From an optimization exercise on the open Yosys and OpenROAD flow, aimed at small area and a short achievable clock period; shortcuts taken in it are not production practice. RTL that was checked went through simulation tests only; none was proved equivalent to the original. Some runs may be left out. An edit can pass the tests and still lose a function that they never use. No functional check of the RTL was part of runs 1 to 4.

**Run 1: M4 wires**

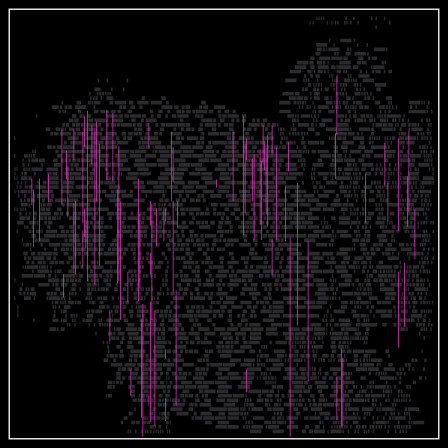
**Run 1: where the registers sit**

Other sequential cells in the stronger gray, the rest of the logic in the fainter gray.
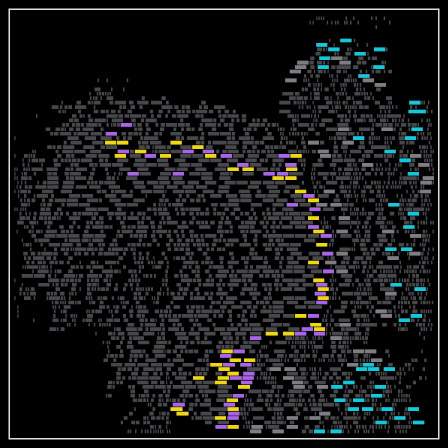
**Run 1: I/O pins on the die edge**

Pins as bars across the die edge, other pins in gray.
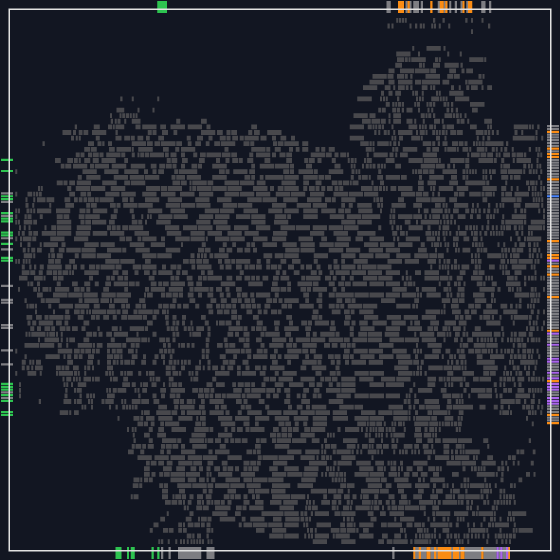
**Run 1: cells colored by class**

Fill, decap, tap and diode cells in gray.
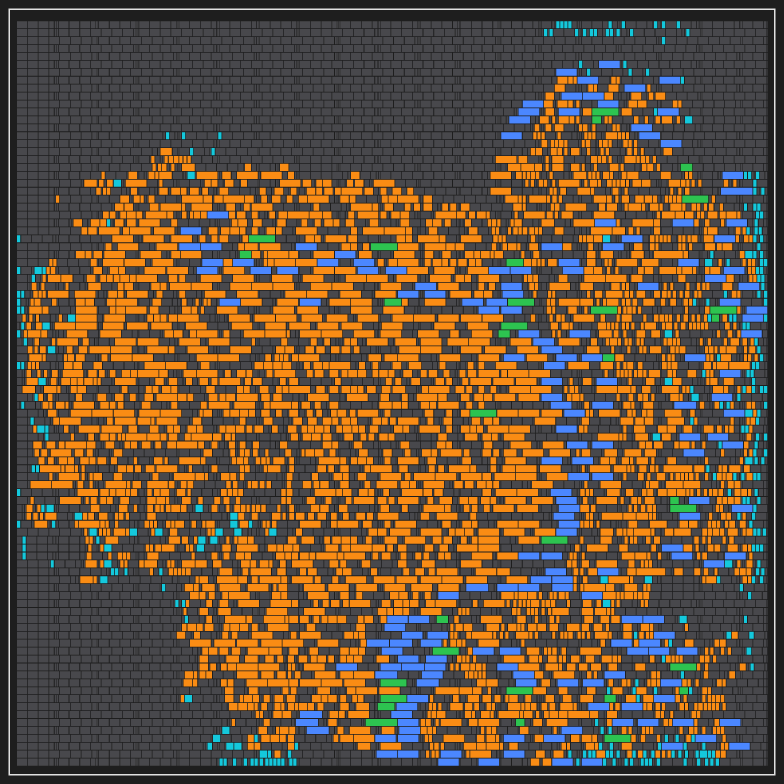
--- flow/design.v: outline only ---
// module gte_mac123: 1209 lines
// module mac_fa: 4 lines
// module mac_ha: 4 lines
module gte_mac123 (
   input  wire               clk,
   input  wire               reset,
   input  wire               trigger,
   input  wire signed [31:0] mul1,
   input  wire signed [31:0] mul2,
   input  wire signed [44:0] add,
   input  wire               sub,
   input  wire               swap,
   input  wire               save_shifted,
   input  wire               use_ir,
   input  wire               ir_shift,
   input  wire               ir_shift_flag,
   input  wire               sat_ir,
   input  wire               sat_ir_flag,
   input  wire               use_result,
   output wire signed [31:0] mac_result,
   output reg                mac_writeback,
   output wire signed [15:0] ir_result,
   output reg                ir_writeback,
   output reg  signed [44:0] mac_last,
   output wire signed [31:0] mac_shifted,
   output wire               flag_mac_uf,
   output wire               flag_mac_of,
   output wire               flag_ir
);
  // ...
==> flow/flow/run.sh <==
#!/bin/bash
# The standard layout (standard.sh with its unchanged synthesis) with two
# changes to how the layout is made: the port buffers are plain buffers
# (sky130_fd_sc_hd__buf_1) instead of the delay cells buffer_ports picks by
# default, and ORFS's timing repair is asked for a setup margin past what the
# clock period needs. The clock and constraints are the design's.
# make's full output goes to make_finish.log in the work folder.
set -euo pipefail
here="$(cd "$(dirname "${BASH_SOURCE[0]}")/.." && pwd)"
cd "$here"
bash ./standard.sh "BUFFER_PORTS_ARGS=-buffer_cell sky130_fd_sc_hd__buf_1" \
  SETUP_SLACK_MARGIN=6.8 finish > make_finish.log 2>&1
==> flow/standard.sh <==
#!/bin/bash
# synth_recipe.tcl (not shown) runs the flow's synth.tcl, then flattens the netlist and writes it again
# the make line also repeats each setting of config.mk as NAME=value (left out here)
make -C /OpenROAD-flow-scripts/flow DESIGN_CONFIG=/design/flow/config.mk WORK_HOME=/design/flow/orfs CLKGATE_MAP_FILE= SYNTH_SCRIPT=/design/flow/synth_recipe.tcl "${@:-finish}"
==> flow/config.mk <==
export PLATFORM = sky130hd
export DESIGN_NAME = gte_mac123
export DESIGN_NICKNAME = gte_mac123
export VERILOG_FILES = /design/flow/design.v
export SDC_FILE = /design/flow/constraint.sdc
export NUM_CORES = 4
export LEC_CHECK = 0
export ABC_AREA = 1
export CAP_MARGIN = 20
export CORE_MARGIN = 2
export CORE_UTILIZATION = 40
export SLEW_MARGIN = 20
export SYNTH_HIERARCHICAL = 1
==> flow/constraint.sdc <==
create_clock -name core_clock -period 14.0 [get_ports {clk}]
set_input_delay 2.8000 -clock core_clock [delete_from_list [all_inputs] [get_ports {clk}]]
set_output_delay 2.8000 -clock core_clock [all_outputs]
set_load 0.01 [all_outputs]
==> impl_metrics.py, run 1 <==
metrics = {
    "sta": {
        "finalCriticalPeriod_ns": 7.02,
        "tns_ns": 0,
        "setup_violations": 0,
        "drv_slew": 0,
        "skew_ns": 0.0188,
    },
    "critical_path": {
        "critical_path.max_fanout": 38,
        "start_kind": "input pin",
        "worstSetupPathType": "input pin to register",
        "r2r_slack_ns": 10.40,
    },
    "global_routing": {
        "grt_pass1_wl_microns": 140000,
        "grt_util_all_layers_pct": 27.2,
        "antenna_found_initial": 2,
    },
    "synthesis": {
        "synth_flop_cell": "dfxtp_1",
        "yosysTopAreaCell": "fa_1",
        "syn_avg_cell_area_sq_um": 8.87,
        "synth-async-reset-ratio_pct": 0,
        "synth_area_sq_um": 26600,
        "synth_cells": 3004,
        "synth_cell_types": 54,
    },
    "cts": {
        "clk_path_buf_depth": 2,
    },
    "detailed_routing": {
        "drt_iter0_markers": 2529,
        "post_drt_wl_per_cell_microns": 23.2,
    },
    "layout": {
        "layout.cells.non_filler": 4026,
        "largest_reg_flops": 45,
    },
    "min_path": {
        "hold_depth": 2,
    },
    "place": {
        "hpwl_microns": 74100,
    },
    "status": {
        "status": "timing/DRC/antenna clean",
    },
}
Notes on 'M4 wires' above:
The wires run mostly vertical. The layer holds 3.6% of the routed length. The layer carries 3390 microns of wire.

Notes on 'where the registers sit' above:
Key: cyan = mac_last [placed flops 45, where a vertical strip on the right]; purple = pc_r [placed flops 43]; yellow = ps_r [placed flops 44]
Another 54 sequential cells are not colored.

Notes on 'I/O pins on the die edge' above:
Key: green = mul2 [pins 32, direction input, edge 19 west, 8 south, 5 north]; blue = trigger [pins 1, direction input, edge east]; orange = add [pins 45, direction input, edge 19 south, 15 east, 11 north]; purple = ir_result [pins 16, direction output, edge 13 east, 3 south]
All pins by edge: 107 east, 78 south, 33 north, 33 west.
chip width: 262 microns
die height: 262 microns
Port Buf Inserts: 250

Notes on 'cells colored by class' above:
Key: blue = flops [cells 186, share of their area 13%]; green = clock drivers and dummy loads [cells 32, share of their area 2.2%]; orange = combinational and other logic [cells 2646, share of their area 80%]; cyan = other buffers and delay cells [cells 297, share of their area 4.6%]
fin area: 29200 sq um
FP Rows: 94
Seq area share: 12.8%
Core ar.: 65900 sq um

-- run 1: layout by cell type (no fill, tap or decap), types with 8 or more instances in the layout --
cell / netlist / final
nor3_1: 10 / 10
mux2i_1: 35 / 35
nor2_4: 3 / 14
a31oi_1: 15 / 15
o22ai_1: 398 / 398
xnor2_1: 99 / 97
clkbuf_16: 0 / 17
nand4_1: 8 / 8
nand2_2: 31 / 31
nor4_1: 12 / 12
xor2_1: 417 / 416
dfxtp_1: 185 / 175
nor2_2: 28 / 32
clkinv_1: 11 / 11
nand3_1: 74 / 73
nand2_4: 16 / 21
fa_1: 398 / 397
nor2_1: 169 / 155
ha_1: 95 / 95
a21oi_1: 48 / 47
buf_4: 2 / 47
o21bai_1: 11 / 11
o21ai_0: 166 / 165
buf_1: 37 / 246
inv_1: 179 / 174
conb_1: 2 / 8
dfxtp_2: 0 / 10
nand2_1: 324 / 320
inv_2: 26 / 26
-- run 1: critical path, stage by stage --
cell and delay (ns):
clkbuf_2 0.08, buf_4 0.27, inv_1 0.34, nand2_1 0.09, nand2_1 0.27, clkinvlp_4 0.39, o22ai_1 0.31, fa_1 0.48
fa_1 0.56, fa_1 0.43, fa_1 0.41, fa_1 0.51, fa_1 0.40
-- run 1: kinds of logic after synthesis --
logic type                 synth area share, %
and+or+nand+nor                           11.7
AOI/OAI and AO/OA                         15.2
muxes                                     1.31
DFF                                       14.0
xor gates and xnor gates                  17.5
buffers and inverters                     5.89
adders and majority gates                 34.4
other                                   0.0282
-- run 1: area by class of cell --
cell class	instances	share of cell area, %
multi-input combinational	2429	74.1
sequential	186	12.8
timing repair buffer	297	4.44
tap	864	3.70
inverter	216	2.83
clock buffer	17	1.46
clock inverter	15	0.647
timing repair inverter	1	0.0171
antenna	1	0.00857
-- run 1: Yosys cell counts (6+ instances only) --
library cell and instances:
xor2_1 417, fa_1 398, o22ai_1 398, nand2_1 324, dfxtp_1 185, inv_1 179
nor2_1 169, o21ai_0 166, clkbuf_1 134, xnor2_1 99, ha_1 95, nand3_1 74
a21oi_1 48, buf_1 37, mux2i_1 35, nand2_2 31, nor2_2 28, inv_2 26
nand2_4 16, a31oi_1 15, nor4_1 12, clkinv_1 11, o21bai_1 11, nor3_1 10
nand4_1 8, a21oi_2 6, buf_2 6, o211ai_1 6
-- run 1: stage by stage --
stage / cell area, sq um / hold slack (ns) / utilization, %
global route: 29200 / 0.500 / 44.3
CTS: 29000 / 0.483 / 44.0
global placement: 28300 / 0.459 / 42.9
finish: 29200 / 0.486 / 44.3
detailed placement: 28300 / 0.465 / 43.0
floorplan: 26700 / 0.498 / -
-- run 1: timing repair --
item	4_1_cts	5_1_grt
setup endpoints to repair	27	30
gates cloned	1	4
hold buffers	0	0
setup buffers	0	10
resized for setup	10	32
pin swaps	1	4
-- run 1: layer usage --
layer | vias to the layer above | part of all wire (%) | wire length (microns) | global-route usage (%)
li1 | 10400 | - | - | -
met1 | 11200 | 42 | 38800 | 36.4
met2 | 1238 | 45 | 41600 | 42.7
met3 | 186 | 10 | 9560 | 6.96
met4 | 2 | 3.6 | 3390 | 9.27
met5 | - | 0.014 | 13 | 0
**Run 1: the routed nets**

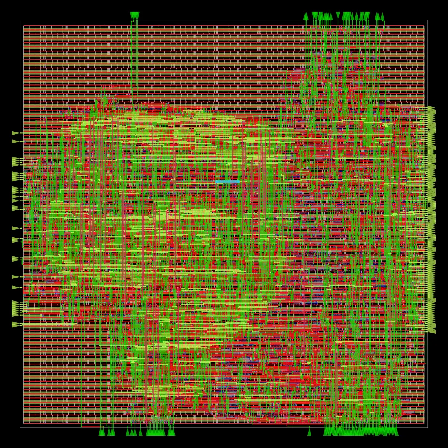

==> inputs of run 2 (changes only) <==
--- a/flow/design.v
+++ b/flow/design.v
@@ -32,24 +32,24 @@
       wire y0 = ybits[2*gj], y1 = ybits[2*gj+1], y2 = ybits[2*gj+2];
       assign bone[gj] = y0 ^ y1;
       assign btwo[gj] = (y2 & ~y1 & ~y0) | (~y2 & y1 & y0);
-      assign bneg[gj] = y2 & ~(y1 & y0);    
+      assign bneg[gj] = y2;
    end endgenerate
-   wire [32:0] pp0 = ({33{bone[0]}} & (x ^ {33{bneg[0]}})) | ({33{btwo[0]}} & ({x[31:0], 1'b0} ^ {33{bneg[0]}}));
-   wire [32:0] pp1 = ({33{bone[1]}} & (x ^ {33{bneg[1]}})) | ({33{btwo[1]}} & ({x[31:0], 1'b0} ^ {33{bneg[1]}}));
-   wire [32:0] pp2 = ({33{bone[2]}} & (x ^ {33{bneg[2]}})) | ({33{btwo[2]}} & ({x[31:0], 1'b0} ^ {33{bneg[2]}}));
-   wire [32:0] pp3 = ({33{bone[3]}} & (x ^ {33{bneg[3]}})) | ({33{btwo[3]}} & ({x[31:0], 1'b0} ^ {33{bneg[3]}}));
-   wire [32:0] pp4 = ({33{bone[4]}} & (x ^ {33{bneg[4]}})) | ({33{btwo[4]}} & ({x[31:0], 1'b0} ^ {33{bneg[4]}}));
-   wire [32:0] pp5 = ({33{bone[5]}} & (x ^ {33{bneg[5]}})) | ({33{btwo[5]}} & ({x[31:0], 1'b0} ^ {33{bneg[5]}}));
-   wire [32:0] pp6 = ({33{bone[6]}} & (x ^ {33{bneg[6]}})) | ({33{btwo[6]}} & ({x[31:0], 1'b0} ^ {33{bneg[6]}}));
-   wire [32:0] pp7 = ({33{bone[7]}} & (x ^ {33{bneg[7]}})) | ({33{btwo[7]}} & ({x[31:0], 1'b0} ^ {33{bneg[7]}}));
-   wire [32:0] pp8 = ({33{bone[8]}} & (x ^ {33{bneg[8]}})) | ({33{btwo[8]}} & ({x[31:0], 1'b0} ^ {33{bneg[8]}}));
-   wire [32:0] pp9 = ({33{bone[9]}} & (x ^ {33{bneg[9]}})) | ({33{btwo[9]}} & ({x[31:0], 1'b0} ^ {33{bneg[9]}}));
-   wire [32:0] pp10 = ({33{bone[10]}} & (x ^ {33{bneg[10]}})) | ({33{btwo[10]}} & ({x[31:0], 1'b0} ^ {33{bneg[10]}}));
-   wire [32:0] pp11 = ({33{bone[11]}} & (x ^ {33{bneg[11]}})) | ({33{btwo[11]}} & ({x[31:0], 1'b0} ^ {33{bneg[11]}}));
-   wire [32:0] pp12 = ({33{bone[12]}} & (x ^ {33{bneg[12]}})) | ({33{btwo[12]}} & ({x[31:0], 1'b0} ^ {33{bneg[12]}}));
-   wire [32:0] pp13 = ({33{bone[13]}} & (x ^ {33{bneg[13]}})) | ({33{btwo[13]}} & ({x[31:0], 1'b0} ^ {33{bneg[13]}}));
-   wire [32:0] pp14 = ({33{bone[14]}} & (x ^ {33{bneg[14]}})) | ({33{btwo[14]}} & ({x[31:0], 1'b0} ^ {33{bneg[14]}}));
-   wire [32:0] pp15 = ({33{bone[15]}} & (x ^ {33{bneg[15]}})) | ({33{btwo[15]}} & ({x[31:0], 1'b0} ^ {33{bneg[15]}}));
+   wire [32:0] pp0 = (({33{bone[0]}} & x) | ({33{btwo[0]}} & {x[31:0], 1'b0})) ^ {33{bneg[0]}};
+   wire [32:0] pp1 = (({33{bone[1]}} & x) | ({33{btwo[1]}} & {x[31:0], 1'b0})) ^ {33{bneg[1]}};
+   wire [32:0] pp2 = (({33{bone[2]}} & x) | ({33{btwo[2]}} & {x[31:0], 1'b0})) ^ {33{bneg[2]}};
+   wire [32:0] pp3 = (({33{bone[3]}} & x) | ({33{btwo[3]}} & {x[31:0], 1'b0})) ^ {33{bneg[3]}};
+   wire [32:0] pp4 = (({33{bone[4]}} & x) | ({33{btwo[4]}} & {x[31:0], 1'b0})) ^ {33{bneg[4]}};
+   wire [32:0] pp5 = (({33{bone[5]}} & x) | ({33{btwo[5]}} & {x[31:0], 1'b0})) ^ {33{bneg[5]}};
+   wire [32:0] pp6 = (({33{bone[6]}} & x) | ({33{btwo[6]}} & {x[31:0], 1'b0})) ^ {33{bneg[6]}};
+   wire [32:0] pp7 = (({33{bone[7]}} & x) | ({33{btwo[7]}} & {x[31:0], 1'b0})) ^ {33{bneg[7]}};
+   wire [32:0] pp8 = (({33{bone[8]}} & x) | ({33{btwo[8]}} & {x[31:0], 1'b0})) ^ {33{bneg[8]}};
+   wire [32:0] pp9 = (({33{bone[9]}} & x) | ({33{btwo[9]}} & {x[31:0], 1'b0})) ^ {33{bneg[9]}};
+   wire [32:0] pp10 = (({33{bone[10]}} & x) | ({33{btwo[10]}} & {x[31:0], 1'b0})) ^ {33{bneg[10]}};
+   wire [32:0] pp11 = (({33{bone[11]}} & x) | ({33{btwo[11]}} & {x[31:0], 1'b0})) ^ {33{bneg[11]}};
+   wire [32:0] pp12 = (({33{bone[12]}} & x) | ({33{btwo[12]}} & {x[31:0], 1'b0})) ^ {33{bneg[12]}};
+   wire [32:0] pp13 = (({33{bone[13]}} & x) | ({33{btwo[13]}} & {x[31:0], 1'b0})) ^ {33{bneg[13]}};
+   wire [32:0] pp14 = (({33{bone[14]}} & x) | ({33{btwo[14]}} & {x[31:0], 1'b0})) ^ {33{bneg[14]}};
+   wire [32:0] pp15 = (({33{bone[15]}} & x) | ({33{btwo[15]}} & {x[31:0], 1'b0})) ^ {33{bneg[15]}};
    wire hs0, hc0;
    mac_ha u_ha0 (.a(bneg[12]), .b(pp0[24]), .s(hs0), .co(hc0));
    wire hs1, hc1;
@@ -833,8 +833,85 @@
    wire [43:0] ps = {fs389, fc387, fc386, fc385, fc384, fc383, fc382, fc381, fc380, fc379, fc378, fc377, fc376, fc375, fc374, fc373, fc372, fc371, fc370, fc369, fc368, fc367, fc366, fc365, fc364, fc363, fc362, fc361, fc360, fc359, fc358, fc357, fc356, fc355, fc354, fc353, fc352, fc351, fc350, hc349, hc348, pp1[0], pp0[1], bneg[0]};
    wire [43:0] pc = {fc388, fs388, fs387, fs386, fs385, fs384, fs383, fs382, fs381, fs380, fs379, fs378, fs377, fs376, fs375, fs374, fs373, fs372, fs371, fs370, fs369, fs368, fs367, fs366, fs365, fs364, fs363, fs362, fs361, fs360, fs359, fs358, fs357, fs356, fs355, fs354, fs353, fs352, fs351, fs350, hs349, hs348, 1'b0, pp0[0]};
    wire psign = (mul1[31] ^ mul2[31]) & (|mul1) & (|mul2);
-   reg  [43:0] ps_r, pc_r;      
-   reg  [43:0] a_r;             
+   wire [43:0] pg = ps & pc;
+   wire [43:0] pp_ = ps | pc;
+   wire pb0_g0_0 = pg[1] | (pp_[1] & pg[0]);
+   wire pb0_p0_0 = pp_[1] & pp_[0];
+   wire pb0_g0_2 = pg[3] | (pp_[3] & pg[2]);
+   wire pb0_p0_2 = pp_[3] & pp_[2];
+   wire pb0_g0_4 = pg[5] | (pp_[5] & pg[4]);
+   wire pb0_p0_4 = pp_[5] & pp_[4];
+   wire pb0_g1_0 = pb0_g0_2 | (pb0_p0_2 & pb0_g0_0);
+   wire pb0_p1_0 = pb0_p0_2 & pb0_p0_0;
+   wire pb0_g2_0 = pb0_g0_4 | (pb0_p0_4 & pb0_g1_0);
+   wire pb0_p2_0 = pb0_p0_4 & pb0_p1_0;
+   wire pb1_g0_0 = pg[7] | (pp_[7] & pg[6]);
+   wire pb1_p0_0 = pp_[7] & pp_[6];
+   wire pb1_g0_2 = pg[9] | (pp_[9] & pg[8]);
+   wire pb1_p0_2 = pp_[9] & pp_[8];
+   wire pb1_g0_4 = pg[11] | (pp_[11] & pg[10]);
+   wire pb1_p0_4 = pp_[11] & pp_[10];
+   wire pb1_g1_0 = pb1_g0_2 | (pb1_p0_2 & pb1_g0_0);
+   wire pb1_p1_0 = pb1_p0_2 & pb1_p0_0;
+   wire pb1_g2_0 = pb1_g0_4 | (pb1_p0_4 & pb1_g1_0);
+   wire pb1_p2_0 = pb1_p0_4 & pb1_p1_0;
+   wire pb2_g0_0 = pg[13] | (pp_[13] & pg[12]);
+   wire pb2_p0_0 = pp_[13] & pp_[12];
+   wire pb2_g0_2 = pg[15] | (pp_[15] & pg[14]);
+   wire pb2_p0_2 = pp_[15] & pp_[14];
+   wire pb2_g0_4 = pg[17] | (pp_[17] & pg[16]);
+   wire pb2_p0_4 = pp_[17] & pp_[16];
+   wire pb2_g1_0 = pb2_g0_2 | (pb2_p0_2 & pb2_g0_0);
+   wire pb2_p1_0 = pb2_p0_2 & pb2_p0_0;
+   wire pb2_g2_0 = pb2_g0_4 | (pb2_p0_4 & pb2_g1_0);
+   wire pb2_p2_0 = pb2_p0_4 & pb2_p1_0;
+   wire pb3_g0_0 = pg[19] | (pp_[19] & pg[18]);
+   wire pb3_p0_0 = pp_[19] & pp_[18];
+   wire pb3_g0_2 = pg[21] | (pp_[21] & pg[20]);
+   wire pb3_p0_2 = pp_[21] & pp_[20];
+   wire pb3_g0_4 = pg[23] | (pp_[23] & pg[22]);
+   wire pb3_p0_4 = pp_[23] & pp_[22];
+   wire pb3_g1_0 = pb3_g0_2 | (pb3_p0_2 & pb3_g0_0);
+   wire pb3_p1_0 = pb3_p0_2 & pb3_p0_0;
+   wire pb3_g2_0 = pb3_g0_4 | (pb3_p0_4 & pb3_g1_0);
+   wire pb3_p2_0 = pb3_p0_4 & pb3_p1_0;
+   wire pb4_g0_0 = pg[25] | (pp_[25] & pg[24]);
+   wire pb4_p0_0 = pp_[25] & pp_[24];
+   wire pb4_g0_2 = pg[27] | (pp_[27] & pg[26]);
+   wire pb4_p0_2 = pp_[27] & pp_[26];
+   wire pb4_g0_4 = pg[29] | (pp_[29] & pg[28]);
+   wire pb4_p0_4 = pp_[29] & pp_[28];
+   wire pb4_g1_0 = pb4_g0_2 | (pb4_p0_2 & pb4_g0_0);
+   wire pb4_p1_0 = pb4_p0_2 & pb4_p0_0;
+   wire pb4_g2_0 = pb4_g0_4 | (pb4_p0_4 & pb4_g1_0);
+   wire pb4_p2_0 = pb4_p0_4 & pb4_p1_0;
+   wire pb5_g0_0 = pg[31] | (pp_[31] & pg[30]);
+   wire pb5_p0_0 = pp_[31] & pp_[30];
+   wire pb5_g0_2 = pg[33] | (pp_[33] & pg[32]);
+   wire pb5_p0_2 = pp_[33] & pp_[32];
+   wire pb5_g0_4 = pg[35] | (pp_[35] & pg[34]);
+   wire pb5_p0_4 = pp_[35] & pp_[34];
+   wire pb5_g1_0 = pb5_g0_2 | (pb5_p0_2 & pb5_g0_0);
+   wire pb5_p1_0 = pb5_p0_2 & pb5_p0_0;
+   wire pb5_g2_0 = pb5_g0_4 | (pb5_p0_4 & pb5_g1_0);
+   wire pb5_p2_0 = pb5_p0_4 & pb5_p1_0;
+   wire pb6_g0_0 = pg[37] | (pp_[37] & pg[36]);
+   wire pb6_p0_0 = pp_[37] & pp_[36];
+   wire pb6_g0_2 = pg[39] | (pp_[39] & pg[38]);
+   wire pb6_p0_2 = pp_[39] & pp_[38];
+   wire pb6_g0_4 = pg[41] | (pp_[41] & pg[40]);
+   wire pb6_p0_4 = pp_[41] & pp_[40];
+   wire pb6_g1_0 = pb6_g0_2 | (pb6_p0_2 & pb6_g0_0);
+   wire pb6_p1_0 = pb6_p0_2 & pb6_p0_0;
+   wire pb6_g2_0 = pb6_g0_4 | (pb6_p0_4 & pb6_g1_0);
+   wire pb6_p2_0 = pb6_p0_4 & pb6_p1_0;
+   wire pb7_g0_0 = pg[43] | (pp_[43] & pg[42]);
+   wire pb7_p0_0 = pp_[43] & pp_[42];
+   wire [7:0] bg = {pb7_g0_0, pb6_g2_0, pb5_g2_0, pb4_g2_0, pb3_g2_0, pb2_g2_0, pb1_g2_0, pb0_g2_0};
+   wire [7:0] bp = {pb7_p0_0, pb6_p2_0, pb5_p2_0, pb4_p2_0, pb3_p2_0, pb2_p2_0, pb1_p2_0, pb0_p2_0};
+   reg  [43:0] s3_r;            
+   reg  [43:0] c3_r;            
+   reg  [7:0] bg_r, bp_r;      
    reg         z44_r;           
    reg         cin_r;           
    reg         inv_r;           
@@ -842,10 +919,16 @@
    wire [44:0] R;
    wire [44:0] last_next = mac_writeback ? R : mac_last;
    wire [44:0] addVal = use_result ? {last_next[43], last_next[43:0]} : add;
+   wire [43:0] a_in = addVal[43:0] ^ {44{sub}};
+   wire [43:0] s3, c3;
+   generate for (gj = 0; gj < 44; gj = gj + 1) begin : csa
+      mac_fa u_fa (.a(a_in[gj]), .b(ps[gj]), .c(pc[gj]), .s(s3[gj]), .co(c3[gj]));
+   end endgenerate
    always @(posedge clk) begin
-      ps_r           <= ps;
-      pc_r           <= pc;
-      a_r            <= addVal[43:0] ^ {44{sub}};
+      s3_r           <= s3;
+      c3_r           <= c3;
+      bg_r           <= bg;
+      bp_r           <= bp;
       z44_r          <= addVal[44] ^ sub ^ psign ^ (sub & ~swap);
       cin_r          <= sub & swap;
       inv_r          <= sub & ~swap;
@@ -863,16 +946,11 @@
          ir_writeback  <= trigger & use_ir;
       end
    end
-   wire [43:0] s3, c3;
-   generate for (gj = 0; gj < 44; gj = gj + 1) begin : csa
-      mac_fa u_fa (.a(a_r[gj]), .b(ps_r[gj]), .c(pc_r[gj]), .s(s3[gj]), .co(c3[gj]));
-   end endgenerate
-   wire [43:0] vb = {c3[42:0], cin_r};
-   wire [43:0] vg, vh;
-   generate for (gj = 0; gj < 44; gj = gj + 1) begin : cpa_in
-      mac_ha u_ha (.a(s3[gj]), .b(vb[gj]), .s(vh[gj]), .co(vg[gj]));
-   end endgenerate
-   wire [43:0] vp = s3 | vb;
+   wire [43:0] s3o = s3_r;
+   wire [43:0] vb = {c3_r[42:0], cin_r};
+   wire [43:0] vg = s3o & vb;
+   wire [43:0] vp = s3o | vb;
+   wire [43:0] vh = s3o ^ vb;
    wire va_g0_1 = vg[1] | (vp[1] & vg[0]);
    wire va_p0_1 = vp[1] & vp[0];
    wire va_g0_3 = vg[3] | (vp[3] & vg[2]);
@@ -1097,98 +1175,10 @@
    wire va_p5_42 = va_p3_42 & va_p4_31;
    wire va_g5_43 = va_g3_43 | (va_p3_43 & va_g4_31);
    wire va_p5_43 = va_p3_43 & va_p4_31;
-   wire pcy_g0_0 = pg[1] | (pp_[1] & pg[0]);
-   wire pcy_p0_0 = pp_[1] & pp_[0];
-   wire pcy_g0_2 = pg[3] | (pp_[3] & pg[2]);
-   wire pcy_p0_2 = pp_[3] & pp_[2];
-   wire pcy_g0_4 = pg[5] | (pp_[5] & pg[4]);
-   wire pcy_p0_4 = pp_[5] & pp_[4];
-   wire pcy_g0_6 = pg[7] | (pp_[7] & pg[6]);
-   wire pcy_p0_6 = pp_[7] & pp_[6];
-   wire pcy_g0_8 = pg[9] | (pp_[9] & pg[8]);
-   wire pcy_p0_8 = pp_[9] & pp_[8];
-   wire pcy_g0_10 = pg[11] | (pp_[11] & pg[10]);
-   wire pcy_p0_10 = pp_[11] & pp_[10];
-   wire pcy_g0_12 = pg[13] | (pp_[13] & pg[12]);
-   wire pcy_p0_12 = pp_[13] & pp_[12];
-   wire pcy_g0_14 = pg[15] | (pp_[15] & pg[14]);
-   wire pcy_p0_14 = pp_[15] & pp_[14];
-   wire pcy_g0_16 = pg[17] | (pp_[17] & pg[16]);
-   wire pcy_p0_16 = pp_[17] & pp_[16];
-   wire pcy_g0_18 = pg[19] | (pp_[19] & pg[18]);
-   wire pcy_p0_18 = pp_[19] & pp_[18];
-   wire pcy_g0_20 = pg[21] | (pp_[21] & pg[20]);
-   wire pcy_p0_20 = pp_[21] & pp_[20];
-   wire pcy_g0_22 = pg[23] | (pp_[23] & pg[22]);
-   wire pcy_p0_22 = pp_[23] & pp_[22];
-   wire pcy_g0_24 = pg[25] | (pp_[25] & pg[24]);
-   wire pcy_p0_24 = pp_[25] & pp_[24];
-   wire pcy_g0_26 = pg[27] | (pp_[27] & pg[26]);
-   wire pcy_p0_26 = pp_[27] & pp_[26];
-   wire pcy_g0_28 = pg[29] | (pp_[29] & pg[28]);
-   wire pcy_p0_28 = pp_[29] & pp_[28];
-   wire pcy_g0_30 = pg[31] | (pp_[31] & pg[30]);
-   wire pcy_p0_30 = pp_[31] & pp_[30];
-   wire pcy_g0_32 = pg[33] | (pp_[33] & pg[32]);
-   wire pcy_p0_32 = pp_[33] & pp_[32];
-   wire pcy_g0_34 = pg[35] | (pp_[35] & pg[34]);
-   wire pcy_p0_34 = pp_[35] & pp_[34];
-   wire pcy_g0_36 = pg[37] | (pp_[37] & pg[36]);
-   wire pcy_p0_36 = pp_[37] & pp_[36];
-   wire pcy_g0_38 = pg[39] | (pp_[39] & pg[38]);
-   wire pcy_p0_38 = pp_[39] & pp_[38];
-   wire pcy_g0_40 = pg[41] | (pp_[41] & pg[40]);
-   wire pcy_p0_40 = pp_[41] & pp_[40];
-   wire pcy_g0_42 = pg[43] | (pp_[43] & pg[42]);
-   wire pcy_p0_42 = pp_[43] & pp_[42];
-   wire pcy_g1_0 = pcy_g0_2 | (pcy_p0_2 & pcy_g0_0);
-   wire pcy_p1_0 = pcy_p0_2 & pcy_p0_0;
-   wire pcy_g1_2 = pcy_g0_6 | (pcy_p0_6 & pcy_g0_4);
-   wire pcy_p1_2 = pcy_p0_6 & pcy_p0_4;
-   wire pcy_g1_4 = pcy_g0_10 | (pcy_p0_10 & pcy_g0_8);
-   wire pcy_p1_4 = pcy_p0_10 & pcy_p0_8;
-   wire pcy_g1_6 = pcy_g0_14 | (pcy_p0_14 & pcy_g0_12);
-   wire pcy_p1_6 = pcy_p0_14 & pcy_p0_12;
-   wire pcy_g1_8 = pcy_g0_18 | (pcy_p0_18 & pcy_g0_16);
-   wire pcy_p1_8 = pcy_p0_18 & pcy_p0_16;
-   wire pcy_g1_10 = pcy_g0_22 | (pcy_p0_22 & pcy_g0_20);
-   wire pcy_p1_10 = pcy_p0_22 & pcy_p0_20;
-   wire pcy_g1_12 = pcy_g0_26 | (pcy_p0_26 & pcy_g0_24);
-   wire pcy_p1_12 = pcy_p0_26 & pcy_p0_24;
-   wire pcy_g1_14 = pcy_g0_30 | (pcy_p0_30 & pcy_g0_28);
-   wire pcy_p1_14 = pcy_p0_30 & pcy_p0_28;
-   wire pcy_g1_16 = pcy_g0_34 | (pcy_p0_34 & pcy_g0_32);
-   wire pcy_p1_16 = pcy_p0_34 & pcy_p0_32;
-   wire pcy_g1_18 = pcy_g0_38 | (pcy_p0_38 & pcy_g0_36);
-   wire pcy_p1_18 = pcy_p0_38 & pcy_p0_36;
-   wire pcy_g1_20 = pcy_g0_42 | (pcy_p0_42 & pcy_g0_40);
-   wire pcy_p1_20 = pcy_p0_42 & pcy_p0_40;
-   wire pcy_g2_0 = pcy_g1_2 | (pcy_p1_2 & pcy_g1_0);
-   wire pcy_p2_0 = pcy_p1_2 & pcy_p1_0;
-   wire pcy_g2_2 = pcy_g1_6 | (pcy_p1_6 & pcy_g1_4);
-   wire pcy_p2_2 = pcy_p1_6 & pcy_p1_4;
-   wire pcy_g2_4 = pcy_g1_10 | (pcy_p1_10 & pcy_g1_8);
-   wire pcy_p2_4 = pcy_p1_10 & pcy_p1_8;
-   wire pcy_g2_6 = pcy_g1_14 | (pcy_p1_14 & pcy_g1_12);
-   wire pcy_p2_6 = pcy_p1_14 & pcy_p1_12;
-   wire pcy_g2_8 = pcy_g1_18 | (pcy_p1_18 & pcy_g1_16);
-   wire pcy_p2_8 = pcy_p1_18 & pcy_p1_16;
-   wire pcy_g3_0 = pcy_g2_2 | (pcy_p2_2 & pcy_g2_0);
-   wire pcy_p3_0 = pcy_p2_2 & pcy_p2_0;
-   wire pcy_g3_2 = pcy_g2_6 | (pcy_p2_6 & pcy_g2_4);
-   wire pcy_p3_2 = pcy_p2_6 & pcy_p2_4;
-   wire pcy_g3_4 = pcy_g1_20 | (pcy_p1_20 & pcy_g2_8);
-   wire pcy_p3_4 = pcy_p1_20 & pcy_p2_8;
-   wire pcy_g4_0 = pcy_g3_2 | (pcy_p3_2 & pcy_g3_0);
-   wire pcy_p4_0 = pcy_p3_2 & pcy_p3_0;
-   wire pcy_g5_0 = pcy_g3_4 | (pcy_p3_4 & pcy_g4_0);
-   wire pcy_p5_0 = pcy_p3_4 & pcy_p4_0;
    wire [43:0] vcy = {va_g5_43, va_g5_42, va_g5_41, va_g5_40, va_g5_39, va_g5_38, va_g5_37, va_g5_36, va_g5_35, va_g5_34, va_g5_33, va_g5_32, va_g4_31, va_g4_30, va_g4_29, va_g4_28, va_g4_27, va_g4_26, va_g4_25, va_g4_24, va_g4_23, va_g4_22, va_g4_21, va_g4_20, va_g4_19, va_g4_18, va_g4_17, va_g4_16, va_g3_15, va_g3_14, va_g3_13, va_g3_12, va_g3_11, va_g3_10, va_g3_9, va_g3_8, va_g2_7, va_g2_6, va_g2_5, va_g2_4, va_g1_3, va_g1_2, va_g0_1, vg[0]};              
    wire [43:0] vci = {vcy[42:0], 1'b0};       
-   wire [43:0] pg = ps_r & pc_r;
-   wire [43:0] pp_ = ps_r | pc_r;
-   wire        pcarry = pcy_g5_0;
-   wire        T44 = c3[43] ^ vcy[43] ^ z44_r ^ pcarry;
+   wire        pcarry = (bg_r[7] | (bp_r[7] & (bg_r[6] | (bp_r[6] & (bg_r[5] | (bp_r[5] & (bg_r[4] | (bp_r[4] & (bg_r[3] | (bp_r[3] & (bg_r[2] | (bp_r[2] & (bg_r[1] | (bp_r[1] & bg_r[0]))))))))))))));
+   wire        T44 = c3_r[43] ^ vcy[43] ^ z44_r ^ pcarry;
    assign R = {T44, (vh ^ {44{inv_r}}) ^ vci};
    assign mac_shifted = R[43:12];
    assign mac_result  = save_shifted_r ? R[43:12] : R[31:0];
--- a/flow/flow/run.sh
+++ b/flow/flow/run.sh
@@ -9,4 +9,4 @@
 here="$(cd "$(dirname "${BASH_SOURCE[0]}")/.." && pwd)"
 cd "$here"
 bash ./standard.sh "BUFFER_PORTS_ARGS=-buffer_cell sky130_fd_sc_hd__buf_1" \
-  SETUP_SLACK_MARGIN=6.8 finish > make_finish.log 2>&1
+  SETUP_SLACK_MARGIN=7.0 finish > make_finish.log 2>&1
**Run 2: the routed nets**

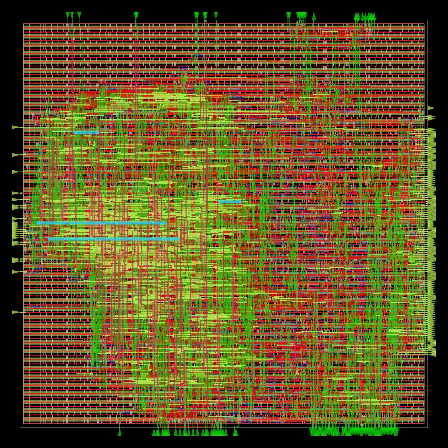
met1 wire length: 41300 microns
met2 wire length: 44900 microns
DR top layer: met5

**Run 2: I/O pins on the die edge**

Pins as bars across the die edge, other pins in gray.
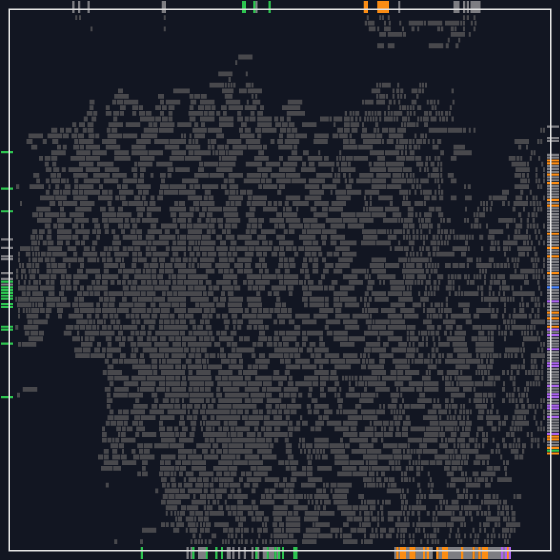
Key: purple = ir_result [pins 16, direction output, edge 13 east, 3 south]; orange = add [pins 45, direction input, edge 20 south, 17 east, 8 north]; green = mul2 [pins 32, direction input, edge 15 west, 12 south, 4 north, 1 east]; blue = trigger [pins 1, direction input, edge east]
All pins by edge: 110 east, 90 south, 29 north, 22 west.

**Run 2: where the registers sit**

Other sequential cells in the stronger gray, the rest of the logic in the fainter gray.
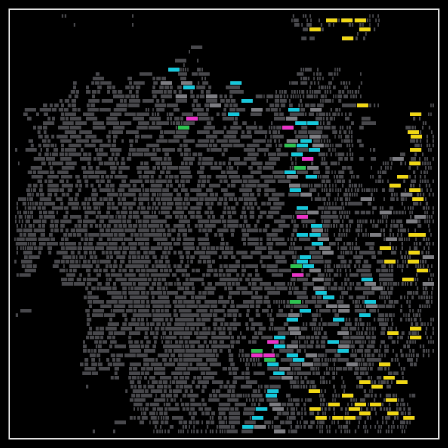
Key: yellow = mac_last [placed flops 45, where a vertical strip on the right]; cyan = c3_r [placed flops 44]; green = bp_r [placed flops 7]; magenta = bg_r [placed flops 8]
Another 54 sequential cells are not colored.
register area: 3170 sq um
Seq area share: 9.89%
Final Util: 49.0%

==> run 2 against run 1 <==
Clock-buffer cell count is 2 higher; critical path depth is 4 higher; sequential share of layout area shrank 2.9 points; worst hold slack got worse by 0.0020 ns; register-to-register slack lost 0.14 ns; final area grew 10%; sequential cell count decreased by 28; critical path type unchanged; largest cell class unchanged.
==> impl_metrics.py, run 2 <==
metrics = {
    "global_routing": {
        "grt_pass1_wl_microns": 149000,
        "antenna_found_initial": 3,
    },
    "synthesis": {
        "synth.most_common_cell": "xor2_1",
        "synth_cells": 3024,
        "synth-async-reset-ratio_pct": 0,
        "synth_cell_types": 57,
        "synth_flop_cell": "dfxtp_1",
        "ys_top_cells_by_count": "xor2_1, o22ai_1, fa_1",
        "synth_area_sq_um": 26400,
    },
    "sta": {
        "drv_slew": 0,
        "tns_ns": 0,
        "finalCriticalPeriod_ns": 7.18,
        "timing.hold.ws_ns": 0.484,
    },
    "critical_path": {
        "path_buf_inv": 6,
        "crit_chain": "buf_6, buf_12, nand2_4, inv_1, nor2_2, inv_2, buf_12, o22ai_2, xor2_1, fa_1, fa_1, fa_1, fa_2, fa_1, fa_2, buf_6, fa_2",
        "worstSetupPathType": "input pin to register",
        "r2r_slack_ns": 10.26,
        "cp_slowest_cell": "fa_1",
        "cp.depth": 17,
        "max_stage_delay_ns": 0.54,
    },
    "place": {
        "numPortBuffers": 250,
        "hpwl_microns": 66400,
    },
    "status": {
        "status": "timing/DRC/antenna clean",
    },
    "layout": {
        "layout.cells.non_filler": 4163,
        "layout.cells.most_common": "xor2_1",
    },
    "floorplanning": {
        "die_x_microns": 261,
        "rows": 94,
    },
    "detailed_routing": {
        "post_drt_wl_per_cell_microns": 25.2,
    },
    "cts": {
        "clk_path_buf_depth": 2,
    },
    "min_path": {
        "hold_depth": 2,
    },
}
[run 2: cell count changes in the layout (fill, tap and decap cells not counted), sizes merged, moves of 32 or more]
cell   change
o21ai     -41
inv       +82
xor2      +68
buf      +136
xnor2     -55
nor2      -46
nand3     -32
[run 2: worst register-to-register path, cell delays in order (launching register included)]
cell	delay, ns
dfxtp_1	0.33
inv_1	0.05
ha_1	0.20
nor2_1	0.16
nand3_1	0.14
nor2_1	0.20
nand2_4	0.07
nand2_4	0.20
nand2_2	0.12
nand2_4	0.17
nand2_2	0.08
nand2_1	0.06
nand2_1	0.04
nand2_1	0.22
o21ai_0	0.21
mux2i_1	0.37
xor2_1	0.46
fa_2	0.53
[run 2: layout make-up]
cell class	instances	area, sq um
Timing Repair inverter	4	30.0
Clock buffer	19	464
Multi-Input combinational cell	2335	22100
Timing Repair Buffer	468	3890
Inverter	301	1180
Sequential cell	158	3170
Clock inverter	13	163
Tap cell	864	1080
Fill cell	6151	33400
Antenna cell	1	2.50
[run 2: kinds of logic (layout without fill, tap and decap cells)]
group | after synthesis | in the layout | synth area share [%]
AO/OA/AOI/OAI | 643 | 645 | 14.9
XOR/XNOR | 537 | 537 | 18.1
adder cells (fa/ha/maj) | 522 | 522 | 36.1
buffers and inverters | 541 | 805 | 7.89
flip-flops | 158 | 158 | 12.0
multiplexers | 31 | 31 | 1.18
other | 2 | 9 | 0.0285
AND/OR/NAND/NOR | 590 | 592 | 9.81
[run 2: stage by stage]
step	area (sq um)
floorplan	26900
global placement	28200
detailed placement	28200
CTS	30700
global route	32100
finish	32100
[run 2: repair_timing]
| item | CTS | global route |
|---|---|---|
| pin swaps | 26 | 60 |
| hold buffers | 0 | 0 |
| buffers inserted | 53 | 75 |
| gates resized for setup | 163 | 145 |
| cloned | 25 | 13 |
| endpoints found under the setup margin | 60 | 52 |
[run 2: layer usage]
layer | vias to the layer above | track usage (%) | part of all wire, %
li1 | 10400 | - | -
met1 | 11600 | 38.8 | 39
met2 | 1816 | 44.9 | 43
met3 | 435 | 7.21 | 12
met4 | 8 | 14.1 | 6.0
met5 | - | 0 | 0.18
**Run 2: cells colored by class**

Fill, decap, tap and diode cells in gray.
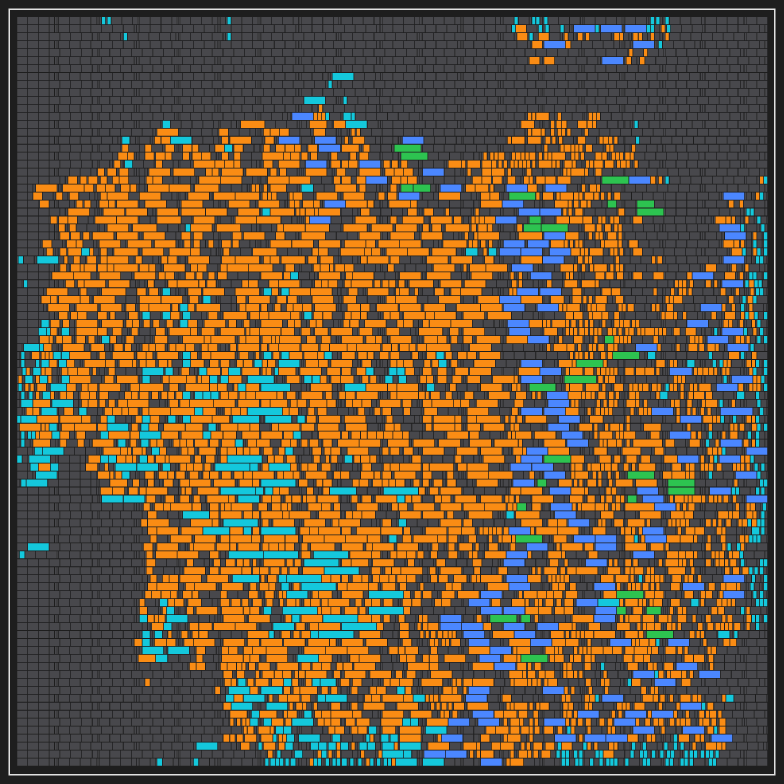

==> run 3: too many edits to list; what changed since run 2 <==
flow/design.v: 1207 -> 907 lines; modules unchanged: 2
  gte_mac123: edited, 1199 -> 899 lines
==> flow/run.sh (new file) <==
#!/bin/bash
# synth_recipe.tcl (not shown) runs the flow's synth.tcl, then flattens the netlist and writes it again
# the make line also repeats each setting of config.mk as NAME=value (left out here)
make -C /OpenROAD-flow-scripts/flow DESIGN_CONFIG=/design/flow/config.mk WORK_HOME=/design/flow/orfs CLKGATE_MAP_FILE= SYNTH_SCRIPT=/design/flow/synth_recipe.tcl finish
removed: flow/flow/run.sh
removed: flow/standard.sh
**Run 3: cells colored by class**

Fill, decap, tap and diode cells in gray.
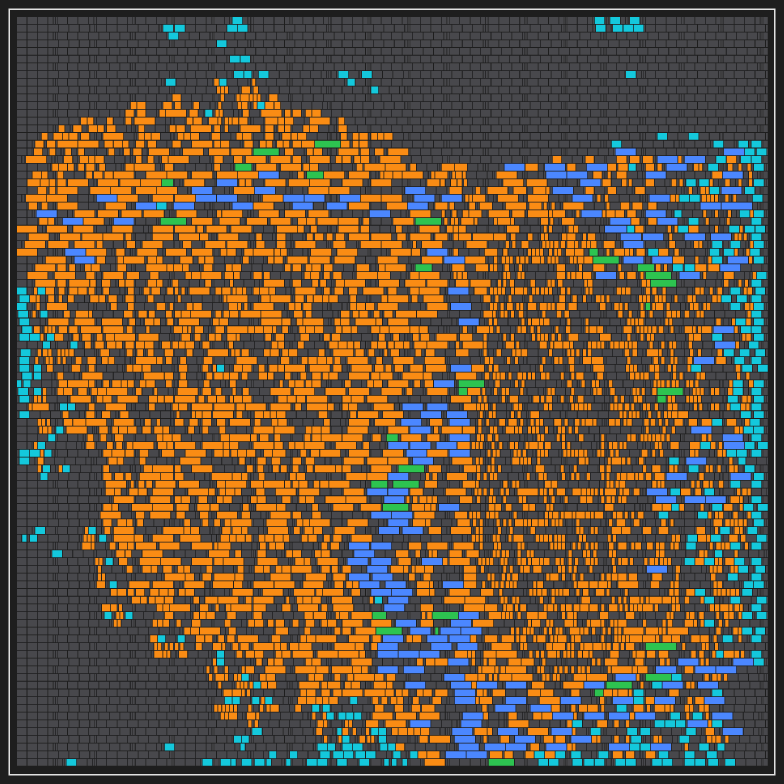
Key: cyan = other buffers and delay cells [cells 321, share of their area 9.7%]; blue = flops [cells 186, share of their area 12%]; orange = combinational and other logic [cells 2937, share of their area 76%]; green = clock drivers and dummy loads [cells 32, share of their area 2.0%]

**Run 3: the routed nets**

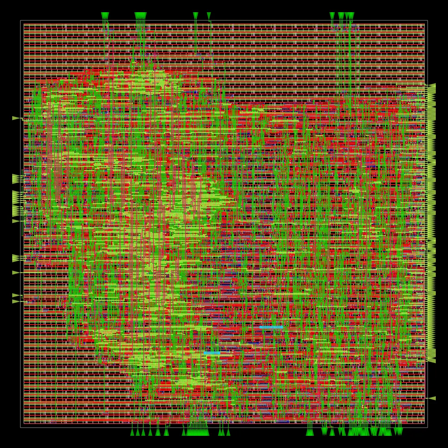
wire per inst: 23.2 microns
GRT Total Usage: 28.5%

**Run 3: M4 wires**

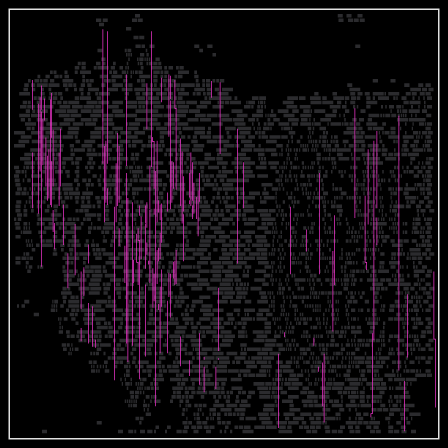
The wires run mostly vertical. The longest straight run is 160 microns. The layer holds 4.6% of the routed length. The layer carries 4690 microns of wire. 89 nets have wire on it.
DR vias: 25.2k
Post-Route WL: 103000 microns

==> run 3 against run 2 <==
Still clean on timing, DRC and antenna; first-iteration DRC count is 29% lower; maximum frequency is 7.1% lower; cell count is 6.1% higher; via count is 3.4% higher; worst hold slack better by 0.0027 ns; area after synthesis is 6.5% higher; register-to-register slack worse by 0.21 ns; clock-buffer cell count stayed put; clock skew is 0.0028 ns lower; highest routed layer unchanged.
==> impl_metrics.py, run 3 <==
metrics = {
    "status": {
        "status": "timing/DRC/antenna clean",
    },
    "cts": {
        "cts_hold_buf": 0,
        "cts.sinks": 186,
        "clk_latency_ns": 0.49,
        "post_cts_buffers": 0,
        "cts_buffers": 17,
        "clk_path_buf_depth": 2,
        "post_cts_resized": 0,
    },
    "sta": {
        "relSlewSlack_pct": 22.9,
        "rsz0062_at_grt": "false",
        "drv_slew": 0,
        "skew_ns": 0.0152,
        "tns_ns": 0,
        "finalCriticalPeriod_ns": 7.72,
        "min_period_over_period_pct": 55.2,
    },
    "critical_path": {
        "cp_data_arrival_time_ns": 4.92,
        "cp.required_ns": 11.20,
        "endpoint_kind": "primary output",
        "worstSetupPathType": "register to primary output",
        "critical_path.max_fanout": 15,
        "r2r_slack_ns": 10.05,
    },
    "detailed_routing": {
        "final_antenna_net_count": 0,
        "drc": 0,
        "dr.pass1.iters": 6,
    },
    "synthesis": {
        "synth_flop_cell": "dfxtp_1",
        "synth_cells": 3361,
        "synth_area_sq_um": 28100,
        "synth-async-reset-ratio_pct": 0,
        "ys_seq_area_share_pct": 13.3,
        "synth_cell_types": 50,
        "synth.most_common_cell": "nand2_1",
        "synth_area_leaders": "fa_1, xor2_1, dfxtp_1, o22ai_1, nand2_1",
        "yosys_register_bits": 186,
        "ys_top_cells_by_count": "nand2_1, xor2_1, o22ai_1",
        "synth_edf_count": 1,
    },
    "layout": {
        "multi_input_area_sq_um": 22300,
        "nFillCells": 6886,
        "stdcell_area_sq_um": 32000,
        "seq_area_sq_um": 3730,
        "area_delta_synth_final_pct": 13.9,
        "layout.cells.most_common": "nand2_1",
    },
    "min_path": {
        "hold_depth": 2,
        "hold_path.class": "register to register",
    },
    "global_routing": {
        "grt_pass1_wl_microns": 154000,
        "antenna_found_initial": 3,
        "grt_max_degree": 80,
    },
    "floorplanning": {
        "die_x_microns": 269,
        "rows": 97,
        "die-area_sq_um": 72300,
    },
    "place": {
        "place_area_sq_um": 31300,
        "hpwl_microns": 75400,
        "numPortBuffers": 250,
    },
    "run": {
        "cap_violations": 0,
    },
}
run 3: cell count changes after synthesis, moves of 12 or more:
| cell | before | now |
|---|---|---|
| a21oi_1 | 51 | 80 |
| dfxtp_1 | 157 | 185 |
| inv_1 | 277 | 246 |
| inv_2 | 16 | 28 |
| nand2_1 | 310 | 569 |
| nand3_1 | 44 | 70 |
| nor2_1 | 130 | 151 |
| o21ai_0 | 127 | 113 |
| xnor2_1 | 45 | 23 |
| xor2_1 | 486 | 504 |
run 3: cells by family (layout without fill, tap and decap cells):
group                    count (synthesis)  count (layout)  synth area share [%]
flip-flops                             186             186                  13.3
multiplexers                            37              37                  1.32
buffers and inverters                  534             643                  7.32
AND/OR/NAND/NOR                        915             915                  14.1
other                                    1               9                0.0134
AO/OA/AOI/OAI                          640             640                  13.6
adder cells (fa/ha/maj)                521             521                  33.9
XOR/XNOR                               527             527                  16.4
run 3: per-layer routing:
layer	part of all wire, %	global-route usage [%]
met1	40	37.5
met5	0.022	0
met3	9.9	5.83
met2	45	45.4
met4	4.6	12.6
run 3: metrics by stage:
step | util (%) | std cells | hold slack [ns] | setup WS [ns]
finish | 45.8 | 4418 | 0.486 | 6.28
global route | 45.8 | 4416 | 0.509 | 5.98
CTS | 45.8 | 4416 | 0.490 | 6.29
detailed placement | 44.9 | 4384 | 0.470 | 6.11
global placement | 44.9 | 4384 | 0.464 | 6.13
floorplan | - | 3367 | 0.494 | 6.98
run 3: critical path, cell delays in order (launching register included):
cell and delay (ns):
dfxtp_1 0.38, fa_1 0.57, ha_1 0.21, inv_1 0.08, fa_1 0.46, inv_1 0.13, nand2_1 0.08, nand3_2 0.09
nand3_1 0.12, nand3_1 0.18, nand2_1 0.09, nand2_1 0.07, nand2_1 0.07, nand2_1 0.30, nand2_1 0.09, nand2_1 0.07
nand3_1 0.07, nor2_1 0.14, nand3_2 0.39, a21oi_1 0.29, nor2_1 0.07, clkdlybuf4s50_1 0.49
run 3: area by class of cell:
type	count	area share (%)
Antenna cell	2	0.0157
Clock buffer	19	1.39
Clock inverter	13	0.544
Inverter	290	3.41
Multi-Input combinational cell	2647	69.9
Sequential cell	186	11.7
Tap cell	940	3.68
Timing Repair Buffer	321	9.34
**Run 3: I/O pins on the die edge**

Pins as bars across the die edge, other pins in gray.
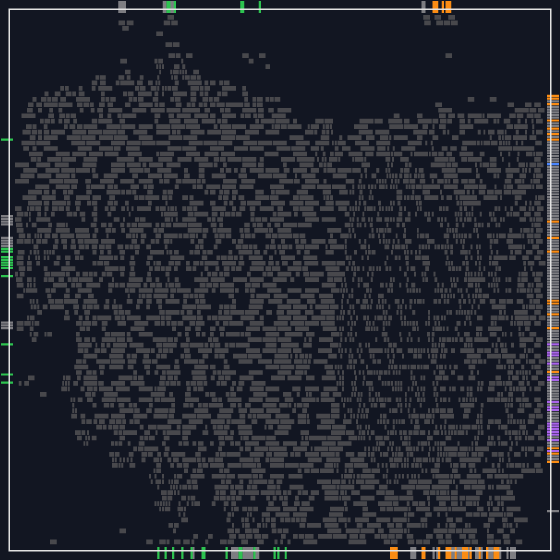

==> inputs of run 4 (changes only) <==
--- a/flow/config.mk
+++ b/flow/config.mk
@@ -5,7 +5,7 @@
 export SDC_FILE = /design/flow/constraint.sdc
 export NUM_CORES = 4
 export LEC_CHECK = 0
-export ABC_AREA = 1
+export ABC_CLOCK_PERIOD_IN_PS = 3000
 export CAP_MARGIN = 20
 export CORE_MARGIN = 2
 export CORE_UTILIZATION = 40
**Run 4: I/O pins on the die edge**

Pins as bars across the die edge, other pins in gray.
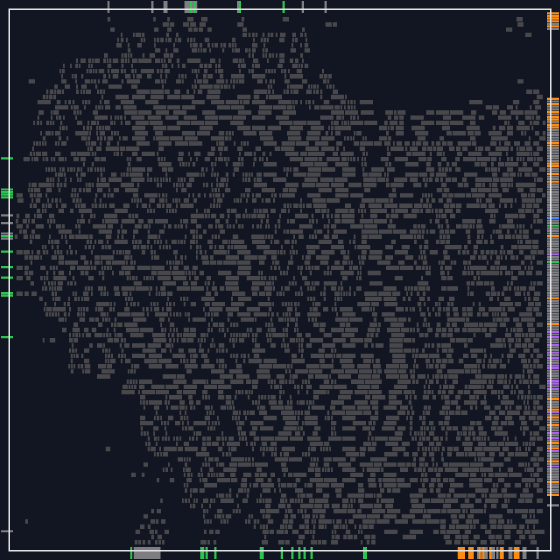
Key: orange = add [pins 45, direction input, edge 30 east, 15 south]; blue = trigger [pins 1, direction input, edge east]; purple = ir_result [pins 16, direction output, edge east]; green = mul2 [pins 32, direction input, edge 14 south, 12 west, 4 north, 2 east]
All pins by edge: 162 east, 56 south, 17 west, 16 north.
die height: 284 microns
chip width: 284 microns

**Run 4: the routed nets**

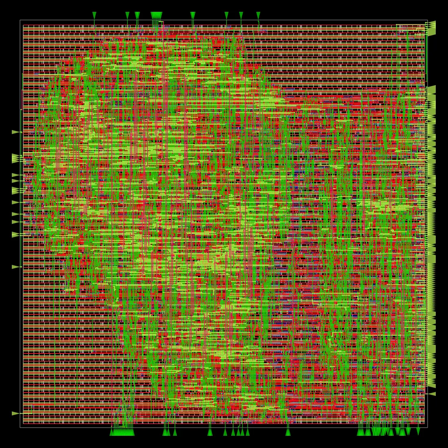
GRT Total Usage: 30.9%
DR top layer: met4

==> run 4 against run 3 <==
Still clean on timing, DRC and antenna; utilization shrank 1.2 points; setup slack lost 1.2 ns; synthesized cell count grew 22%; maximum frequency shrank 13%; sequential cell count is the same; highest routed layer is now met4.
==> impl_metrics.py, run 4 <==
metrics = {
    "global_routing": {
        "grt_max_degree": 79,
        "grt_pass1_wl_microns": 192000,
    },
    "min_path": {
        "hold_depth": 2,
    },
    "sta": {
        "drv_slew": 0,
        "finalCriticalPeriod_ns": 8.90,
        "relSlewSlack_pct": 28.6,
        "skew_ns": 0.0153,
    },
    "detailed_routing": {
        "drc": 0,
        "final_antenna_net_count": 0,
        "vias": 31500,
    },
    "layout": {
        "area_delta_synth_final_pct": 10.3,
    },
    "critical_path": {
        "cp_data_arrival_time_ns": 6.10,
        "r2r_slack_ns": 9.68,
        "max_stage_delay_ns": 0.85,
        "endpoint_kind": "primary output",
        "cp.required_ns": 11.20,
    },
    "run": {
        "cap_violations": 0,
    },
    "status": {
        "status": "timing/DRC/antenna clean",
    },
    "cts": {
        "clk_latency_ns": 0.47,
        "post_cts_buffers": 0,
        "clk_path_buf_depth": 2,
    },
    "synthesis": {
        "synth_area_sq_um": 31300,
        "synth_cell_types": 74,
        "synth_edf_count": 1,
    },
    "floorplanning": {
        "rows": 102,
        "die-area_sq_um": 80500,
    },
    "place": {
        "placed_cells": 5002,
    },
}
**Run 4: cells colored by class**

Fill, decap, tap and diode cells in gray.
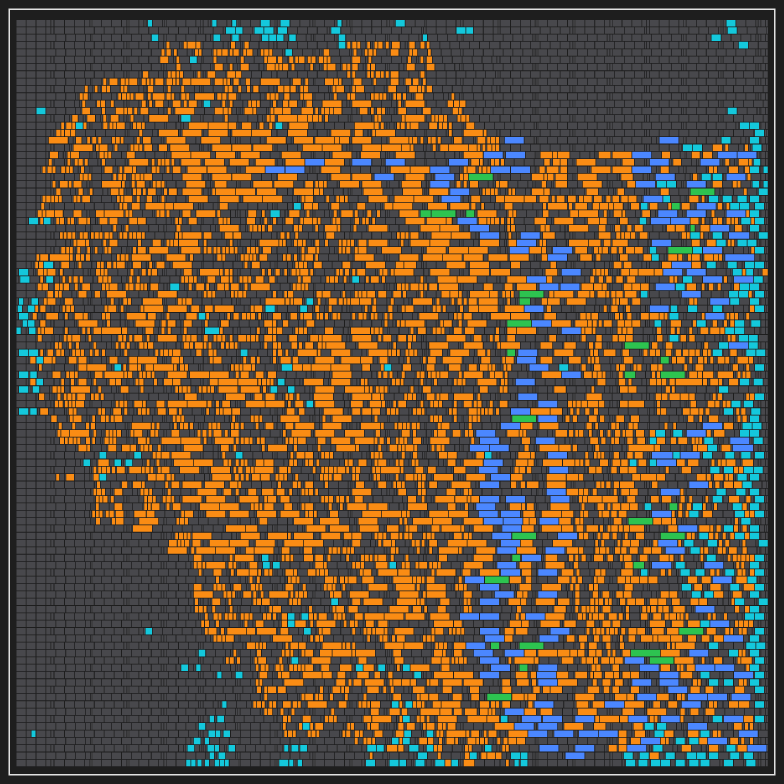
Key: cyan = other buffers and delay cells [cells 362, share of their area 9.6%]; orange = combinational and other logic [cells 3415, share of their area 77%]; blue = flops [cells 186, share of their area 11%]; green = clock drivers and dummy loads [cells 31, share of their area 1.7%]
Final Util: 44.6%
fin area: 34500 sq um
Core ar.: 77500 sq um
Seq area share: 10.8%

run 4: cell families after synthesis:
group / count (synthesis) / share of synthesized area (%)
AOI/OAI and AO/OA: 1103 / 23.9
xor gates and xnor gates: 164 / 4.69
adders and majority gates: 521 / 30.4
buffers and inverters: 558 / 6.88
DFF: 186 / 11.9
muxes: 103 / 3.35
other: 1 / 0.0120
and+or+nand+nor: 1471 / 18.8
run 4: per-stage QoR:
| stage | util, % | worst slack, ns | hold WS, ns | area (sq um) |
|---|---|---|---|---|
| finish | 44.6 | 5.10 | 0.483 | 34500 |
| global route | 44.6 | 4.81 | 0.510 | 34500 |
| CTS | 44.5 | 5.18 | 0.487 | 34500 |
| detailed placement | 43.8 | 5.69 | 0.471 | 33900 |
| global placement | 43.8 | 5.81 | 0.476 | 33900 |
| floorplan | - | 6.93 | 0.498 | 31300 |
run 4: worst register-to-register path: stages, from the launching register on:
cell and delay [ns]:
dfxtp_1 0.34, fa_1 0.48, ha_1 0.23, inv_1 0.10
fa_1 0.23, nand2b_1 0.14, a21oi_1 0.11, o31ai_1 0.61
a311oi_2 0.28, a31oi_2 0.28, o21ai_1 0.11, xnor2_1 0.75
a21oi_1 0.19, mux2i_1 0.23, xnor2_1 0.09
run 4: layout make-up:
class | count | area, sq um
diodes | 5 | 12.5
clock buffers | 17 | 425
clock inverters | 14 | 150
fillers | 7835 | 42900
inverters | 46 | 173
multi-input cells | 3369 | 25500
flip-flops and latches | 186 | 3740
well taps | 1040 | 1300
repair buffers | 362 | 3200
run 4: per-layer routing:
metal | GRT usage, % | vias to the layer above | part of all wire, %
li1 | - | 14000 | -
met1 | 41.6 | 15200 | 41
met2 | 48.4 | 2020 | 44
met3 | 6.23 | 340 | 10
met4 | 12.9 | 0 | 4.5
met5 | 0 | - | 0
**Run 4: where the registers sit**

Other sequential cells in the stronger gray, the rest of the logic in the fainter gray.
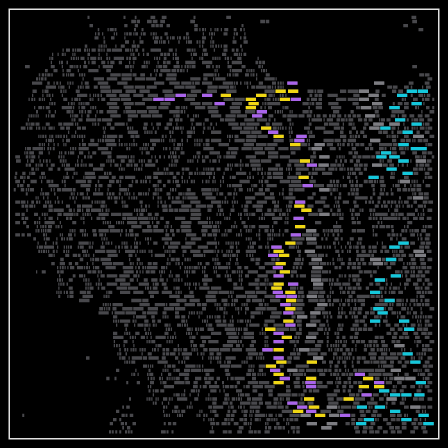

==> run 5: too many edits to list; what changed since run 4 <==
flow/design.v: 907 -> 1151 lines; modules unchanged: 2
  gte_mac123: edited, 899 -> 1143 lines
==> flow/flow/run.sh (new file) <==
#!/bin/bash
# The standard layout (standard.sh with its unchanged synthesis) with two
# changes to how the layout is made: the port buffers are plain buffers
# (sky130_fd_sc_hd__buf_1) instead of the delay cells buffer_ports picks by
# default, and ORFS's timing repair is asked for a setup margin past what the
# clock period needs. The clock and constraints are the design's.
# make's full output goes to make_finish.log in the work folder.
set -euo pipefail
here="$(cd "$(dirname "${BASH_SOURCE[0]}")/.." && pwd)"
cd "$here"
bash ./standard.sh "BUFFER_PORTS_ARGS=-buffer_cell sky130_fd_sc_hd__buf_1" \
  SETUP_SLACK_MARGIN=7.0 finish > make_finish.log 2>&1
==> flow/standard.sh (new file) <==
#!/bin/bash
# synth_recipe.tcl (not shown) runs the flow's synth.tcl, then flattens the netlist and writes it again
# the make line also repeats each setting of config.mk as NAME=value (left out here)
make -C /OpenROAD-flow-scripts/flow DESIGN_CONFIG=/design/flow/config.mk WORK_HOME=/design/flow/orfs CLKGATE_MAP_FILE= SYNTH_SCRIPT=/design/flow/synth_recipe.tcl "${@:-finish}"
--- a/flow/config.mk
+++ b/flow/config.mk
@@ -6,5 +6,5 @@
 export NUM_CORES = 4
 export LEC_CHECK = 0
-export ABC_CLOCK_PERIOD_IN_PS = 3000
+export ABC_AREA = 1
 export CAP_MARGIN = 20
 export CORE_MARGIN = 2
removed: flow/run.sh
**Run 5: where the registers sit**

Other sequential cells in the stronger gray, the rest of the logic in the fainter gray.
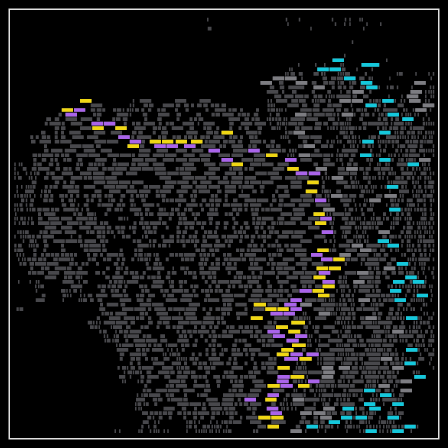
Key: yellow = ps_r [placed flops 44]; purple = pc_r [placed flops 43]; cyan = mac_last [placed flops 45, where a vertical strip on the right]
Another 54 sequential cells are not colored.

**Run 5: cells colored by class**

Fill, decap, tap and diode cells in gray.
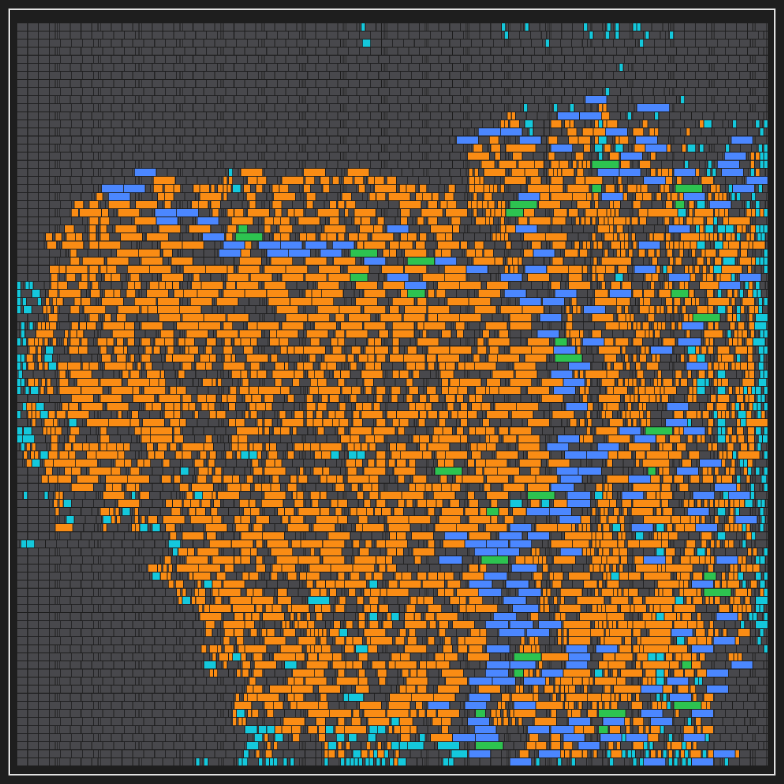
Key: cyan = other buffers and delay cells [cells 362, share of their area 6.8%]; green = clock drivers and dummy loads [cells 32, share of their area 2.1%]; blue = flops [cells 186, share of their area 13%]; orange = combinational and other logic [cells 2453, share of their area 78%]

**Run 5: I/O pins on the die edge**

Pins as bars across the die edge, other pins in gray.
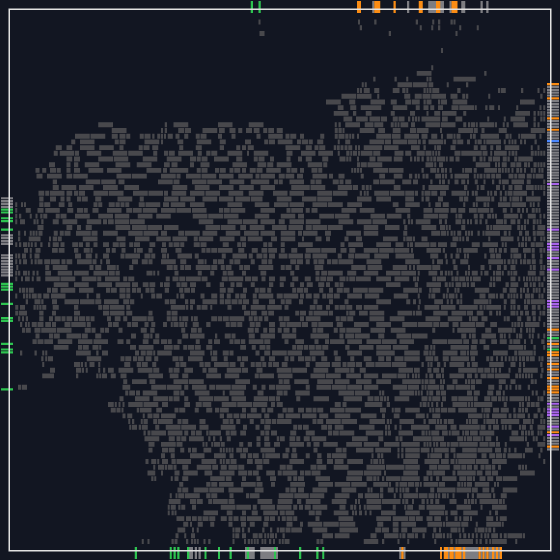
Key: green = mul2 [pins 32, direction input, edge 15 west, 13 south, 2 east, 2 north]; blue = trigger [pins 1, direction input, edge east]; orange = add [pins 45, direction input, edge 16 east, 16 south, 13 north]; purple = ir_result [pins 16, direction output, edge east]
chip width: 257 microns
die height: 257 microns

==> run 5 against run 4 <==
Still clean on timing, DRC and antenna; critical path depth down 3; via count shrank 29%; setup slack better by 1.9 ns; clock skew down 0.0011 ns; critical path type is now input pin to register; critical endpoint is now pc_r[31]$_DFF_P_.
==> impl_metrics.py, run 5 <==
metrics = {
    "global_routing": {
        "grt_pass1_wl_microns": 137000,
        "grt_use_met1_pct": 35.8,
        "grt_busiest_layer": "met2",
        "grt_util_all_layers_pct": 27.2,
        "grt_max_degree": 76,
        "grtUsageMet2_pct": 42.8,
        "use_met3_pct": 7.03,
    },
    "sta": {
        "worst_pin_slew_ns": 1.14,
        "min_period_over_period_pct": 49.7,
        "relSlewSlack_pct": 23.9,
        "worst_slack_ns": 7.04,
        "finalCriticalPeriod_ns": 6.96,
        "tns_ns": 0,
    },
    "place": {
        "hpwl_microns": 65000,
        "place_ws_ns": 6.26,
    },
    "critical_path": {
        "endpoint_kind": "register",
        "r2r_slack_ns": 10.50,
    },
    "layout": {
        "nFillCells": 6134,
        "n_antenna_cell": 0,
        "layout-drive-gt1-share_pct": 13.9,
        "area_delta_synth_final_pct": 14.4,
    },
    "min_path": {
        "hold_depth": 2,
    },
    "status": {
        "status": "timing/DRC/antenna clean",
    },
    "synthesis": {
        "synth_cell_types": 59,
        "synth_edf_count": 1,
        "synth_area_sq_um": 25700,
        "synth.most_common_cell": "xor2_1",
    },
    "cts": {
        "clk_path_buf_depth": 2,
        "clk_latency_ns": 0.50,
    },
    "run": {
        "cap_violations": 0,
    },
    "detailed_routing": {
        "final_antenna_net_count": 0,
        "drc": 0,
        "vias": 22500,
    },
    "floorplanning": {
        "rows": 92,
        "die-area_sq_um": 66200,
        "core_sq_um": 63300,
    },
}
==> run 5: changes by cell type in the layout (fill, tap and decap cells not counted), sizes merged, moves of 49 or more <==
cell,before,now
o21ai,57,106
a21oi,514,53
clkdlybuf4s50,219,0
xor2,41,500
nor2,524,146
mux2i,89,32
inv,55,178
nand2,793,375
xnor2,123,31
o22ai,31,405
a221oi,377,1
buf,142,349
==> run 5: cells by family after synthesis <==
kind of cell	synth area share (%)
muxes	1.25
xor gates and xnor gates	18.3
and+or+nand+nor	10.5
AOI/OAI and AO/OA	14.2
DFF	14.5
buffers and inverters	6.25
adders and majority gates	34.9
other	0.0293
==> run 5: worst max-delay path, cell delays in order <==
cell,delay [ns]
buf_1,0.33
inv_1,0.08
buf_4,0.27
nand2_1,0.11
buf_4,0.41
o22ai_1,0.15
xor2_1,0.28
fa_1,0.52
fa_1,0.54
fa_1,0.43
fa_1,0.40
fa_1,0.52
fa_1,0.41
==> run 5: what timing repair did <==
action / CTS / global route
gates cloned: 0 / 2
pin swaps: 7 / 56
buffers inserted: 3 / 41
setup endpoints to repair: 39 / 46
gates resized for setup: 34 / 241
==> run 5: area by class of cell <==
class	instances	area, sq um	area share (%)
clock buffer	17	425	1.45
clock inverter	15	168	0.571
inverter	181	692	2.36
multi-input combinational	2272	21300	72.6
sequential	186	3780	12.9
tap	846	1060	3.60
timing repair buffer	362	1920	6.55
==> run 5: per-stage QoR <==
stage	instance area [sq um]	instances	hold WS [ns]	utilization (%)
floorplan	25700	2875	0.498	-
global placement	27400	3801	0.463	43.2
CTS	28100	3836	0.485	44.4
global route	29400	3879	0.507	46.4
detailed placement	27400	3801	0.469	43.2
finish	29400	3879	0.481	46.4
==> run 5: layer usage <==
layer | vias up | wire length (microns)
li1 | 9834 | -
met1 | 11000 | 37200
met2 | 1478 | 42200
met3 | 251 | 9660
met4 | 0 | 3610
met5 | - | 0
**Run 5: the routed nets**

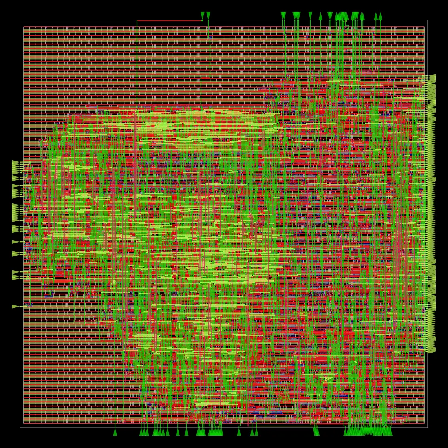

==> inputs of run 6 (changes only) <==
--- a/flow/flow/run.sh
+++ b/flow/flow/run.sh
@@ -9,4 +9,4 @@
 here="$(cd "$(dirname "${BASH_SOURCE[0]}")/.." && pwd)"
 cd "$here"
 bash ./standard.sh "BUFFER_PORTS_ARGS=-buffer_cell sky130_fd_sc_hd__buf_1" \
-  SETUP_SLACK_MARGIN=7.0 finish > make_finish.log 2>&1
+  SETUP_SLACK_MARGIN=6.8 finish > make_finish.log 2>&1
**Run 6: the routed nets**

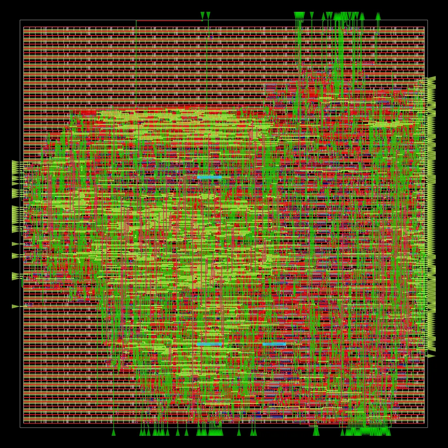
met1 wire length: 37200 microns
Post-Route WL: 91900 microns
DR top layer: met5
wire per inst: 23.9 microns

**Run 6: I/O pins on the die edge**

Pins as bars across the die edge, other pins in gray.
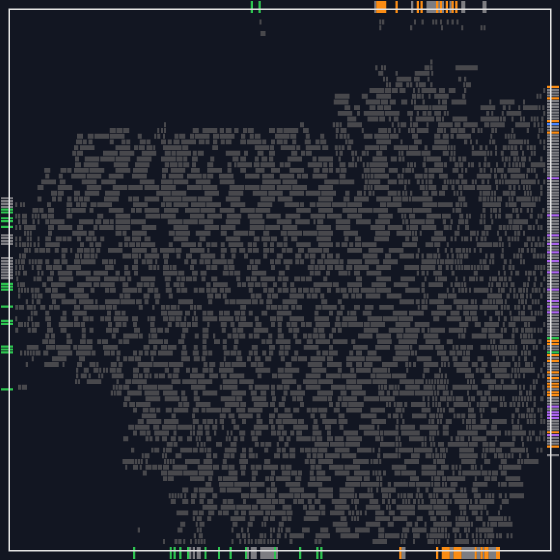
Key: orange = add [pins 45, direction input, edge 16 east, 16 south, 13 north]; green = mul2 [pins 32, direction input, edge 15 west, 13 south, 2 east, 2 north]; purple = ir_result [pins 16, direction output, edge east]; blue = trigger [pins 1, direction input, edge east]

**Run 6: where the registers sit**

Other sequential cells in the stronger gray, the rest of the logic in the fainter gray.
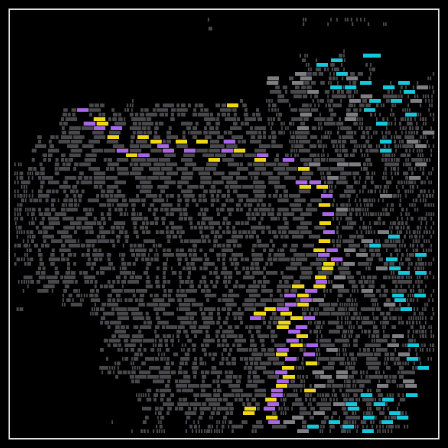
Key: yellow = ps_r [placed flops 44]; purple = pc_r [placed flops 43]; cyan = mac_last [placed flops 45, where a vertical strip on the right]
Another 54 sequential cells are not colored.

==> run 6 against run 5 <==
Still clean on timing, DRC and antenna; sequential share of layout area increased by 0.32 points; first-iteration DRC count increased by 1.3%; setup slack worse by 0.11 ns; largest cell class unchanged; critical endpoint is now pc_r[34]$_DFF_P_; highest routed layer is now met5.
==> impl_metrics.py, run 6 <==
metrics = {
    "sta": {
        "timing.hold.ws_ns": 0.482,
        "min_period_over_period_pct": 50.5,
        "finalCriticalPeriod_ns": 7.07,
        "worst_pin_slew_ns": 1.14,
    },
    "status": {
        "status": "timing/DRC/antenna clean",
    },
    "critical_path": {
        "r2r_slack_ns": 10.48,
        "endpoint_kind": "register",
    },
    "layout": {
        "seq_area_sq_um": 3750,
        "stdcell_area_sq_um": 28400,
        "n_antenna_cell": 0,
        "layout-drive-gt1-share_pct": 9.23,
        "multi_input_area_sq_um": 20700,
        "nFillCells": 6254,
    },
    "floorplanning": {
        "rows": 92,
        "core_sq_um": 63300,
        "die_x_microns": 257,
        "fp.dieH_microns": 257,
        "die-area_sq_um": 66200,
    },
    "cts": {
        "clk_path_buf_depth": 2,
        "clk_latency_ns": 0.49,
    },
    "global_routing": {
        "grt_max_degree": 75,
        "grt_pass1_wl_microns": 138000,
        "grt_util_all_layers_pct": 27.5,
    },
    "place": {
        "place_area_sq_um": 27400,
        "numPortBuffers": 250,
    },
    "detailed_routing": {
        "vias": 22300,
        "drc": 0,
        "final_antenna_net_count": 0,
    },
    "synthesis": {
        "synth_cell_types": 59,
        "ys_seq_area_share_pct": 14.5,
        "synth_cells": 2869,
        "synth_area_sq_um": 25700,
        "synth_edf_count": 1,
    },
    "run": {
        "cap_violations": 0,
    },
}
run 6: cell counts after synthesis:
Identical to the previous run, type by type.
run 6: stage by stage:
stage / utilization, % / instances / worst slack [ns]
detailed placement: 43.2 / 3801 / 6.22
finish: 44.9 / 3846 / 6.93
CTS: 44.2 / 3833 / 6.79
global route: 44.9 / 3846 / 6.79
global placement: 43.2 / 3801 / 6.30
floorplan: - / 2875 / 6.98
run 6: area by class of cell:
type / instances / share of cell area (%)
Inverter: 181 / 2.42
Multi-Input combinational cell: 2271 / 72.9
Clock inverter: 14 / 0.634
Clock buffer: 18 / 1.54
Tap cell: 846 / 3.72
Sequential cell: 186 / 13.2
Timing Repair Buffer: 330 / 5.58
run 6: kinds of logic after synthesis:
kind of cell	Yosys count	synth area share [%]
AO/OA/AOI/OAI	600	14.2
XOR/XNOR	531	18.3
adder cells (fa/ha/maj)	478	34.9
buffers and inverters	419	6.25
flip-flops	186	14.5
multiplexers	32	1.25
other	2	0.0293
AND/OR/NAND/NOR	621	10.5
run 6: routing by layer:
layer,vias up,wire length [microns],global-route usage (%)
li1,9762,-,-
met1,10900,37200,36.2
met2,1386,41300,42.9
met3,257,9710,7.05
met4,6,3680,11.4
met5,-,40,0
run 6: worst max-delay path, stage by stage:
cell and delay (ns):
clkbuf_2 0.10, buf_12 0.25, nor2_1 0.17, nor2_1 0.26, clkinvlp_4 0.31, buf_4 0.30
o22ai_1 0.21, xor2_1 0.22, fa_1 0.45, fa_1 0.52, fa_1 0.43, fa_1 0.39
fa_1 0.52, fa_1 0.43
run 6: timing repair:
| item | in CTS | in global routing |
|---|---|---|
| pin swaps | 0 | 14 |
| cloned | 0 | 1 |
| gates resized for setup | 5 | 70 |
| buffers inserted | 0 | 12 |
| setup endpoints to repair | 21 | 49 |

==> notes/layouts.md <==
Pictures saved along the way, in no particular order.

M4 wires.
(a)
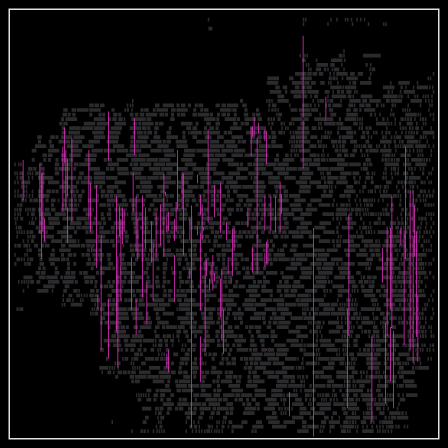
(b)
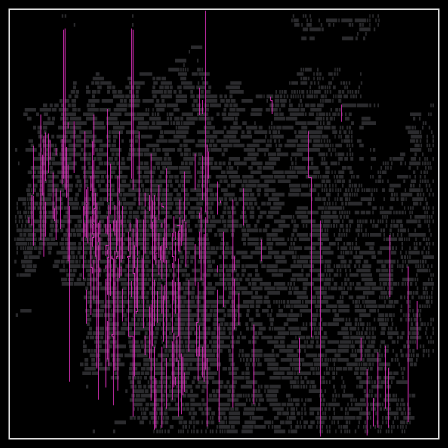
(c)
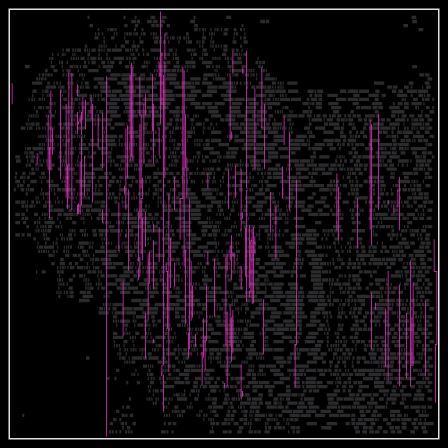
Run 4 is (c).
Run 2 is (b).
Run 6 is (a).

Key to (a):
The longest straight run is 133 microns. The layer holds 4.0% of the routed length. The layer carries 3680 microns of wire. 87 nets have wire on it.

==> port drivers added, routing unchanged <==
How much do the figures lean on ideal ports? The routed layouts below were timed once more, with nothing changed but the port constraints. Step 1 sets driving cells, clkbuf_16 on the clock port and buf_2 on the other inputs (assumed; they add their load-dependent delay and slew). Step 2, shift: input delay + t, output delay - t, t = (earliest + latest rising clock arrival at the registers) / 2. This alone moves slack from input paths to output paths. Slacks: ideal / step 1 / step 2; pairs: ideal / step 1.
run | t, ns | setup slack, ns | slew at the worst register clock pin (ns)
run 1 | 0.532 | 6.982 / 6.960 / 6.473 | 0.09 / 0.09
run 2 | 0.491 | 6.822 / 6.829 / 6.337 | 0.08 / 0.08
run 3 | 0.540 | 6.275 / 6.217 / 6.029 | 0.08 / 0.08
run 4 | 0.521 | 5.097 / 5.040 / 5.561 | 0.08 / 0.08
run 5 | 0.538 | 7.040 / 7.003 / 6.524 | 0.08 / 0.08
run 6 | 0.541 | 6.931 / 6.954 / 6.423 | 0.08 / 0.08
After both steps every run listed still meets setup and hold. For run 5, which loses most, drivers alone change the setup slack by -0.037 ns; drivers and shift together by -0.516 ns.
